This design comes from an exercise in tuning for small area and a short achievable clock period on the open sky130 flow, not from production work.
Where RTL was checked, it was by simulation tests only, not by an equivalence proof against the original.
Some runs may be left out. An edit can pass the tests and still lose a function that they never use.
No functional check of the RTL was part of run 2.
No driver is modelled on the clock port, so clocking that relies on it looks cheaper here than on a real chip.
No activity file was given, so power comes from the tool's default toggle rates.

**Run 1: M1 wires**

Supply wires on this layer in gray.
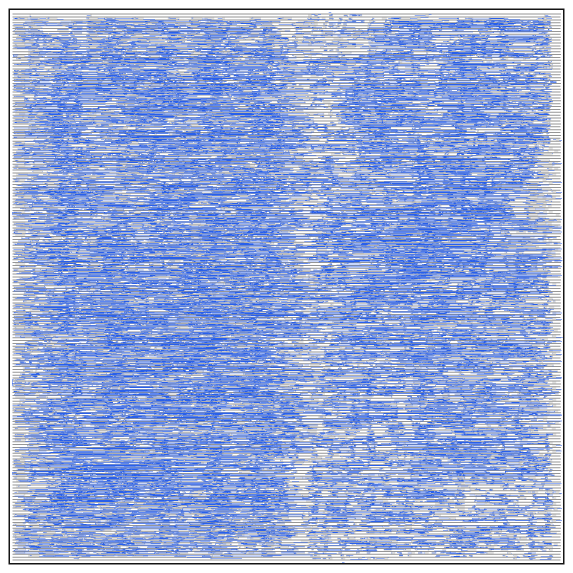
**Run 1: metal 2**

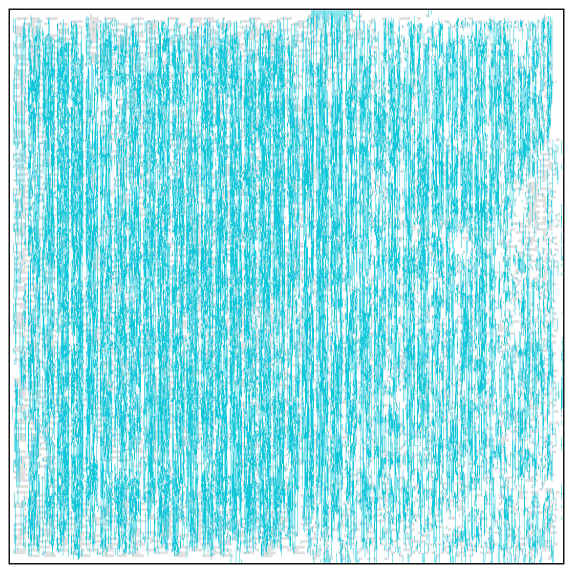
**Run 1: signal wires on met3**

Scale bar: 200 um.
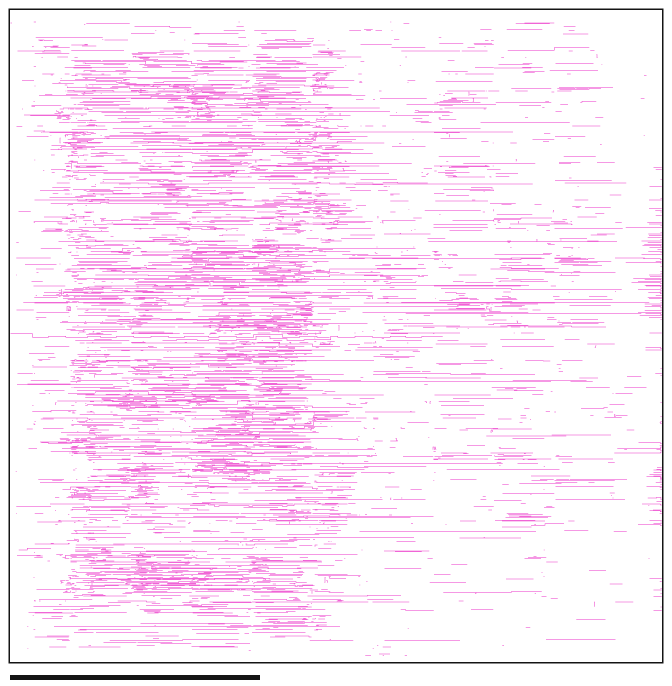
**Run 1: met4 routing**

Supply wires on this layer in gray.
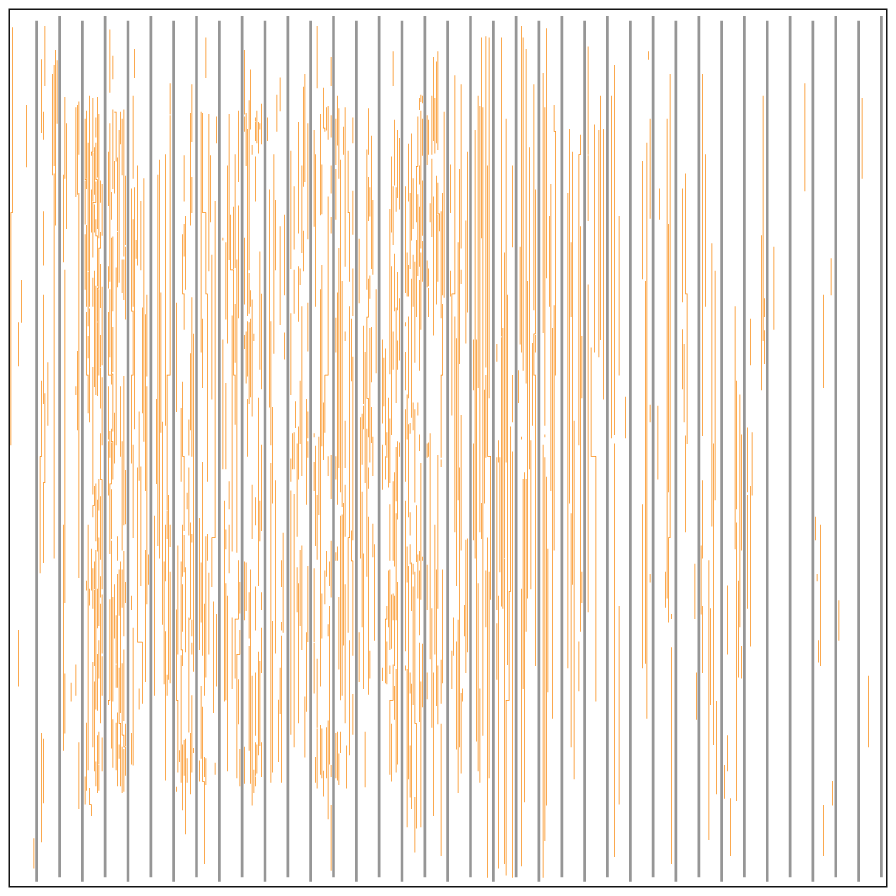
<file path="flow/config.mk">
export PLATFORM = sky130hd
export DESIGN_NAME = rv32i_irq_core
export DESIGN_NICKNAME = rv32i_irq_core
export VERILOG_FILES = /design/flow/design.v
export SDC_FILE = /design/flow/constraint.sdc
export NUM_CORES = 4
export LEC_CHECK = 0
export CAP_MARGIN = 20
export CELL_PAD_IN_SITES_DETAIL_PLACEMENT = 2
export CELL_PAD_IN_SITES_GLOBAL_PLACEMENT = 4
export CORE_MARGIN = 2
export CORE_UTILIZATION = 30
export SLEW_MARGIN = 20
</file>
<file path="flow/constraint.sdc">
create_clock -name core_clock -period 12.0 [get_ports {clk_i}]
set_input_delay 2.4000 -clock core_clock [delete_from_list [all_inputs] [get_ports {clk_i}]]
set_output_delay 2.4000 -clock core_clock [all_outputs]
set_load 0.01 [all_outputs]
</file>
<file path="flow/design.v">
package RISC_V_pac; 
  localparam logic [ 4 : 0 ] ALU_ADD  = 5'b0_0_000;
  localparam logic [ 4 : 0 ] ALU_SUB  = 5'b0_1_000;
  localparam logic [ 4 : 0 ] ALU_SLL  = 5'b0_0_001;
  localparam logic [ 4 : 0 ] ALU_SLT  = 5'b0_0_010;
  localparam logic [ 4 : 0 ] ALU_SLTU = 5'b0_0_011;
  localparam logic [ 4 : 0 ] ALU_XOR  = 5'b0_0_100;
  localparam logic [ 4 : 0 ] ALU_SRL  = 5'b0_0_101;
  localparam logic [ 4 : 0 ] ALU_SRA  = 5'b0_1_101;
  localparam logic [ 4 : 0 ] ALU_OR   = 5'b0_0_110;
  localparam logic [ 4 : 0 ] ALU_AND  = 5'b0_0_111;
  localparam logic [ 4 : 0 ] ALU_BEQ  = 5'b1_1_000;
  localparam logic [ 4 : 0 ] ALU_BNE  = 5'b1_1_001;
  localparam logic [ 4 : 0 ] ALU_BLT  = 5'b1_1_100;
  localparam logic [ 4 : 0 ] ALU_BGE  = 5'b1_1_101;
  localparam logic [ 4 : 0 ] ALU_BLTU = 5'b1_1_110;
  localparam logic [ 4 : 0 ] ALU_BGEU = 5'b1_1_111;
  localparam logic [ 2 : 0 ] LDST_B  = 3'd0;
  localparam logic [ 2 : 0 ] LDST_H  = 3'd1;
  localparam logic [ 2 : 0 ] LDST_W  = 3'd2;
  localparam logic [ 2 : 0 ] LDST_BU = 3'd4;
  localparam logic [ 2 : 0 ] LDST_HU = 3'd5;
endpackage
import RISC_V_pac::*;
module RISCV_ALU #( parameter N = 32 )
(
  input        [ N - 1 : 0 ] A_i,
  input        [ N - 1 : 0 ] B_i,
  input        [ 4 : 0 ]     ALUOp_i,
  output logic [ N - 1 : 0 ] Result_o,
  output logic               Flag_o
    );
  always_comb
    case ( ALUOp_i )
      ALU_ADD : begin Result_o <= A_i + B_i;                Flag_o   <= 0; end
      ALU_SUB : begin Result_o <= A_i - B_i;                Flag_o   <= 0; end
      ALU_SLL : begin Result_o <= A_i << B_i[4:0];             Flag_o   <= 0; end
      ALU_SLT : begin Result_o <= $signed( A_i ) < $signed( B_i );   Flag_o   <= 0; end
      ALU_SLTU: begin Result_o <= A_i < B_i;                Flag_o   <= 0; end
      ALU_XOR : begin Result_o <= A_i ^ B_i;                Flag_o   <= 0; end
      ALU_SRL : begin Result_o <= A_i >> B_i[4:0];             Flag_o   <= 0; end
      ALU_SRA : begin Result_o <= $signed( A_i ) >>> B_i[4:0];   Flag_o   <= 0; end
      ALU_OR  : begin Result_o <= A_i | B_i;                Flag_o   <= 0; end
      ALU_AND : begin Result_o <= A_i & B_i;                Flag_o   <= 0; end
      ALU_BEQ : begin Flag_o   <= A_i == B_i;               Result_o <= 0; end
      ALU_BNE : begin Flag_o   <= A_i != B_i;               Result_o <= 0; end
      ALU_BLT : begin Flag_o   <= $signed( A_i ) < $signed( B_i );   Result_o <= 0; end
      ALU_BGE : begin Flag_o   <= $signed( A_i ) >= $signed( B_i );    Result_o <= 0; end
      ALU_BLTU: begin Flag_o   <= ( A_i < B_i );            Result_o <= 0; end
      ALU_BGEU: begin Flag_o   <= ( A_i >= B_i );           Result_o <= 0; end
      default : begin Result_o <= 0;                        Flag_o   <= 0; end
  endcase
endmodule
module Register_file #( parameter DEPTH = 32, WIDTH = 32 )
(
  input                              CLK,
  input                              WE3,
  input  [ $clog2( DEPTH ) - 1 : 0 ] A1,
  input  [ $clog2( DEPTH ) - 1 : 0 ] A2,
  input  [ $clog2( DEPTH ) - 1 : 0 ] A3,
  input  [ WIDTH - 1 : 0 ]           WD3,
  output [ WIDTH - 1 : 0 ]           RD1,
  output [ WIDTH - 1 : 0 ]           RD2
  );
  logic [ WIDTH - 1 : 0 ] RAM [ 0 : DEPTH - 1 ];
  assign RD1 = ( A1 ) ? ( RAM[ A1 ] ) : 0;
  assign RD2 = ( A2 ) ? ( RAM[ A2 ] ) : 0;
  always_ff @( posedge CLK ) 
    RAM[ A3 ] = ( WE3 && ( A3 != 0 ) ) ? ( WD3 ) : ( RAM[ A3 ] );
endmodule
import RISC_V_pac::*;
module Main_decoder(
    input          [31:0]  fetched_instr_i,     
    input                  INT_o,
    output  logic          INT_o_RST,
    output  logic  [1:0]   ex_op_a_sel_o,       
    output  logic  [2:0]   ex_op_b_sel_o,       
    output  logic  [4:0]   alu_op_o,            
    output  logic  [2:0]   CSRop,
    output  logic          csr,
    output  logic          mem_req_o,           
    output  logic          mem_we_o,            
    output  logic  [2:0]   mem_size_o,          
    output  logic          gpr_we_a_o,          
    output  logic          wb_src_sel_o,        
    output  logic          illegal_instr_o,     
    output  logic          branch_o,            
    output  logic          jal_o,               
    output  logic  [1:0]   jalr_o               
    );
    always_comb begin
        alu_op_o <= ALU_ADD;
        case ( fetched_instr_i[6:0] )  
            7'b0110011: begin  
                ex_op_a_sel_o <= 2'd0;
                ex_op_b_sel_o <= 3'd0;
                wb_src_sel_o <= 1'b0;
                gpr_we_a_o <= 1'b1;
                mem_we_o <= 1'b0;
                mem_req_o <= 1'b0;         
                mem_size_o <= LDST_B;            
                branch_o <= 1'b0;
                jal_o <= 1'b0; 
                jalr_o <= 2'b00;
                CSRop <= 3'b000;
                csr <= 1'b0;
                INT_o_RST <= 1'b0;
                illegal_instr_o <= 1'b0;
                case ( {fetched_instr_i[31:25], fetched_instr_i[14:12]} )
                    10'h000: alu_op_o <= ALU_ADD;
                    10'h100: alu_op_o <= ALU_SUB;
                    10'h004: alu_op_o <= ALU_XOR;
                    10'h006: alu_op_o <= ALU_OR;
                    10'h007: alu_op_o <= ALU_AND;
                    10'h001: alu_op_o <= ALU_SLL;
                    10'h005: alu_op_o <= ALU_SRL;
                    10'h105: alu_op_o <= ALU_SRA;
                    10'h002: alu_op_o <= ALU_SLT;
                    10'h003: alu_op_o <= ALU_SLTU;
                    default: begin
                        illegal_instr_o <= 1'b1;
                        mem_req_o <= 1'b0;
                        gpr_we_a_o <= 1'b0;
                        alu_op_o <= ALU_ADD;
                    end 
                endcase
                if ( INT_o ) begin
                    jalr_o <= 2'b11;
                    CSRop <= 3'b100;
                end
            end
            7'b0010011: begin  
                ex_op_a_sel_o <= 2'd0;
                ex_op_b_sel_o <= 3'd1;
                wb_src_sel_o <= 1'b0;
                gpr_we_a_o <= 1'b1;
                mem_we_o <= 1'b0;
                mem_req_o <= 1'b0;         
                mem_size_o <= LDST_B;            
                branch_o <= 1'b0;
                jal_o <= 1'b0; 
                jalr_o <= 2'b00;
                CSRop <= 3'b000;
                csr <= 1'b0;
                INT_o_RST <= 1'b0;
                illegal_instr_o <= 1'b0;
                case ( fetched_instr_i[14:12] )
                    3'b000: alu_op_o <= ALU_ADD;
                    3'b100: alu_op_o <= ALU_XOR;
                    3'b110: alu_op_o <= ALU_OR;
                    3'b111: alu_op_o <= ALU_AND;
                    3'b010: alu_op_o <= ALU_SLT;
                    3'b011: alu_op_o <= ALU_SLTU;
                    3'b001: 
                        if ( fetched_instr_i[31:25] == 7'd0)
                            alu_op_o <= ALU_SLL;
                        else begin 
                            illegal_instr_o <= 1'b1;
                            mem_req_o <= 1'b0;
                            gpr_we_a_o <= 1'b0;
                        end 
                    3'b101:
                        if ( fetched_instr_i[31:25] == 7'd0)
                            alu_op_o <= ALU_SRL;
                        else if ( fetched_instr_i[31:25] == 7'b0100000)
                            alu_op_o <= ALU_SRA;
                        else begin
                            illegal_instr_o <= 1'b1;
                            mem_req_o <= 1'b0;
                            gpr_we_a_o <= 1'b0;
                        end 
                    default: begin
                        illegal_instr_o <= 1'b1;
                        mem_req_o <= 1'b0;
                        gpr_we_a_o <= 1'b0;
                    end
                endcase     
                if ( INT_o ) begin
                    jalr_o <= 2'b11;
                    CSRop <= 3'b100;
                end
            end
            7'b0000011: begin  
                ex_op_a_sel_o <= 2'd0;
                ex_op_b_sel_o <= 3'd1;
                alu_op_o <= ALU_ADD;
                mem_req_o <= 1'b1;
                wb_src_sel_o <= 1'b1;
                gpr_we_a_o <= 1'b1;
                mem_we_o <= 1'b0;
                branch_o <= 1'b0;
                jal_o <= 1'b0; 
                jalr_o <= 2'b00;
                CSRop <= 3'b000;
                csr <= 1'b0;
                INT_o_RST <= 1'b0;
                illegal_instr_o <= 1'b0;  
                case ( fetched_instr_i[14:12] )
                    4'h0: mem_size_o <= LDST_B;
                    4'h1: mem_size_o <= LDST_H;
                    4'h2: mem_size_o <= LDST_W;
                    4'h4: mem_size_o <= LDST_BU;
                    4'h5: mem_size_o <= LDST_HU;
                    default: begin
                        illegal_instr_o <= 1'b1;
                        mem_req_o <= 1'b0;
                        gpr_we_a_o <= 1'b0;
                        mem_size_o <= 0;
                    end
                endcase
                if ( INT_o ) begin
                    jalr_o <= 2'b11;
                    CSRop <= 3'b100;
                end
            end
            7'b0100011: begin  
                ex_op_a_sel_o <= 2'd0;
                ex_op_b_sel_o <= 3'd3;
                alu_op_o <= ALU_ADD;
                wb_src_sel_o <= 1'b0;
                gpr_we_a_o <= 1'b0;
                mem_req_o <= 1'b1;
                mem_we_o <= 1'b1;
                branch_o <= 1'b0;
                jal_o <= 1'b0; 
                jalr_o <= 2'b00;
                CSRop <= 3'b000;
                csr <= 1'b0;
                INT_o_RST <= 1'b0;
                illegal_instr_o <= 1'b0;
                case ( fetched_instr_i[14:12] )
                    4'h0: mem_size_o <= LDST_B;
                    4'h1: mem_size_o <= LDST_H;
                    4'h2: mem_size_o <= LDST_W;
                    default: begin
                        illegal_instr_o <= 1'b1;
                        mem_req_o <= 1'b0;
                        gpr_we_a_o <= 1'b0;
                        mem_size_o <= 0;
                    end
                endcase
                if ( INT_o ) begin
                    jalr_o <= 2'b11;
                    CSRop <= 3'b100;
                end
            end
            7'b1100011: begin  
                ex_op_a_sel_o <= 2'd0;
                ex_op_b_sel_o <= 3'd0;
                wb_src_sel_o <= 1'b0;
                gpr_we_a_o <= 1'b0;
                mem_req_o <= 1'b0;
                mem_size_o <= LDST_B;
                mem_we_o <= 1'b0;
                branch_o <= 1'b1;
                jal_o <= 1'b0;
                jalr_o <= 2'b00;
                CSRop <= 3'b000;
                csr <= 1'b0;
                INT_o_RST <= 1'b0;
                illegal_instr_o <= 1'b0;
                case ( fetched_instr_i[14:12] )
                    3'b000: alu_op_o <= ALU_BEQ;
                    3'b001: alu_op_o <= ALU_BNE;
                    3'b100: alu_op_o <= ALU_BLT;
                    3'b101: alu_op_o <= ALU_BGE;
                    3'b110: alu_op_o <= ALU_BLTU;
                    3'b111: alu_op_o <= ALU_BGEU;
                    default: begin
                        illegal_instr_o <= 1'b1; 
                        mem_req_o <= 1'b0;  
                        gpr_we_a_o <= 1'b0; 
                        branch_o <= 1'b0;
                    end
                endcase
                if ( INT_o ) begin
                    jalr_o <= 2'b11;
                    CSRop <= 3'b100;
                end
            end
            7'b1101111: begin  
                ex_op_a_sel_o <= 2'd1;
                ex_op_b_sel_o <= 3'd4;
                alu_op_o <= ALU_ADD;
                wb_src_sel_o <= 1'b0;
                gpr_we_a_o <= 1'b1;
                mem_size_o <= LDST_B;
                mem_req_o <= 1'b0;
                mem_we_o <= 1'b0;
                branch_o <= 1'b0;
                jal_o <= 1'b1;             
                jalr_o <= 2'b00;
                CSRop <= 3'b000;
                csr <= 1'b0;
                INT_o_RST <= 1'b0;
                illegal_instr_o <= 1'b0;
                if ( INT_o ) begin
                    jalr_o <= 2'b11;
                    CSRop <= 3'b100;
                end
            end
            7'b1100111: begin  
                mem_size_o <= LDST_B;
                mem_req_o <= 1'b0;
                mem_we_o <= 1'b0;
                ex_op_a_sel_o <= 2'd1;
                ex_op_b_sel_o <= 3'd4;
                alu_op_o <= ALU_ADD;
                wb_src_sel_o <= 1'b0;
                jal_o <= 1'b0;
                branch_o <= 1'b0;
                CSRop <= 3'b000;
                csr <= 1'b0;
                INT_o_RST <= 1'b0;
                if ( fetched_instr_i[14:12] == 3'd0 ) begin  
                    gpr_we_a_o <= 1'b1;
                    jalr_o <= 2'b01;
                    illegal_instr_o <= 1'b0;
                end else begin
                    illegal_instr_o <= 1'b1;
                    gpr_we_a_o <= 1'b0;
                    jalr_o <= 2'b00;
                end
                if ( INT_o ) begin
                    jalr_o <= 2'b11;
                    CSRop <= 3'b100;
                end
            end
            7'b0110111: begin  
                ex_op_a_sel_o <= 2'd2;
                ex_op_b_sel_o <= 3'd2;
                alu_op_o <= ALU_ADD;
                wb_src_sel_o <= 1'b0;
                gpr_we_a_o <= 1'b1;
                mem_size_o <= LDST_B;
                mem_req_o <= 1'b0;
                mem_we_o <= 1'b0;
                branch_o <= 1'b0;
                jal_o <= 1'b0;
                jalr_o <= 2'b00;
                CSRop <= 3'b000;
                csr <= 1'b0;
                INT_o_RST <= 1'b0;
                illegal_instr_o <= 1'b0;
                if ( INT_o ) begin
                    jalr_o <= 2'b11;
                    CSRop <= 3'b100;
                end
            end
            7'b0010111: begin  
                ex_op_a_sel_o <= 2'd1;
                ex_op_b_sel_o <= 3'd2;
                alu_op_o <= ALU_ADD;
                wb_src_sel_o <= 1'b0;
                gpr_we_a_o <= 1'b1;
                mem_size_o <= LDST_B;
                mem_req_o <= 1'b0;
                mem_we_o <= 1'b0;
                branch_o <= 1'b0;
                jal_o <= 1'b0;
                jalr_o <= 1'b0;
                CSRop <= 3'b000;
                csr <= 1'b0;
                INT_o_RST <= 1'b0;
                illegal_instr_o <= 1'b0;
                if ( INT_o ) begin
                    jalr_o <= 2'b11;
                    CSRop <= 3'b100;
                end
            end
            7'b1110011: begin  
                ex_op_a_sel_o <= 2'd0;
                ex_op_b_sel_o <= 3'd4;
                alu_op_o <= ALU_ADD;
                wb_src_sel_o <= 1'b0;
                gpr_we_a_o <= 1'b0;
                mem_size_o <= LDST_B;
                mem_req_o <= 1'b0;
                mem_we_o <= 1'b0;
                branch_o <= 1'b0;
                jal_o <= 1'b0; 
                jalr_o <= 2'b00;
                CSRop <= fetched_instr_i[14:12];
                csr <= 1'b1;
                gpr_we_a_o <= 1'b1;
                INT_o_RST <= 1'b0;
                illegal_instr_o <= 1'b0;
                if ( fetched_instr_i[14:12] == 3'b000) begin
                        jalr_o <= 2'b10;
                        csr <= 1'b0;
                        gpr_we_a_o <= 1'b0;
                        INT_o_RST <= 1'b1;
                end else if ( fetched_instr_i[14:12] > 3'b011 ) begin
                    gpr_we_a_o <= 1'b0;
                    illegal_instr_o <= 1'b1;
                end
            end
            7'b0001111: begin  
                ex_op_a_sel_o <= 2'd2;
                ex_op_b_sel_o <= 3'd4;
                alu_op_o <= ALU_ADD;
                wb_src_sel_o <= 1'b0;
                gpr_we_a_o <= 1'b0;
                mem_size_o <= LDST_B;
                mem_req_o <= 1'b0;
                mem_we_o <= 1'b0;
                branch_o <= 1'b0;
                jal_o <= 1'b0;
                jalr_o <= 2'b00;
                CSRop <= 3'b000;
                csr <= 1'b0;
                INT_o_RST <= 1'b0;
                illegal_instr_o <= 1'b0;
                if ( INT_o ) begin
                    jalr_o <= 2'b11;
                    CSRop <= 3'b100;
                end
            end
            default: begin
                ex_op_a_sel_o <= 2'd2;
                ex_op_b_sel_o <= 3'd4;
                alu_op_o <= ALU_ADD;
                wb_src_sel_o <= 1'b0;
                gpr_we_a_o <= 1'b0;
                mem_size_o <= LDST_B;
                mem_req_o <= 1'b0;
                mem_we_o <= 1'b0;
                branch_o <= 1'b0;
                jal_o <= 1'b0;
                jalr_o <= 2'b00;
                CSRop <= 3'b000;
                csr <= 1'b0;
                INT_o_RST <= 1'b0;
                illegal_instr_o <= 1'b1;  
            end
        endcase
    end
endmodule
import RISC_V_pac::*;
module Load_Store_Unit(
    input clk_i,   
    input arstn_i,  
    input [31:0] lsu_addr_i,  
    input lsu_we_i,          
    input [2:0] lsu_size_i,  
    input [31:0] lsu_data_i,  
    input lsu_req_i,          
    output logic lsu_stall_req_o,   
    output logic [31:0] lsu_data_o,  
    input [31:0] data_rdata_i,        
    output logic data_req_o,          
    output logic data_we_o,           
    output logic [3:0] data_be_o,     
    output logic [31:0] data_addr_o,  
    output logic [31:0] data_wdata_o  
    );
    parameter IDLE = 2'b00;
    parameter WRITE = 2'b01;
    parameter READ = 2'b10;
    logic [1:0] state;
    assign lsu_stall_req_o = (state == IDLE) && lsu_req_i;
    always_comb begin
        lsu_data_o <= 0;
        case ( lsu_size_i )
                                LDST_B: case ( lsu_addr_i[1:0] )
                                    2'd0: lsu_data_o <= { {24{data_rdata_i[7]}}, data_rdata_i[7:0] };
                                    2'd1: lsu_data_o <= { {24{data_rdata_i[15]}}, data_rdata_i[15:8] };
                                    2'd2: lsu_data_o <= { {24{data_rdata_i[23]}}, data_rdata_i[23:16] };
                                    2'd3: lsu_data_o <= { {24{data_rdata_i[31]}}, data_rdata_i[31:24] };
                                endcase
                                LDST_H: case ( lsu_addr_i[1:0] ) 
                                    2'd0: lsu_data_o <= { {16{data_rdata_i[15]}}, data_rdata_i[15:0] };
                                    2'd2: lsu_data_o <= { {16{data_rdata_i[31]}}, data_rdata_i[31:16] };
                                endcase
                                LDST_W: lsu_data_o <= data_rdata_i;
                                LDST_BU: case ( lsu_addr_i[1:0] )
                                    2'd0: lsu_data_o <= { 24'd0, data_rdata_i[7:0] };
                                    2'd1: lsu_data_o <= { 24'd0, data_rdata_i[15:8] };
                                    2'd2: lsu_data_o <= { 24'd0, data_rdata_i[23:16] };
                                    2'd3: lsu_data_o <= { 24'd0, data_rdata_i[31:24] };
                                endcase
                                LDST_HU: case ( lsu_addr_i[1:0] ) 
                                    2'd0: lsu_data_o <= { 16'd0, data_rdata_i[15:0] };
                                    2'd2: lsu_data_o <= { 16'd0, data_rdata_i[31:16] };
                                endcase
                            endcase
    end
    always_ff @( posedge clk_i ) begin
        if ( !arstn_i ) begin 
           state <= IDLE; 
           data_req_o <= 1'b0;
           data_we_o <= 1'b0;
        end else
            case ( state )
                IDLE: begin
                    if ( lsu_req_i ) begin
                        data_req_o <= lsu_req_i;
                        data_addr_o <= lsu_addr_i;
                        data_we_o <= lsu_we_i;
                        if ( lsu_we_i ) begin
                            data_we_o <= lsu_we_i;
                            case ( lsu_size_i )
                                LDST_B: begin
                                    data_wdata_o <= {4{lsu_data_i[7:0]}};
                                    case ( lsu_addr_i[1:0] )
                                        2'd0: data_be_o <= 4'b0001;
                                        2'd1: data_be_o <= 4'b0010;
                                        2'd2: data_be_o <= 4'b0100;
                                        2'd3: data_be_o <= 4'b1000;
                                    endcase
                                end
                                LDST_H: begin
                                    data_wdata_o <= { 2{lsu_data_i[15:0]} };
                                    case ( lsu_addr_i[1:0] )
                                        2'd0: data_be_o <= 4'b0011;
                                        2'd2: data_be_o <= 4'b1100;
                                        default: data_be_o <= 4'b0011;
                                    endcase
                                end
                                LDST_W: begin
                                    data_wdata_o <= lsu_data_i;
                                    data_be_o <= 4'b1111;
                                end
                            endcase
                            state <= WRITE;
                         end else begin
                            state <= READ;
                         end
                    end else begin
                      state <= IDLE;
                      data_req_o <= 1'b0;
                      data_we_o <= 1'b0;
                     end
                end
                WRITE: begin
                    data_we_o <= lsu_we_i; 
                    data_req_o <= lsu_req_i;  
                    state <= IDLE;
                end 
                READ: begin
                    data_req_o <= lsu_req_i;
                    state <= IDLE;
                end
            endcase 
    end
endmodule
module Control_Status_Registers (
    input CLK,
    input arstn_i,
    input [ 31 : 0 ] PC,
    input [2:0]  OP,
    input [11:0] A,
    input [31:0] WD,
    input [31:0] mcause,
    output [31:0] mie,
    output [31:0] mtvec,
    output [31:0] mepc,
    output logic [31:0] RD
    );
    logic [31:0] CSRop;
    logic mie_en;
    logic mtvec_en;
    logic mepc_en;
    logic mscratch_en;
    logic mcause_en;
    logic [31:0] mie_reg;
    logic [31:0] mtvec_reg;
    logic [31:0] mepc_reg;
    logic [31:0] mscratch_reg;
    logic [31:0] mcause_reg;
    assign mie = mie_reg;
    assign mtvec = mtvec_reg;
    assign mepc = mepc_reg;
    always_comb begin
        case ( A )
            12'h304: RD <= mie_reg;
            12'h305: RD <= mtvec_reg;
            12'h340: RD <= mscratch_reg;
            12'h341: RD <= mepc_reg;
            12'h342: RD <= mcause_reg;
            default: RD <= 32'd0;
        endcase
        case ( OP[1:0] )
            2'd0: CSRop <= 32'd0;
            2'd1: CSRop <= WD;
            2'd2: CSRop <= WD | RD;
            2'd3: CSRop <= ~WD & RD;
        endcase
        mie_en <= 1'b0;
        mtvec_en <= 1'b0;
        mscratch_en <= 1'b0;
        mepc_en <= 1'b0;
        mcause_en <= 1'b0;
        case ( A )
                12'h304: mie_en <= OP[1] | OP[0];
                12'h305: mtvec_en <= OP[1] | OP[0];
                12'h340: mscratch_en <= OP[1] | OP[0];
                12'h341: mepc_en <= OP[1] | OP[0];
                12'h342: mcause_en <= OP[1] | OP[0];
            endcase
       if (OP[2]) begin
            mepc_en <= 1;
            mcause_en <= 1;
       end
    end
    always_ff @( posedge CLK ) begin
        if ( !arstn_i ) begin
            mie_reg <= 32'd0;
            mtvec_reg <= 32'd0;
            mepc_reg <= 32'd0;
            mscratch_reg <= 32'd0;
            mcause_reg <= 32'd0;
        end else begin
            if ( mie_en ) begin
                mie_reg <= CSRop;
            end
            if ( mtvec_en ) begin
                mtvec_reg <= CSRop;
            end
            if ( mscratch_en ) begin
                mscratch_reg <= CSRop;
            end
            if ( mepc_en ) begin
                if ( OP[2] )
                    mepc_reg <= PC;
                else
                    mepc_reg <= CSRop;
            end
            if ( mcause_en ) begin
                if ( OP[2] )
                    mcause_reg <= mcause;
                else
                    mcause_reg <= CSRop;
            end
        end                    
    end   
endmodule
module Interrupt_Controller(
    input CLK,
    input arstn_i,
    input [31:0] mie,
    input [31:0] int_req,
    input INT_RST,
    output [31:0] mcause,
    output logic [31:0] int_fin,
    output logic INT_o
    );
    logic [4:0] count;
    logic buffer;
    logic interrupt;
    assign mcause = { 27'h4000000, count };
    assign interrupt = mie[count] & int_req[count];
    always_ff @( posedge CLK ) begin
        if ( !arstn_i ) begin
            count <= 5'd0;
            buffer <= 1'd0;
            int_fin <= 32'd0;  
            INT_o <= 1'b0;
        end else
        if ( INT_RST ) begin
            int_fin[count] <= interrupt & INT_RST;
            count <= 5'd0;
            buffer <= 1'd0;
        end else begin  
            if ( !interrupt ) 
                count <= count + 1'b1;
            else begin     
                INT_o <= buffer ^ interrupt;
                buffer <= interrupt;
            end
        end
    end
endmodule
module RISC_V_Processor(
    input clk_i,
    input arstn_i,
    input  [31:0] instr_rdata_i,
    output [31:0] instr_addr_o,
    input  [31:0] data_rdata_i,
    output data_req_o,
    output data_we_o,
    output [3:0] data_be_o,
    output [31:0] data_addr_o,
    output [31:0] data_wdata_o,
    input INT_o,
    input [31:0] mcause,
    output INT_RST,
    output [31:0] mie
    );
    logic  [1:0]   ex_op_a_sel;      
    logic  [2:0]   ex_op_b_sel;       
    logic  [4:0]   alu_op;            
    logic  [2:0]   CSRop;
    logic          csr;
    logic          mem_req;           
    logic          mem_we;            
    logic  [2:0]   mem_size;          
    logic          gpr_we_a;          
    logic          wb_src_sel;        
    logic          illegal_instr;     
    logic          branch;            
    logic          jal;               
    logic  [1:0]   jalr;
    Main_decoder MD (
        .fetched_instr_i( instr_rdata_i ),
        .INT_o( INT_o ),
        .INT_o_RST( INT_RST ),
        .ex_op_a_sel_o( ex_op_a_sel ),      
        .ex_op_b_sel_o( ex_op_b_sel ),      
        .alu_op_o( alu_op ),
        .CSRop( CSRop ),
        .csr( csr ),
        .mem_req_o( mem_req ),
        .mem_we_o( mem_we ),           
        .mem_size_o( mem_size ),       
        .gpr_we_a_o( gpr_we_a ),         
        .wb_src_sel_o( wb_src_sel ),       
        .illegal_instr_o( illegal_instr ),
        .branch_o( branch ),      
        .jal_o( jal ),             
        .jalr_o( jalr )
    );
    logic [31:0] PC;
    assign instr_addr_o = PC;
    logic [31:0] RD1, RD2;
    logic [31:0] Source_selected_1, Source_selected_2;
    Register_file RF (
        .CLK( clk_i ),
        .WE3( gpr_we_a ),
        .A1( instr_rdata_i[19:15] ),
        .A2( instr_rdata_i[24:20] ),
        .A3( instr_rdata_i[11:7] ),
        .WD3( Source_selected_2 ),
        .RD1( RD1 ),
        .RD2( RD2 )
    );
    logic [31:0] A_selected, B_selected;
    logic [31:0] ALU_result;
    logic Comparison;
    RISCV_ALU ALU (
    .A_i( A_selected ),
    .B_i( B_selected ),
    .ALUOp_i( alu_op ),
    .Result_o( ALU_result ),
    .Flag_o( Comparison )
    );
    logic [31:0] RD;
    logic lsu_stall_req;  
    Load_Store_Unit LSU (
        .clk_i( clk_i ),
        .arstn_i( arstn_i ),
        .lsu_addr_i( ALU_result ),
        .lsu_we_i( mem_we ),
        .lsu_size_i( mem_size ),
        .lsu_data_i( RD2 ),
        .lsu_req_i( mem_req ),
        .lsu_stall_req_o( lsu_stall_req ),
        .lsu_data_o( RD ),
        .data_rdata_i( data_rdata_i ),
        .data_req_o( data_req_o ),
        .data_we_o( data_we_o ),
        .data_be_o( data_be_o ),
        .data_addr_o( data_addr_o ),
        .data_wdata_o( data_wdata_o )
    );
    logic [31:0] mtvec, mepc;
    logic [31:0] CSR_RD;
    Control_Status_Registers CSR (
        .CLK( clk_i ),
        .arstn_i( arstn_i ),
        .PC( PC ),
        .OP( CSRop ),
        .A( instr_rdata_i[31:20] ),
        .WD( RD1 ),
        .mcause( mcause ),
        .mie( mie ),
        .mtvec( mtvec ),
        .mepc( mepc),
        .RD( CSR_RD )
    ); 
    logic [31:0] imm_I, imm_S, imm_J, imm_B;
    assign imm_I = { { 20{ instr_rdata_i[31] } }, instr_rdata_i[31:20] };
    assign imm_S = { { 20{ instr_rdata_i[31] } }, instr_rdata_i[31:25], instr_rdata_i[11:7] };
    assign imm_J = { { 12{ instr_rdata_i[31] } }, instr_rdata_i[31], instr_rdata_i[19:12], instr_rdata_i[20], instr_rdata_i[30:21] };
    assign imm_B = { { 19{ instr_rdata_i[31] } }, instr_rdata_i[31], instr_rdata_i[7], instr_rdata_i[30:25], instr_rdata_i[11:8], 1'b0 };
    always_comb begin
        case ( ex_op_a_sel )
            2'd0: A_selected <= RD1;
            2'd1: A_selected <= PC;
            2'd2: A_selected <= 32'd0;
            default: A_selected <= 32'd0;
        endcase
        case ( ex_op_b_sel )
            3'd0: B_selected <= RD2;
            3'd1: B_selected <= imm_I;
            3'd2: B_selected <= { instr_rdata_i[31:12], 12'd0 };
            3'd3: B_selected <= imm_S;
            3'd4: B_selected <= 32'd4;
            default: B_selected <= 32'd0;
        endcase
        if ( wb_src_sel ) Source_selected_1 <= RD;
        else              Source_selected_1 <= ALU_result;
        if ( csr ) Source_selected_2 <= CSR_RD;
        else       Source_selected_2 <= Source_selected_1;
    end
    always_ff @( posedge clk_i )
        if ( !arstn_i ) PC <= 32'd0; 
        else 
            if ( !lsu_stall_req )
                case ( jalr )
                    2'd0: 
                        if ( jal | Comparison & branch )
                            if ( branch ) PC <= PC + imm_B;
                            else          PC <= PC + imm_J;
                        else PC <= PC + 32'd4;
                     2'd1: PC <= RD1 + imm_I;
                     2'd2: PC <= mepc;
                     2'd3: PC <= mtvec;
                endcase
            else PC <= PC + 32'd0; 
endmodule
module rv32i_irq_core (
  input         clk_i,
  input         rst_n_i,
  output [31:0] instr_addr_o,
  input  [31:0] instr_rdata_i,
  input  [31:0] data_rdata_i,
  output        data_req_o,
  output        data_we_o,
  output [3:0]  data_be_o,
  output [31:0] data_addr_o,
  output [31:0] data_wdata_o,
  input  [31:0] int_req_i,
  output [31:0] int_fin_o
);
  logic  [31:0]  mie;
  logic  [31:0]  mcause;
  logic          INT_o;
  logic          INT_RST;
  RISC_V_Processor core (
    .clk_i         ( clk_i         ),
    .arstn_i       ( rst_n_i       ),
    .instr_rdata_i ( instr_rdata_i ),
    .instr_addr_o  ( instr_addr_o  ),
    .data_rdata_i  ( data_rdata_i  ),
    .data_req_o    ( data_req_o    ),
    .data_we_o     ( data_we_o     ),
    .data_be_o     ( data_be_o     ),
    .data_addr_o   ( data_addr_o   ),
    .data_wdata_o  ( data_wdata_o  ),
    .INT_o         ( INT_o         ),
    .mcause        ( mcause        ),
    .INT_RST       ( INT_RST       ),
    .mie           ( mie           )
  );
  Interrupt_Controller IC (
    .CLK     ( clk_i     ),
    .arstn_i ( rst_n_i   ),
    .mie     ( mie       ),
    .int_req ( int_req_i ),
    .INT_RST ( INT_RST   ),
    .mcause  ( mcause    ),
    .int_fin ( int_fin_o ),
    .INT_o   ( INT_o     )
  );
endmodule
</file>
<file path="flow/run.sh">
#!/bin/bash
# synth_recipe.tcl (not shown) runs the flow's synth.tcl, then flattens the netlist and writes it again
# the make line also repeats each setting of config.mk as NAME=value (left out here)
make -C /OpenROAD-flow-scripts/flow DESIGN_CONFIG=/design/flow/config.mk WORK_HOME=/design/flow/orfs CLKGATE_MAP_FILE= SYNTH_SCRIPT=/design/flow/synth_recipe.tcl finish
</file>
==> metrics.yaml, run 1 <==
logic_synthesis:
  ys_async_sr_fraction_pct: 0
  synth-main-ff-cell: "edfxtp_1"
  synth_cell_types: 107
  synth_xor_area_share_pct: 1.334
  netlist_top_cells_count: "1092 x edfxtp_1, 744 x nor2_1, 611 x a22oi_1"
  synth_top_family_by_area: "compound AO/OA/AOI/OAI gates"
  synth_top_area_share_pct: 40.94
  synth_compound_area_share_pct: 25.89
  synth.mux.area_fraction_pct: 3.435
  synth-adder-area-share_pct: 3.062
  synth.area.top_cells: "edfxtp_1 41%, dfxtp_1 5.9%, a22oi_1 5.7%, a221oi_1 4.5%, a22o_1 3.5%"
final_layout:
  fin_util_pct: 36.10
  seq_share_pct: 39.15
  buf_share_pct: 7.486
  syn_to_final_growth_pct: 19.60
  multi_input_area_share_pct: 42.45
  largestClassByArea: "multi-input combinational cells"
  clockBufferCount: 212
status:
  status: "finished clean"
cts:
  hold_buffers: 0
  cts_resized: 0
  post-cts-setup-buffers: 0
sta:
  fin_crit_sh_pct: 94.41
  skew_ps: 119.5
setup_path:
  reg2reg_to: "core.RF.RAM[1][3]$_DFFE_PN_"
  cp.required_ps: 12530
  arrival_ps: 11860
  critPathLaunchType: "primary input"
routing:
  drc: 0
global_routing:
  grt_usage_pct: 42.61
pwr:
  leakagePower_nw: 33.60
  power_density_mw_per_mm2: 129.2
place:
  io_buffers: 231
die:
  io_pins: 232
Notes on 'M1 wires' above:
wire length on this layer: 232 mm
longest straight run: 200 um
nets with wire on the layer: 8198
share of all routed wire: 39%

Notes on 'metal 2' above:
nets with wire on the layer: 7774
share of all routed wire: 42%
longest straight run: 198 um
wire length on this layer: 253 mm
main direction: vertical

Notes on 'signal wires on met3' above:
share of all routed wire: 10%
nets with wire on the layer: 1399
wire length on this layer: 62.1 mm

Notes on 'met4 routing' above:
longest straight run: 373 um
wire length on this layer: 51.4 mm
Post-Route WL: 598.4 mm
vias post-DR: 85115

-- run 1: worst max-delay path by stage --
stage	slack, ps	startpoint	depth (start not counted)	to
floorplan	2180	instr_rdata_i[24]	28	core.RF.RAM[0][11]$_DFFE_PP_
global placement	-10	instr_rdata_i[18]	27	core.RF.RAM[31][28]$_DFFE_PN_
detailed placement	340	instr_rdata_i[18]	27	core.RF.RAM[21][28]$_DFFE_PN_
CTS	1120	instr_rdata_i[18]	27	core.RF.RAM[16][28]$_DFFE_PN_
global route	480	instr_rdata_i[18]	27	core.RF.RAM[10][28]$_DFFE_PN_
finish	670	instr_rdata_i[18]	27	core.RF.RAM[10][28]$_DFFE_PN_
-- run 1: power groups by stage --
stage,combinational [mW],sequential [mW],clock (mW)
floorplan,0.786,5.32,0
global placement,1.78,5.36,0
detailed placement,1.81,5.36,0
CTS,1.82,5.26,5.22
global route,1.94,5.26,5.36
finish,1.93,5.26,5.18
-- run 1: per-layer routing --
metal,vias to the layer above,track usage [%],wire length [um]
li1,32766,-,-
met1,44266,53.72,231500
met2,6217,63.36,253200
met3,1850,10.87,62120
met4,16,30.34,51420
met5,-,0,126
## Run 2: files that changed since run 1, shown whole
==> flow/design.v <==
module rv32i_irq_core (
  input         clk_i,
  input         rst_n_i,
  output [31:0] instr_addr_o,
  input  [31:0] instr_rdata_i,
  input  [31:0] data_rdata_i,
  output        data_req_o,
  output        data_we_o,
  output [3:0]  data_be_o,
  output [31:0] data_addr_o,
  output [31:0] data_wdata_o,
  input  [31:0] int_req_i,
  output [31:0] int_fin_o
);
  logic [31:0] pc;
  logic [31:0] mie, mtvec, mscratch, mepc, mcause;
  logic [1:0]  lsu_state;           
  logic        req_q, we_q;
  logic [3:0]  be_q;
  logic [31:0] addr_q, wdata_q;
  logic [4:0]  irq_cnt;
  logic        irq_buf, irq_o;
  logic [31:0] fin_q;
  assign instr_addr_o = pc;
  assign data_req_o   = req_q;
  assign data_we_o    = we_q;
  assign data_be_o    = be_q;
  assign data_addr_o  = addr_q;
  assign data_wdata_o = wdata_q;
  assign int_fin_o    = fin_q;
  wire [31:0] ir  = instr_rdata_i;
  wire [6:0]  op  = ir[6:0];
  wire [2:0]  f3  = ir[14:12];
  wire [6:0]  f7  = ir[31:25];
  wire [4:0]  rd  = ir[11:7];
  wire [4:0]  rs1 = ir[19:15];
  wire [4:0]  rs2 = ir[24:20];
  wire is_r     = op == 7'b0110011;
  wire is_i     = op == 7'b0010011;
  wire is_ld    = op == 7'b0000011;
  wire is_st    = op == 7'b0100011;
  wire is_br    = op == 7'b1100011;
  wire is_jal   = op == 7'b1101111;
  wire is_jalr  = op == 7'b1100111;
  wire is_lui   = op == 7'b0110111;
  wire is_auipc = op == 7'b0010111;
  wire is_sys   = op == 7'b1110011;
  wire is_fence = op == 7'b0001111;
  wire f7_zero = f7 == 7'b0000000;
  wire f7_alt  = f7 == 7'b0100000;
  wire r_ok   = f7_zero | (f7_alt & (f3 == 3'd0 || f3 == 3'd5));
  wire i_ok   = (f3 == 3'd1) ? f7_zero : (f3 == 3'd5) ? (f7_zero | f7_alt) : 1'b1;
  wire ld_ok  = f3 != 3'd3 && f3 != 3'd6 && f3 != 3'd7;
  wire st_ok  = f3 == 3'd0 || f3 == 3'd1 || f3 == 3'd2;
  wire br_ok  = f3 != 3'd2 && f3 != 3'd3;
  wire f3_z   = f3 == 3'd0;
  wire int_take = irq_o & (is_r | is_i | is_ld | is_st | is_br | is_jal |
                           is_jalr | is_lui | is_auipc | is_fence);
  wire mret     = is_sys & f3_z;
  wire mem_req  = (is_ld & ld_ok) | (is_st & st_ok);
  wire stall    = (lsu_state == 2'd0) & mem_req;
  wire gpr_we   = (is_r & r_ok) | (is_i & i_ok) | (is_ld & ld_ok) | is_jal |
                  (is_jalr & f3_z) | is_lui | is_auipc |
                  (is_sys & (f3 == 3'd1 || f3 == 3'd2 || f3 == 3'd3));
  wire [31:0] imm_i = {{20{ir[31]}}, ir[31:20]};
  wire [31:0] imm_s = {{20{ir[31]}}, ir[31:25], ir[11:7]};
  wire [31:0] imm_b = {{20{ir[31]}}, ir[7], ir[30:25], ir[11:8], 1'b0};
  wire [31:0] imm_j = {{13{ir[31]}}, ir[19:12], ir[20], ir[30:21]};
  wire [31:0] imm_u = {ir[31:12], 12'd0};
  logic [31:0] gpr [1:31];
  logic [31:0] wb;
  wire [1023:0] gpr_flat;
  assign gpr_flat[31:0] = 32'd0;
  genvar g;
  generate
    for (g = 1; g < 32; g = g + 1) begin : g_gpr
      assign gpr_flat[g*32 +: 32] = gpr[g];
      always_ff @(posedge clk_i)
        if (gpr_we && rd == g) gpr[g] <= wb;
    end
  endgenerate
  wire [31:0] rd1 = gpr_flat[rs1*32 +: 32];
  wire [31:0] rd2 = gpr_flat[rs2*32 +: 32];
  wire use_rs2 = is_r | is_br;
  wire [31:0] b_op = use_rs2 ? rd2 : (is_st ? imm_s : imm_i);
  wire sub = is_br | ((is_r | is_i) & (f3 == 3'd2 || f3 == 3'd3)) |
             (is_r & f3_z & f7[5]);
  wire [33:0] sum_x = {1'b0, rd1, 1'b1} + {1'b0, b_op ^ {32{sub}}, sub};
  wire [31:0] sum   = sum_x[32:1];
  wire        cout  = sum_x[33];
  wire ltu = ~cout;
  wire lt  = (rd1[31] ^ b_op[31]) ? rd1[31] : sum[31];
  wire eq  = rd1 == rd2;
  wire [4:0]  shamt  = is_r ? rd2[4:0] : rs2;
  wire        sh_left = ~f3[2];
  wire        sh_arith = f7[5];
  logic [31:0] sh_in, sh_out, sh_res;
  always_comb
    for (int k = 0; k < 32; k++) sh_in[k] = sh_left ? rd1[31-k] : rd1[k];
  wire [32:0] sh_ext = {sh_arith & ~sh_left & rd1[31], sh_in};
  assign sh_out = 32'($signed(sh_ext) >>> shamt);
  always_comb
    for (int k = 0; k < 32; k++) sh_res[k] = sh_left ? sh_out[31-k] : sh_out[k];
  logic [31:0] alu;
  always_comb
    case (f3)
      3'd0: alu = sum;
      3'd1: alu = sh_res;
      3'd2: alu = {31'd0, lt};
      3'd3: alu = {31'd0, ltu};
      3'd4: alu = rd1 ^ b_op;
      3'd5: alu = sh_res;
      3'd6: alu = rd1 | b_op;
      default: alu = rd1 & b_op;
    endcase
  logic br_cond;
  always_comb
    case (f3)
      3'd0: br_cond = eq;
      3'd1: br_cond = ~eq;
      3'd4: br_cond = lt;
      3'd5: br_cond = ~lt;
      3'd6: br_cond = ltu;
      3'd7: br_cond = ~ltu;
      default: br_cond = 1'b0;
    endcase
  wire [31:0] pc4    = {pc[31:2] + 30'd1, pc[1:0]};
  wire [31:0] pc_off = is_br ? imm_b : (is_jal ? imm_j : imm_u);
  wire [31:0] pc_imm = pc + pc_off;
  logic [7:0] ld_b8;
  always_comb
    case (sum[1:0])
      2'd0: ld_b8 = data_rdata_i[7:0];
      2'd1: ld_b8 = data_rdata_i[15:8];
      2'd2: ld_b8 = data_rdata_i[23:16];
      default: ld_b8 = data_rdata_i[31:24];
    endcase
  wire [15:0] ld_h16 = sum[1] ? data_rdata_i[31:16] : data_rdata_i[15:0];
  logic [31:0] ld_data;
  always_comb
    case (f3)
      3'd0, 3'd4: ld_data = {{24{ld_b8[7] & ~f3[2]}}, ld_b8};
      3'd1, 3'd5: ld_data = sum[0] ? 32'd0 : {{16{ld_h16[15] & ~f3[2]}}, ld_h16};
      3'd2: ld_data = data_rdata_i;
      default: ld_data = 32'd0;
    endcase
  wire [11:0] csr_a = ir[31:20];
  wire a_mie = csr_a == 12'h304;
  wire a_mtvec = csr_a == 12'h305;
  wire a_mscratch = csr_a == 12'h340;
  wire a_mepc = csr_a == 12'h341;
  wire a_mcause = csr_a == 12'h342;
  wire [31:0] csr_rd = ({32{a_mie}} & mie) | ({32{a_mtvec}} & mtvec) |
                       ({32{a_mscratch}} & mscratch) | ({32{a_mepc}} & mepc) |
                       ({32{a_mcause}} & mcause);
  logic [31:0] csr_wv;
  always_comb
    case (f3[1:0])
      2'd0: csr_wv = 32'd0;
      2'd1: csr_wv = rd1;
      2'd2: csr_wv = rd1 | csr_rd;
      default: csr_wv = ~rd1 & csr_rd;
    endcase
  wire csr_wr   = is_sys & (f3[1] | f3[0]);
  wire csr_trap = is_sys ? f3[2] : int_take;    
  always_comb
    if (is_r | is_i)         wb = alu;
    else if (is_ld)          wb = ld_data;
    else if (is_sys)         wb = csr_rd;
    else if (is_jal|is_jalr) wb = pc4;
    else if (is_lui)         wb = imm_u;
    else                     wb = pc_imm;
  always_ff @(posedge clk_i)
    if (!rst_n_i) pc <= 32'd0;
    else if (!stall) begin
      if (int_take)                 pc <= mtvec;
      else if (mret)                pc <= mepc;
      else if (is_jalr & f3_z)      pc <= sum;
      else if (is_jal | (is_br & br_ok & br_cond)) pc <= pc_imm;
      else                          pc <= pc4;
    end
  always_ff @(posedge clk_i)
    if (!rst_n_i) begin
      mie <= 32'd0; mtvec <= 32'd0; mscratch <= 32'd0;
      mepc <= 32'd0; mcause <= 32'd0;
    end else begin
      if (csr_wr & a_mie)      mie <= csr_wv;
      if (csr_wr & a_mtvec)    mtvec <= csr_wv;
      if (csr_wr & a_mscratch) mscratch <= csr_wv;
      if (csr_trap)            mepc <= pc;
      else if (csr_wr & a_mepc) mepc <= csr_wv;
      if (csr_trap)            mcause <= {1'b1, 26'd0, irq_cnt};
      else if (csr_wr & a_mcause) mcause <= csr_wv;
    end
  always_ff @(posedge clk_i)
    if (!rst_n_i) begin
      lsu_state <= 2'd0;
      req_q <= 1'b0;
      we_q <= 1'b0;
    end else
      case (lsu_state)
        2'd0:
          if (mem_req) begin
            req_q <= 1'b1;
            we_q <= is_st;
            lsu_state <= is_st ? 2'd1 : 2'd2;
          end else begin
            req_q <= 1'b0;
            we_q <= 1'b0;
          end
        2'd1: begin
          req_q <= mem_req;
          we_q <= is_st;
          lsu_state <= 2'd0;
        end
        default: begin
          req_q <= mem_req;
          lsu_state <= 2'd0;
        end
      endcase
  always_ff @(posedge clk_i)
    if (rst_n_i && lsu_state == 2'd0 && mem_req) begin
      addr_q <= sum;
      if (is_st) begin
        case (f3[1:0])
          2'd0: begin
            wdata_q <= {4{rd2[7:0]}};
            be_q <= 4'b0001 << sum[1:0];
          end
          2'd1: begin
            wdata_q <= {2{rd2[15:0]}};
            be_q <= (sum[1:0] == 2'd2) ? 4'b1100 : 4'b0011;
          end
          default: begin
            wdata_q <= rd2;
            be_q <= 4'b1111;
          end
        endcase
      end
    end
  wire [31:0] irq_pend = mie & int_req_i;
  wire irq_hit = irq_pend[irq_cnt];
  always_ff @(posedge clk_i)
    if (!rst_n_i) begin
      irq_cnt <= 5'd0;
      irq_buf <= 1'b0;
      irq_o <= 1'b0;
      fin_q <= 32'd0;
    end else if (mret) begin
      fin_q[irq_cnt] <= irq_hit;
      irq_cnt <= 5'd0;
      irq_buf <= 1'b0;
    end else if (!irq_hit)
      irq_cnt <= irq_cnt + 5'd1;
    else begin
      irq_o <= ~irq_buf;
      irq_buf <= 1'b1;
    end
endmodule
**Run 2: signal wires on met3**

Scale bar: 100 um.
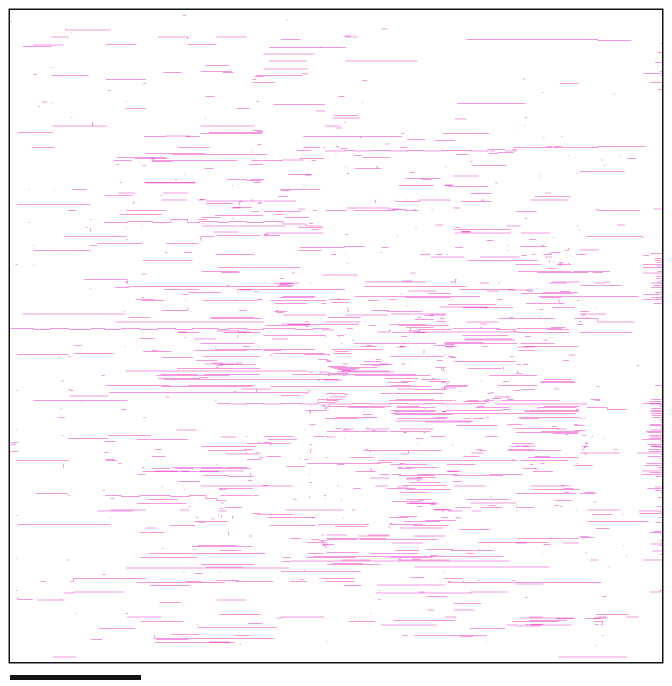
main direction: horizontal
nets with wire on the layer: 657
wire length on this layer: 20.3 mm
longest straight run: 167 um

**Run 2: met4 routing**

Supply wires on this layer in gray.
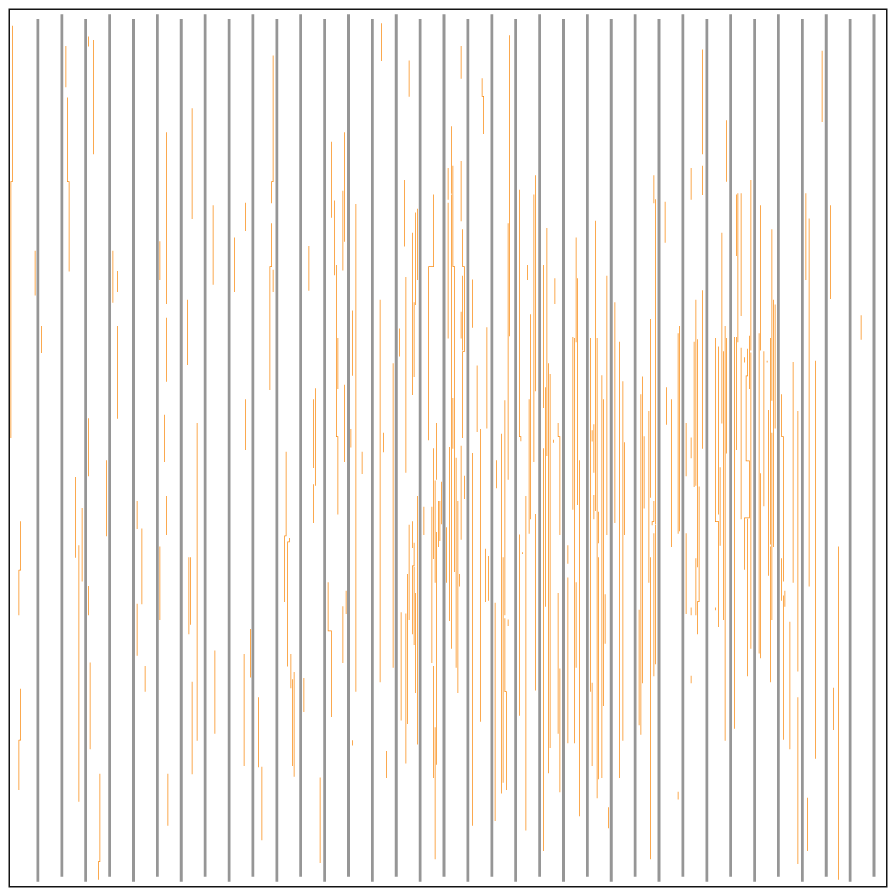
share of all routed wire: 5.1%
nets with wire on the layer: 188
longest straight run: 277 um
wire length on this layer: 21.0 mm

**Run 2: metal 2**

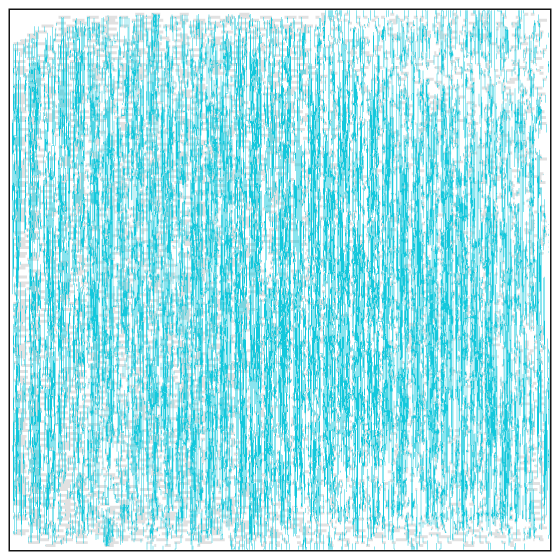
wire length on this layer: 205 mm
main direction: vertical
nets with wire on the layer: 5892
share of all routed wire: 49%
Post-Route WL: 415.7 mm
M2 GR Usage: 56.48%
vias post-DR: 58679

==> run 2 against run 1 <==
- clock skew decreased by 30 ps
- non-clock buffer count fell by 204
- total power shrank 1.2%
- routed wire length is 31% lower
- maximum frequency up 15%
- still clean on timing, DRC and antenna
- critical path type unchanged
- cell count shrank 21%
- highest routed layer unchanged
- utilization shrank 0.59 points
==> metrics.yaml, run 2 <==
logic_synthesis:
  synth.area.top_cells: "edfxtp_1 44%, mux4_2 14%, dfxtp_1 6.4%, mux2i_1 3.3%, a21oi_1 2.5%"
  ys_async_sr_fraction_pct: 0  # unchanged
  synth_compound_area_share_pct: 15.09  # -11 points
  synth_top_area_share_pct: 43.54  # +2.6 points
  synth.mux.area_fraction_pct: 18.60  # +15 points
  synth-adder-area-share_pct: 2.304  # -0.76 points
  synth-main-ff-cell: "edfxtp_1"
setup_path:
  crit_cells: 26  # -3.7%
  critical_path.startpoint: "instr_rdata_i[22]"
  arrival_ps: 10570  # -1290 ps
  critPathLaunchType: "primary input"
  cp.required_ps: 12690  # +160 ps
  reg2reg_to: "pc[12]$_SDFFE_PN0N_"
routing:
  drt-met1-wl_mm: 169.3  # -27%
  wl_met3_mm: 20.32  # -67%
  maxUsedRoutingLayer: "met5"
place:
  io_buffers: 231  # unchanged
pwr:
  top_power_group: "the clock network"
  power_density_mw_per_mm2: 141.8  # +9.8%
  p_seq_mw: 4.94  # -6.1%
status:
  status: "finished clean"
cts:
  cts_resized: 0  # unchanged
  post-cts-setup-buffers: 0  # unchanged
  hold_buffers: 0  # unchanged
global_routing:
  grt_use_met3_pct: 3.812  # -7.1 points
  top_usage_layer: "met2"
  grtUsageMet1_pct: 41.71  # -12 points
  grt_usage_pct: 32.88  # -9.7 points
final_layout:
  fin_util_pct: 35.52  # -0.59 points
  syn_to_final_growth_pct: 17.95
sta:
  skew_ps: 89.82  # -29.66 ps
## run 2: cell count changes after synthesis, sizes merged, moves of 295 or more
| cell | change |
|---|---|
| a22oi | -446 |
| mux4 | +435 |
| and3 | -295 |
| a22o | -296 |
| nor2 | -364 |
| a221oi | -346 |
## run 2: tightest hold or removal path: stages, from the launching register on
cell and delay [ps]:
dfxtp_1 330, nor2_1 50, nor2_1 80
## run 2: cells by family (layout without fill, tap and decap cells)
kind of cell               after synthesis  in the layout
buffers and inverters                  606           1023
muxes                                  790            790
adders and majority gates              134            134
other                                    0              7
and+or+nand+nor                       1353           1353
xor gates and xnor gates               151            151
AOI/OAI and AO/OA                     1591           1591
DFF                                   1295           1295
## run 2: layout make-up
class / count / area share [%]
Timing Repair Buffer: 596 / 6.083
Clock inverter: 82 / 1.273
Antenna cell: 7 / 0.02032
Clock buffer: 214 / 5.047
Multi-Input combinational cell: 4019 / 39.98
Tap cell: 3202 / 4.646
Sequential cell: 1295 / 42.37
Inverter: 131 / 0.5746
## run 2: through the flow
step                instances  hold slack [ps]
finish                   9546            490.3
global placement         9237            459.8
global route             9541            523.2
CTS                      9537            491.9
floorplan                5920            432.5
detailed placement       9241            483.3
## Run 3: what changed since run 2
--- a/flow/design.v
+++ b/flow/design.v
@@ -70,26 +70,82 @@
   logic [31:0] gpr [1:31];
   logic [31:0] wb;
-  wire [1023:0] gpr_flat;
-  assign gpr_flat[31:0] = 32'd0;
+  logic [31:0] wq_data;
+  logic [4:0]  wq_rd;
+  logic        wq_en;
+  always_ff @(posedge clk_i) begin
+    wq_en   <= gpr_we & (rd != 5'd0);
+    wq_rd   <= rd;
+    wq_data <= wb;
+  end
+  logic [31:0] gx [0:31];
+  always_comb begin
+    gx[0] = 32'd0;
+    for (int k = 1; k < 32; k++) gx[k] = gpr[k];
+  end
+  logic [31:0] rf1, rf2;
+  always_comb begin
+    rf1 = 32'd0;
+    rf2 = 32'd0;
+    for (int j = 0; j < 8; j++) begin
+      rf1 = rf1 | ({32{rs1[4:2] == j}} & gx[4*j + rs1[1:0]]);
+      rf2 = rf2 | ({32{rs2[4:2] == j}} & gx[4*j + rs2[1:0]]);
+    end
+  end
+  wire [31:0] rd1 = (wq_en && wq_rd == rs1) ? wq_data : rf1;
+  wire [31:0] rd2 = (wq_en && wq_rd == rs2) ? wq_data : rf2;
   genvar g;
   generate
     for (g = 1; g < 32; g = g + 1) begin : g_gpr
-      assign gpr_flat[g*32 +: 32] = gpr[g];
       always_ff @(posedge clk_i)
-        if (gpr_we && rd == g) gpr[g] <= wb;
+        if (wq_en && wq_rd == g) gpr[g] <= wq_data;
     end
   endgenerate
-  wire [31:0] rd1 = gpr_flat[rs1*32 +: 32];
-  wire [31:0] rd2 = gpr_flat[rs2*32 +: 32];
   wire use_rs2 = is_r | is_br;
   wire [31:0] b_op = use_rs2 ? rd2 : (is_st ? imm_s : imm_i);
   wire sub = is_br | ((is_r | is_i) & (f3 == 3'd2 || f3 == 3'd3)) |
              (is_r & f3_z & f7[5]);
-  wire [33:0] sum_x = {1'b0, rd1, 1'b1} + {1'b0, b_op ^ {32{sub}}, sub};
-  wire [31:0] sum   = sum_x[32:1];
-  wire        cout  = sum_x[33];
+  wire [31:0] ka = rd1;
+  wire [31:0] kb = b_op ^ {32{sub}};
+  wire [31:0] kp = ka ^ kb;
+  logic [31:0] kg_l [0:5];
+  logic [31:0] kp_l [0:5];
+  always_comb begin
+    kg_l[0] = ka & kb;
+    kg_l[0][0] = (ka[0] & kb[0]) | (kp[0] & sub);
+    kp_l[0] = kp;
+    for (int l = 0; l < 5; l++)
+      for (int k = 0; k < 32; k++)
+        if (k >= (1 << l)) begin
+          kg_l[l+1][k] = kg_l[l][k] | (kp_l[l][k] & kg_l[l][k - (1 << l)]);
+          kp_l[l+1][k] = kp_l[l][k] & kp_l[l][k - (1 << l)];
+        end else begin
+          kg_l[l+1][k] = kg_l[l][k];
+          kp_l[l+1][k] = kp_l[l][k];
+        end
+  end
+  wire [31:0] kc  = {kg_l[5][30:0], sub};      
+  wire [31:0] sum = kp ^ kc;
+  wire        cout = kg_l[5][31];
   wire ltu = ~cout;
   wire lt  = (rd1[31] ^ b_op[31]) ? rd1[31] : sum[31];
-  wire eq  = rd1 == rd2;
+  logic [30:0] cl_l [0:5];
+  logic [30:0] ce_l [0:5];
+  always_comb begin
+    cl_l[0] = ~rd1[30:0] & rd2[30:0];
+    ce_l[0] = ~(rd1[30:0] ^ rd2[30:0]);
+    for (int l = 0; l < 5; l++)
+      for (int k = 0; k < 31; k++)
+        if (k >= (1 << l)) begin
+          cl_l[l+1][k] = cl_l[l][k] | (ce_l[l][k] & cl_l[l][k - (1 << l)]);
+          ce_l[l+1][k] = ce_l[l][k] & ce_l[l][k - (1 << l)];
+        end else begin
+          cl_l[l+1][k] = cl_l[l][k];
+          ce_l[l+1][k] = ce_l[l][k];
+        end
+  end
+  wire eq31   = ~(rd1[31] ^ rd2[31]);
+  wire eq     = eq31 & ce_l[5][30];
+  wire br_ltu = (~rd1[31] & rd2[31]) | (eq31 & cl_l[5][30]);
+  wire br_lt  = (rd1[31] & ~rd2[31]) | (eq31 & cl_l[5][30]);
   wire [4:0]  shamt  = is_r ? rd2[4:0] : rs2;
   wire        sh_left = ~f3[2];
@@ -119,8 +175,8 @@
       3'd0: br_cond = eq;
       3'd1: br_cond = ~eq;
-      3'd4: br_cond = lt;
-      3'd5: br_cond = ~lt;
-      3'd6: br_cond = ltu;
-      3'd7: br_cond = ~ltu;
+      3'd4: br_cond = br_lt;
+      3'd5: br_cond = ~br_lt;
+      3'd6: br_cond = br_ltu;
+      3'd7: br_cond = ~br_ltu;
       default: br_cond = 1'b0;
     endcase
@@ -171,13 +227,16 @@
     else if (is_lui)         wb = imm_u;
     else                     wb = pc_imm;
+  wire br_taken = ~int_take & is_br & br_ok & br_cond;
+  logic [31:0] npc_other;
+  always_comb
+    if (int_take)                npc_other = mtvec;
+    else if (mret)               npc_other = mepc;
+    else if (is_jalr & f3_z)     npc_other = sum;
+    else if (is_jal)             npc_other = pc_imm;
+    else                         npc_other = pc4;
+  wire [31:0] npc = br_taken ? pc_imm : npc_other;
   always_ff @(posedge clk_i)
     if (!rst_n_i) pc <= 32'd0;
-    else if (!stall) begin
-      if (int_take)                 pc <= mtvec;
-      else if (mret)                pc <= mepc;
-      else if (is_jalr & f3_z)      pc <= sum;
-      else if (is_jal | (is_br & br_ok & br_cond)) pc <= pc_imm;
-      else                          pc <= pc4;
-    end
+    else if (!stall) pc <= npc;
   always_ff @(posedge clk_i)
     if (!rst_n_i) begin
==> flow/flow/run.sh (new file) <==
#!/bin/bash
# Own layout flow: the standard ORFS flow (standard.sh, unchanged synthesis
# script and registers) with these ORFS variables changed:
#  - ADDER_MAP_FILE empty: Yosys does not extract full/half adder cells before
#    ABC, so ABC maps the adders together with the logic around them;
#  - CTS_ARGS: ORFS's default clock_tree_synthesis arguments plus
#    -dont_use_dummy_load (no dummy load cells in the clock tree);
#  - BUFFER_PORTS_ARGS: every input and output port still gets a buffer, a
#    sky130_fd_sc_hd__buf_1 instead of the default pick (repair_timing
#    resizes the ones on critical paths);
set -euo pipefail
bash standard.sh \
  ADDER_MAP_FILE= \
  "CTS_ARGS=-sink_clustering_enable -repair_clock_nets -dont_use_dummy_load" \
  "BUFFER_PORTS_ARGS=-buffer_cell sky130_fd_sc_hd__buf_1" \
  SETUP_SLACK_MARGIN=6 \
  finish > flow_make.log 2>&1
==> flow/standard.sh (new file) <==
#!/bin/bash
# synth_recipe.tcl (not shown) runs the flow's synth.tcl, then flattens the netlist and writes it again
# the make line also repeats each setting of config.mk as NAME=value (left out here)
make -C /OpenROAD-flow-scripts/flow DESIGN_CONFIG=/design/flow/config.mk WORK_HOME=/design/flow/orfs CLKGATE_MAP_FILE= SYNTH_SCRIPT=/design/flow/synth_recipe.tcl "${@:-finish}"
--- a/flow/config.mk
+++ b/flow/config.mk
@@ -7,7 +7,9 @@
 export LEC_CHECK = 0
 export CAP_MARGIN = 20
-export CELL_PAD_IN_SITES_DETAIL_PLACEMENT = 2
-export CELL_PAD_IN_SITES_GLOBAL_PLACEMENT = 4
+export CELL_PAD_IN_SITES_DETAIL_PLACEMENT = 1
+export CELL_PAD_IN_SITES_GLOBAL_PLACEMENT = 2
 export CORE_MARGIN = 2
-export CORE_UTILIZATION = 30
+export CORE_UTILIZATION = 35
+export SETUP_SLACK_MARGIN = 5
 export SLEW_MARGIN = 20
+export TNS_END_PERCENT = 10
removed: flow/run.sh
**Run 3: metal 2**

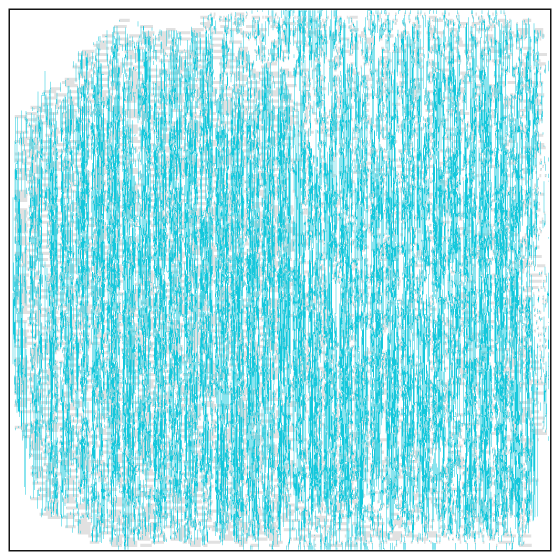
share of all routed wire: 45%
longest straight run: 160 um
nets with wire on the layer: 6741
main direction: vertical
wire length on this layer: 202 mm
M2 GR Usage: 61.06%
vias post-DR: 69303
Post-Route WL: 449.5 mm

**Run 3: M1 wires**

Supply wires on this layer in gray.
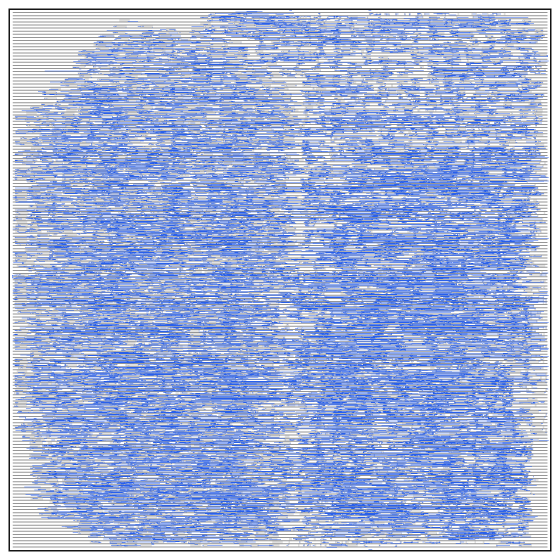
main direction: horizontal
share of all routed wire: 39%
wire length on this layer: 174 mm
longest straight run: 119 um
nets with wire on the layer: 7195

==> run 3 against run 2 <==
- critical path type unchanged
- clock-buffer cell count down 52
- die area down 9.7%
- via count up 18%
- worst setup slack better by 3000 ps
- maximum frequency up 44%
==> metrics.yaml, run 3 <==
setup_path:
  critical_path.startpoint: "instr_rdata_i[15]"
  critPathLaunchType: "primary input"
final_layout:
  fin_util_pct: 42.47  # +7.0 points
  syn_to_final_growth_pct: 20.96
  layout.cells.non_filler: 10376  # +8.7%
  drive_gt1_share_pct: 21.94
routing:
  drt-met1-wl_mm: 174.5  # +3.1%
  wl_met3_mm: 35.11  # +73%
  maxUsedRoutingLayer: "met5"
sta:
  skew_ps: 86.19  # -3.624 ps
  holdWs_ps: 466.4  # -23.91 ps
  rsz0062_at_grt: "true"
  fin_crit_sh_pct: 57.08
logic_synthesis:
  synth.area.top_cells: "edfxtp_1 41%, mux2i_1 9.7%, dfxtp_1 7.1%, mux4_2 5.3%, nor2_1 3.4%"
  synth_top_area_share_pct: 41.38  # -2.2 points
  synth_compound_area_share_pct: 16.69  # +1.6 points
  ys_async_sr_fraction_pct: 0  # unchanged
  synth-adder-area-share_pct: 0.5644  # -1.7 points
  synth-main-ff-cell: "edfxtp_1"
place:
  io_buffers: 231  # unchanged
  dp_cells: 9882  # +6.9%
pwr:
  power_density_mw_per_mm2: 132.5  # -6.6%
cts:
  cts_resized: 609  # +609
  hold_buffers: 0  # unchanged
  post-cts-setup-buffers: 224  # +224
global_routing:
  grt_usage_pct: 39.12  # +6.2 points
status:
  status: "finished clean"
**Run 3: met4 routing**

Supply wires on this layer in gray.
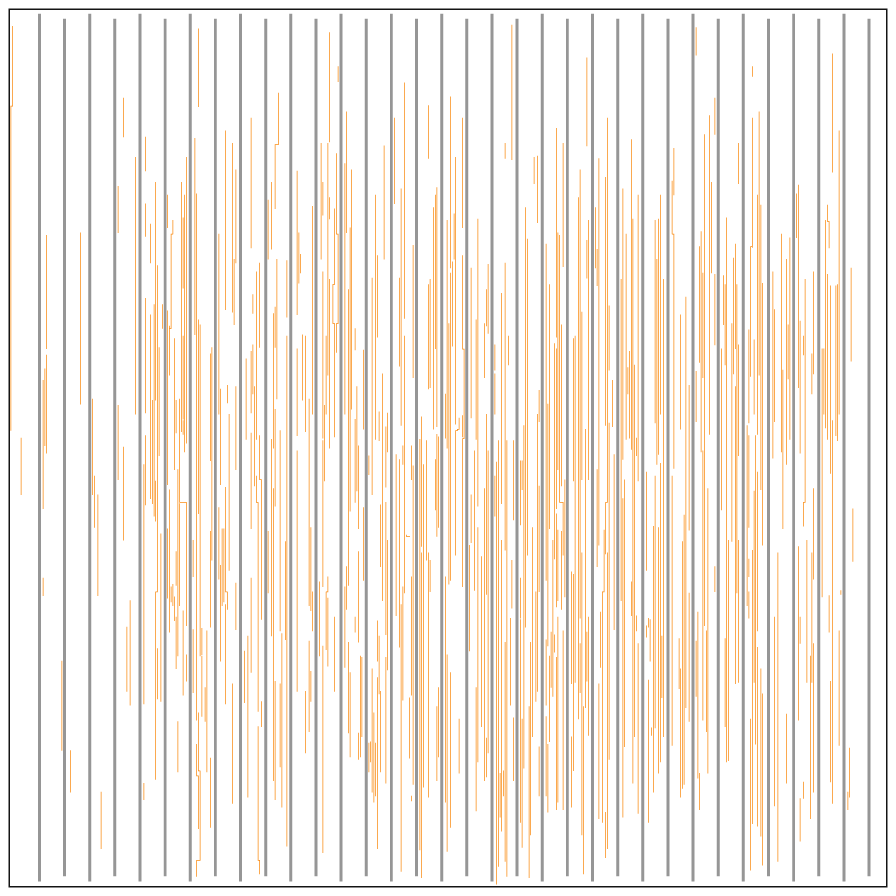
share of all routed wire: 8.5%
wire length on this layer: 38.4 mm
longest straight run: 305 um

==> run 3: area by class of cell <==
| type | instances | area (um2) | area share, % |
|---|---|---|---|
| inverters | 59 | 237.7 | 0.2555 |
| repair buffers | 907 | 8282 | 8.900 |
| well taps | 2871 | 3592 | 3.860 |
| diodes | 17 | 42.54 | 0.04572 |
| flip-flops and latches | 1333 | 37310 | 40.10 |
| clock buffers | 162 | 4054 | 4.357 |
| multi-input cells | 5027 | 39530 | 42.48 |
==> run 3: layer usage <==
layer	track usage (%)	vias up
li1	-	28173
met1	48.81	36228
met2	61.06	3774
met3	7.298	1122
met4	27.68	6
met5	0	-
==> run 3: power groups by stage <==
stage                     clock network [mW]  logic [mW]  registers (mW)
after floorplan                            0        1.23            5.27
after global placement                     0        2.32            5.30
after detailed placement                   0        2.33            5.30
after CTS                               4.33        2.69            5.21
after global routing                    4.48        2.88            5.22
final                                   4.27        2.84            5.22
==> run 3: final timing paths <==
kind	to	slack [ps]	cells after the start
min reg2reg	fin_q[9]$_SDFFE_PN0P_	470	2
min	fin_q[9]$_SDFFE_PN0P_	470	2
max reg2reg	wq_data[31]$_DFF_P_	6070	15
max	pc[4]$_SDFFE_PN0N_	5150	21
## Run 4: what changed since run 3
--- a/flow/flow/run.sh
+++ b/flow/flow/run.sh
@@ -5,5 +5,6 @@
 #    ABC, so ABC maps the adders together with the logic around them;
 #  - CTS_ARGS: ORFS's default clock_tree_synthesis arguments plus
-#    -dont_use_dummy_load (no dummy load cells in the clock tree);
+#    -dont_use_dummy_load (no dummy load cells in the clock tree) and larger
+#    sink clusters (up to 30 sinks, 100 um), so fewer leaf clock buffers;
 #  - BUFFER_PORTS_ARGS: every input and output port still gets a buffer, a
 #    sky130_fd_sc_hd__buf_1 instead of the default pick (repair_timing
@@ -12,5 +13,5 @@
 bash standard.sh \
   ADDER_MAP_FILE= \
-  "CTS_ARGS=-sink_clustering_enable -repair_clock_nets -dont_use_dummy_load" \
+  "CTS_ARGS=-sink_clustering_enable -repair_clock_nets -dont_use_dummy_load -sink_clustering_size 30 -sink_clustering_max_diameter 100" \
   "BUFFER_PORTS_ARGS=-buffer_cell sky130_fd_sc_hd__buf_1" \
   SETUP_SLACK_MARGIN=6 \
**Run 4: M1 wires**

Supply wires on this layer in gray.
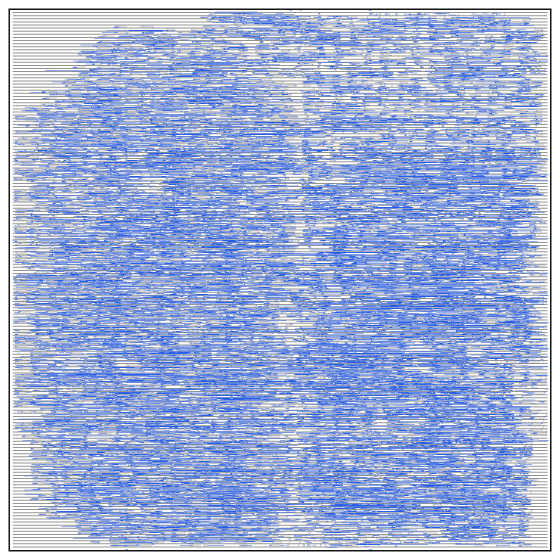
main direction: horizontal
longest straight run: 160 um
GR Util met1: 49.13%
Post-Route WL: 451.0 mm
vias post-DR: 69447

**Run 4: metal 2**

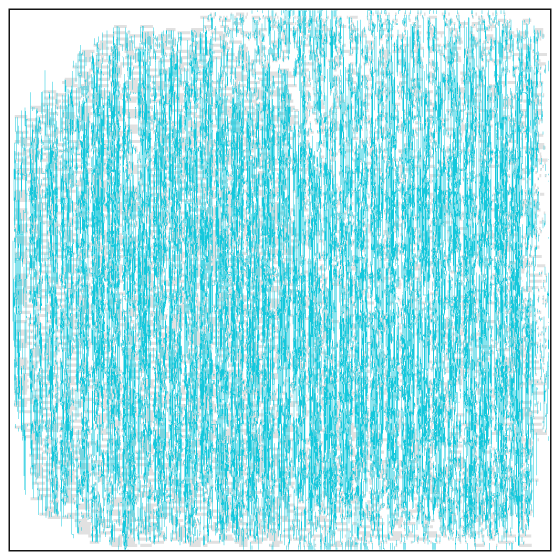
wire length on this layer: 203 mm
share of all routed wire: 45%
main direction: vertical

**Run 4: met4 routing**

Supply wires on this layer in gray.
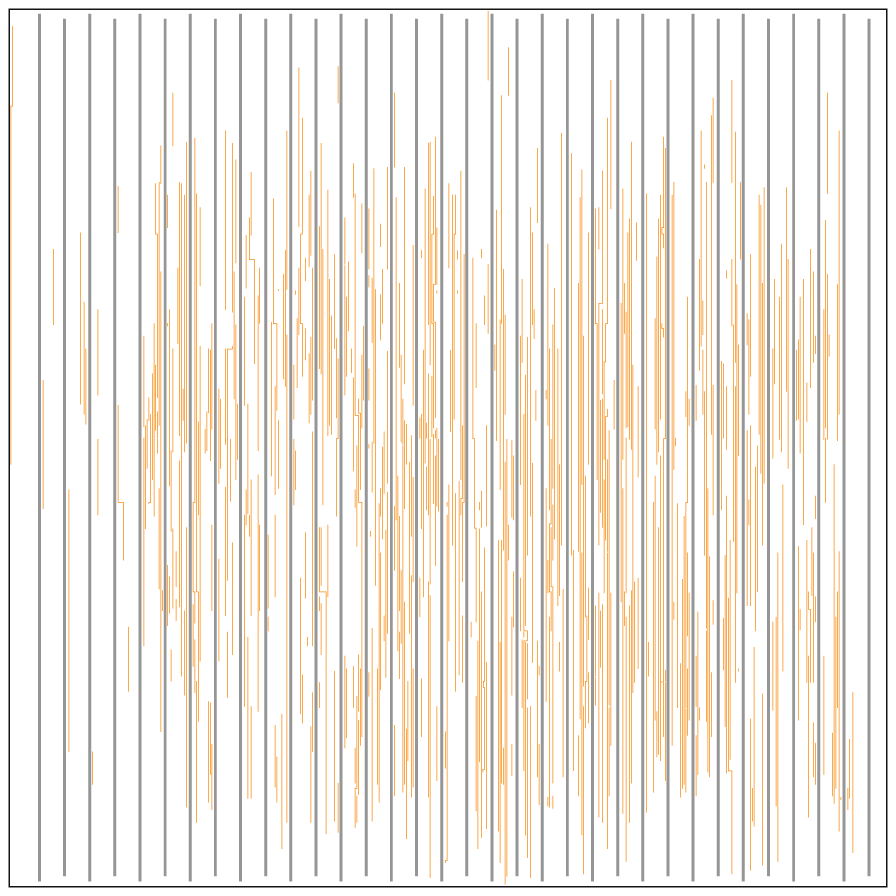
nets with wire on the layer: 345
main direction: vertical
share of all routed wire: 8.5%
longest straight run: 334 um

==> run 4 against run 3 <==
- global-route usage hardly changed
- die area stayed put
- cell count is 0.15% lower
- register-to-register slack worse by 90 ps
- highest routed layer unchanged
- maximum frequency is 0.29% lower
- cell area is 0.50% lower
- utilization is 0.21 points lower
- combinational power is 4% higher
- clock power is 34% lower
- critical path depth is 1 lower
- sequential share of layout area is 0.20 points higher
- still clean on timing, DRC and antenna
- non-clock buffer count is 77 higher
==> metrics.yaml, run 4 <==
sta:
  fin_crit_sh_pct: 57.24  # +0.16 points
  rsz0062_at_grt: "true"
  tns_ps: 0
  fin_crit_ps: 6869
  skew_ps: 141.7  # +55.53 ps
  worst_pin_slew_ps: 1246
  holdWs_ps: 463.1  # -3.377 ps
  final-setup-viol-count: 0
logic_synthesis:
  seq_area_frac_synth_pct: 48.48
  ys_async_sr_fraction_pct: 0  # unchanged
  synth-main-ff-cell: "edfxtp_1"
  netlist_instances: 7018
  syn_area_per_cell_um2: 10.96
  synth_top_area_share_pct: 41.38  # unchanged
  synth.area.top_cells: "edfxtp_1 41%, mux2i_1 9.7%, dfxtp_1 7.1%, mux4_2 5.3%, nor2_1 3.4%"
worst_hold_path:
  min_path_cells: 2  # unchanged
  hold_end: "fin_q[1]$_SDFFE_PN0P_"
pwr:
  powerComb_mw: 2.96  # +4%
  top_power_group: "sequential cells"
  clock_power_mw: 2.80  # -34%
  power_density_mw_per_mm2: 118.5  # -11%
  p_seq_mw: 5.21  # about the same
  power_frac_clock_pct: 25.5
  netSwitchingPower_mw: 3.725
  ir_drop_v: 0.0001104
die:
  dieArea_mm2: 0.2236
routing:
  dr.pass1.iters: 9
  maxUsedRoutingLayer: "met5"
  wl_met2_mm: 202.9
  wl_met3_mm: 37.19  # +5.9%
  ant_nets: 0
  drt-met1-wl_mm: 172.4  # -1.2%
status:
  status: "finished clean"
place:
  dp_cells: 9882  # unchanged
  io_buffers: 231  # unchanged
  hpwl_mm: 297.1
global_routing:
  grt_pass1_vias: 67307
  grt_usage_pct: 39.15  # about the same
  gr-total-overflow: 0
final_layout:
  fin_util_pct: 42.26  # -0.21 points
  syn_to_final_growth_pct: 20.35
  layout_common_cells: "1060 x edfxtp_1, 711 x mux2i_1, 636 x nor2_1"
  final_area_mm2: 0.09258
  drive_gt1_share_pct: 22.98  # +1.0 points
  layout.cells.non_filler: 10360  # -0.15%
cts:
  clk_pin_slew_worst_paths_ps: 70
  clock_latency_ps: 820
  cts_inserted_buffers: 77
setup_path:
  arrival_ps: 7470
  cpPeakStageDelay_ps: 1010
  critPathLaunchType: "primary input"
  endpoint: "wq_data[6]$_DFF_P_"
  rr_worst_depth: 15  # unchanged
  reg2reg_from: "pc[6]$_SDFFE_PN0N_"
  reg2reg_slack_ps: 5980  # -90 ps
  path_class: "primary input to flip-flop"
  reg2reg_to: "wq_data[31]$_DFF_P_"
  critical_path.startpoint: "instr_rdata_i[15]"
run 4: kinds of logic after synthesis:
logic type               synth area share, %
multiplexers                           15.86
AO/OA/AOI/OAI                          16.69
buffers and inverters                  4.362
flip-flops                             48.48
AND/OR/NAND/NOR                        11.47
adder cells (fa/ha/maj)               0.5644
XOR/XNOR                               2.571
run 4: per-layer routing:
layer | track usage [%] | vias to the layer above
li1 | - | 28101
met1 | 49.13 | 36268
met2 | 61.58 | 3913
met3 | 6.609 | 1153
met4 | 27.11 | 12
met5 | 0 | -
run 4: timing repair:
item                                    4_1_cts  5_1_grt
hold endpoints to repair                      0        0
pin swaps                                   141       52
hold buffers                                  0        0
resized for setup                           775      139
endpoints found under the setup margin      309       87
buffers inserted                            280       65
cloned                                       45        2
run 4: area by class of cell:
type | count | area, um2 | area share (%)
diodes | 9 | 22.52 | 0.02433
repair buffers | 984 | 9286 | 10.03
well taps | 2871 | 3592 | 3.880
inverters | 59 | 237.7 | 0.2568
flip-flops and latches | 1333 | 37310 | 40.30
clock buffers | 77 | 1927 | 2.081
multi-input cells | 5027 | 40210 | 43.43
run 4: critical path, delay by kind of cell:
kind,cells,cell delay (ps)
mux,5,1530
compound gates,8,2400
buf+inv,5,800
simple gates,2,280
**Run 4: signal wires on met3**

Scale bar: 100 um.
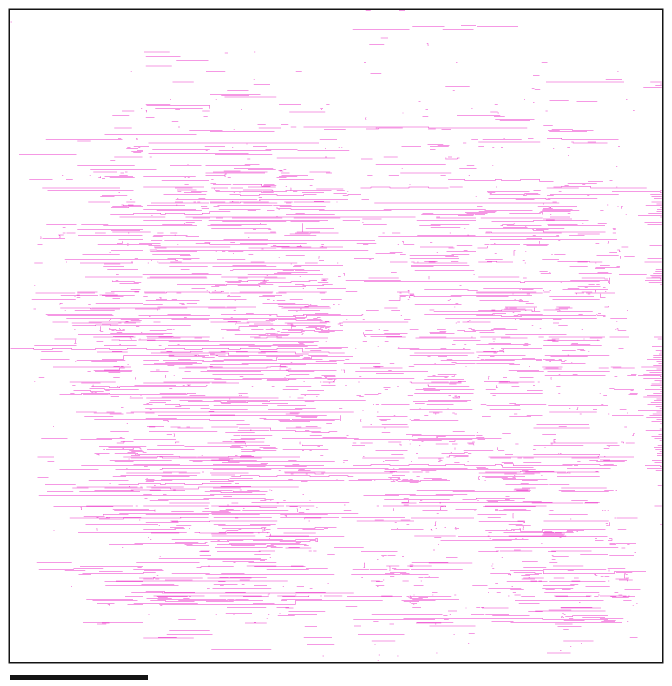

## Run 5: what changed since run 4
--- a/flow/config.mk
+++ b/flow/config.mk
@@ -13,3 +13,3 @@
 export SETUP_SLACK_MARGIN = 5
 export SLEW_MARGIN = 20
-export TNS_END_PERCENT = 10
+export TNS_END_PERCENT = 3
**Run 5: signal wires on met3**

Scale bar: 100 um.
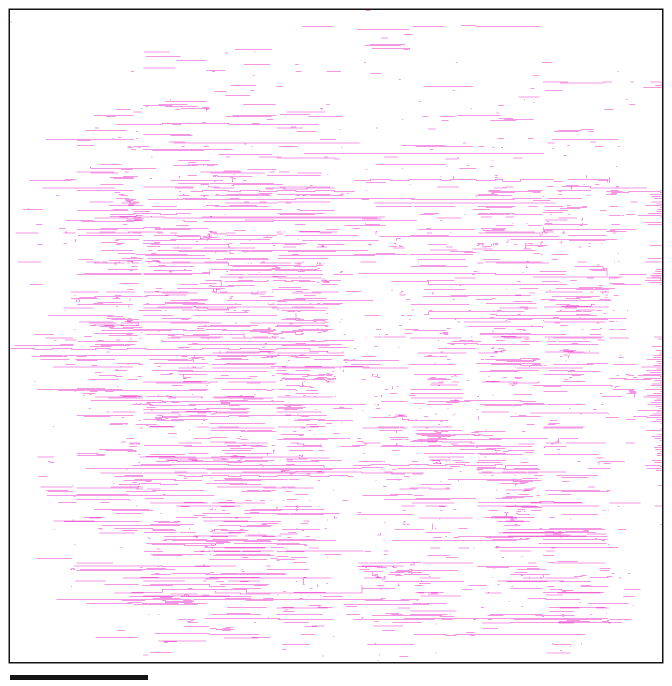
nets with wire on the layer: 1044
longest straight run: 203 um
share of all routed wire: 8.0%
main direction: horizontal

**Run 5: met4 routing**

Supply wires on this layer in gray.
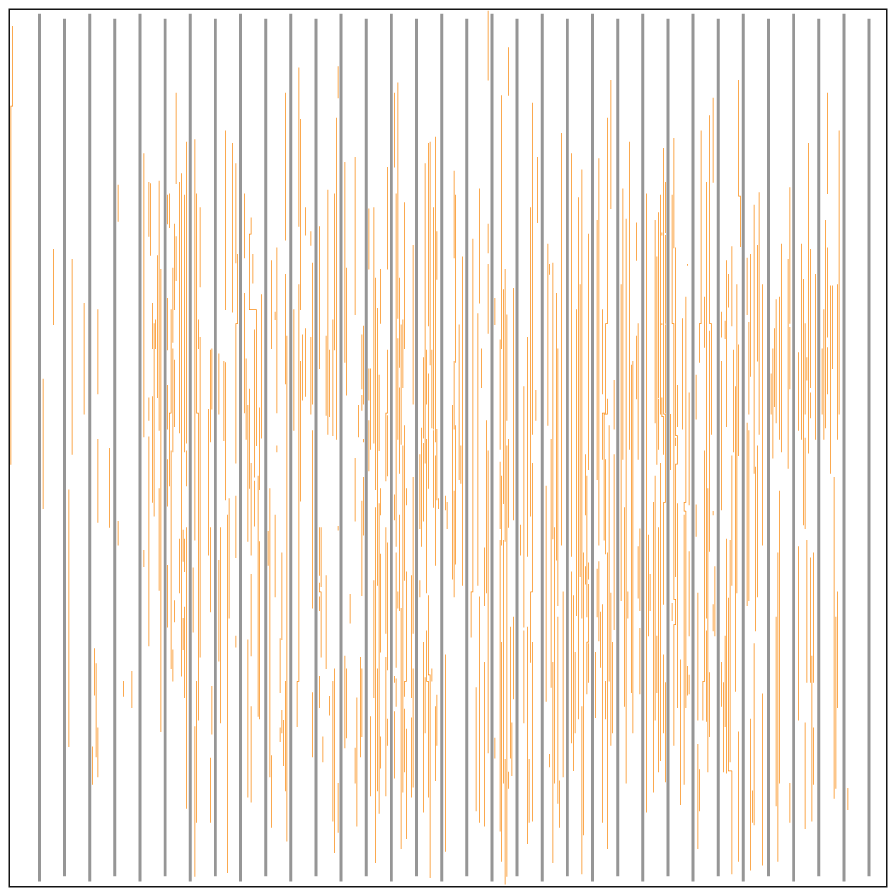
longest straight run: 334 um
nets with wire on the layer: 323
wire length on this layer: 37.6 mm
share of all routed wire: 8.4%
Post-Route WL: 449.2 mm
vias post-DR: 69120

**Run 5: M1 wires**

Supply wires on this layer in gray.
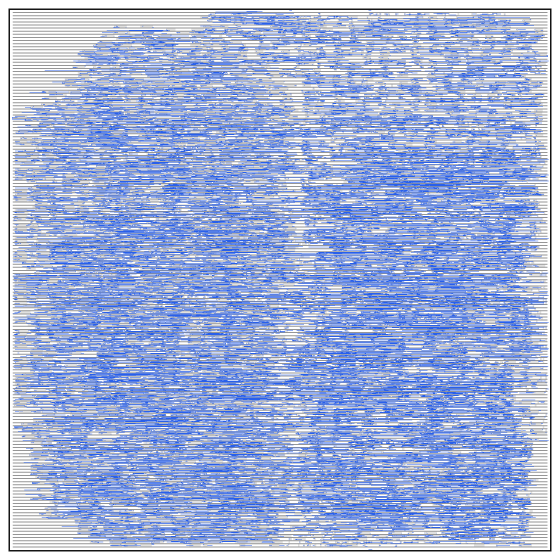
main direction: horizontal
wire length on this layer: 173 mm
longest straight run: 120 um
share of all routed wire: 39%

==> run 5 against run 4 <==
- register-to-register slack better by 70 ps
- die area unchanged
- clock power about the same
- largest power group unchanged
==> metrics.yaml, run 5 <==
setup_path:
  rr_worst_depth: 15  # unchanged
  path_class: "primary input to flip-flop"
  arrival_ps: 7550  # +80 ps
  reg2reg_from: "pc[6]$_SDFFE_PN0N_"
  reg2reg_to: "wq_data[31]$_DFF_P_"
  cpPeakStageDelay_ps: 630  # -380 ps
  reg2reg_slack_ps: 6050  # +70 ps
  cp_num_buf_inv: 6  # +1
pwr:
  power_density_mw_per_mm2: 119.5  # +0.84%
  ir_drop_v: 0.0001113  # +0.81%
worst_hold_path:
  hold_end: "fin_q[1]$_SDFFE_PN0P_"
global_routing:
  use_met2_pct: 61.27  # -0.31 points
  gr-total-overflow: 0  # unchanged
  grt_use_met3_pct: 6.301  # -0.31 points
  grt_usage_pct: 38.89  # -0.26 points
  top_usage_layer: "met2"
  grtUsageMet1_pct: 49.04  # -0.088 points
final_layout:
  drive_gt1_share_pct: 20.92  # -2.1 points
  layout.cells.non_filler: 10279  # -0.78%
  final_area_mm2: 0.09080  # -1.9%
  multi_input_area_share_pct: 43.49  # +0.065 points
  seq_cells: 1333  # unchanged
  clockBufferCount: 77  # unchanged
  clkCellAreaFrac_pct: 2.122  # +0.041 points
  diodes: 12  # +3
  nNonClkBuffers: 900  # -8.5%
  nMultiInputCombCells: 5027  # unchanged
  seq_share_pct: 41.09  # +0.79 points
routing:
  dr.pass1.iters: 8  # -1
  maxUsedRoutingLayer: "met5"
  drt-met1-wl_mm: 173.2  # +0.50%
  wl_met2_mm: 202.4  # -0.27%
  wl_met3_mm: 36.02  # -3.1%
logic_synthesis:
  netlist_instances: 7018  # unchanged
  synth_top_area_share_pct: 41.38  # unchanged
  synth_xor_area_share_pct: 2.571  # unchanged
  synth.mux.area_fraction_pct: 15.86  # unchanged
  ys_async_sr_fraction_pct: 0  # unchanged
  synth_top_family_by_area: "compound AO/OA/AOI/OAI gates"
place:
  dp_cells: 9882  # unchanged
  hpwl_mm: 297.1  # unchanged
sta:
  rsz0062_at_grt: "true"
  worst_pin_slew_ps: 1183  # -63.08 ps
  final-setup-viol-count: 0  # unchanged
  fin_crit_ps: 6879  # +10.26 ps
  skew_ps: 143.1  # +1.368 ps
cts:
  clock_latency_ps: 800  # -20 ps
  cts_resized: 636  # -18%
  hold_buffers: 0  # unchanged
  post-cts-setup-buffers: 209  # -25%
  clk_pin_slew_worst_paths_ps: 80  # about the same
status:
  status: "finished clean"
## run 5: power breakdown
group / internal, mW / switching (mW) / total [mW]
combinational: 0.937 / 1.91 / 2.85
sequential: 5.09 / 0.116 / 5.21
clock: 1.14 / 1.65 / 2.79
total: 7.17 / 3.68 / 10.9
## run 5: worst max-delay path by stage
stage | startpoint | to | slack, ps | cells past startpoint
after floorplan | instr_rdata_i[21] | pc[29]$_SDFFE_PN0N_ | 5540 | 23
after global placement | instr_rdata_i[16] | pc[12]$_SDFFE_PN0N_ | 2100 | 17
after detailed placement | instr_rdata_i[16] | wq_data[15]$_DFF_P_ | 2140 | 17
after CTS | instr_rdata_i[15] | pc[30]$_SDFFE_PN0N_ | 5400 | 19
after global routing | instr_rdata_i[15] | pc[12]$_SDFFE_PN0N_ | 5210 | 21
final | instr_rdata_i[24] | pc[30]$_SDFFE_PN0N_ | 5120 | 22
## run 5: stage by stage
stage	power (mW)	util, %
2_1_floorplan	6.500	-
3_3_place_gp	7.618	37.34
3_5_place_dp	7.634	37.40
4_1_cts	10.74	41.03
5_1_grt	11.05	41.44
6_report	10.85	41.45

[static timing again, ports no longer ideal]
No port has a modelled driver above. Below, the same layouts with a new extraction and two added sets of constraints. Step 1 (the two cells are an assumption about what drives the block):
set clk [get_ports {clk_i}]
set_driving_cell -lib_cell sky130_fd_sc_hd__clkbuf_16 $clk
set_driving_cell -lib_cell sky130_fd_sc_hd__buf_2 [delete_from_list [all_inputs] $clk]
Step 2 moves the port delays by t, midway between the first and last clock arrival at a register: inputs arrive t later, outputs are due t later. That takes back most of the time a late clock gives input paths. a / b / c = ideal ports / drivers / drivers and shift; a / b = the first two.
| run | t (ns) | setup WS [ns] | worst register clock-pin slew, ns |
|---|---|---|---|
| run 1 | 0.957 | 0.671 / 0.745 / -0.212 | 0.07 / 0.07 |
| run 2 | 0.905 | 2.116 / 2.188 / 1.283 | 0.07 / 0.07 |
| run 3 | 0.910 | 5.151 / 5.018 / 4.108 | 0.07 / 0.07 |
| run 4 | 0.843 | 5.131 / 4.991 / 4.148 | 0.12 / 0.12 |
| run 5 | 0.828 | 5.121 / 4.848 / 4.021 | 0.12 / 0.12 |
Met with ideal ports but missed after step 2: setup timing in run 1. The setup slack of run 5, which loses most, moves by -0.273 ns with the drivers and by -1.100 ns with both steps.
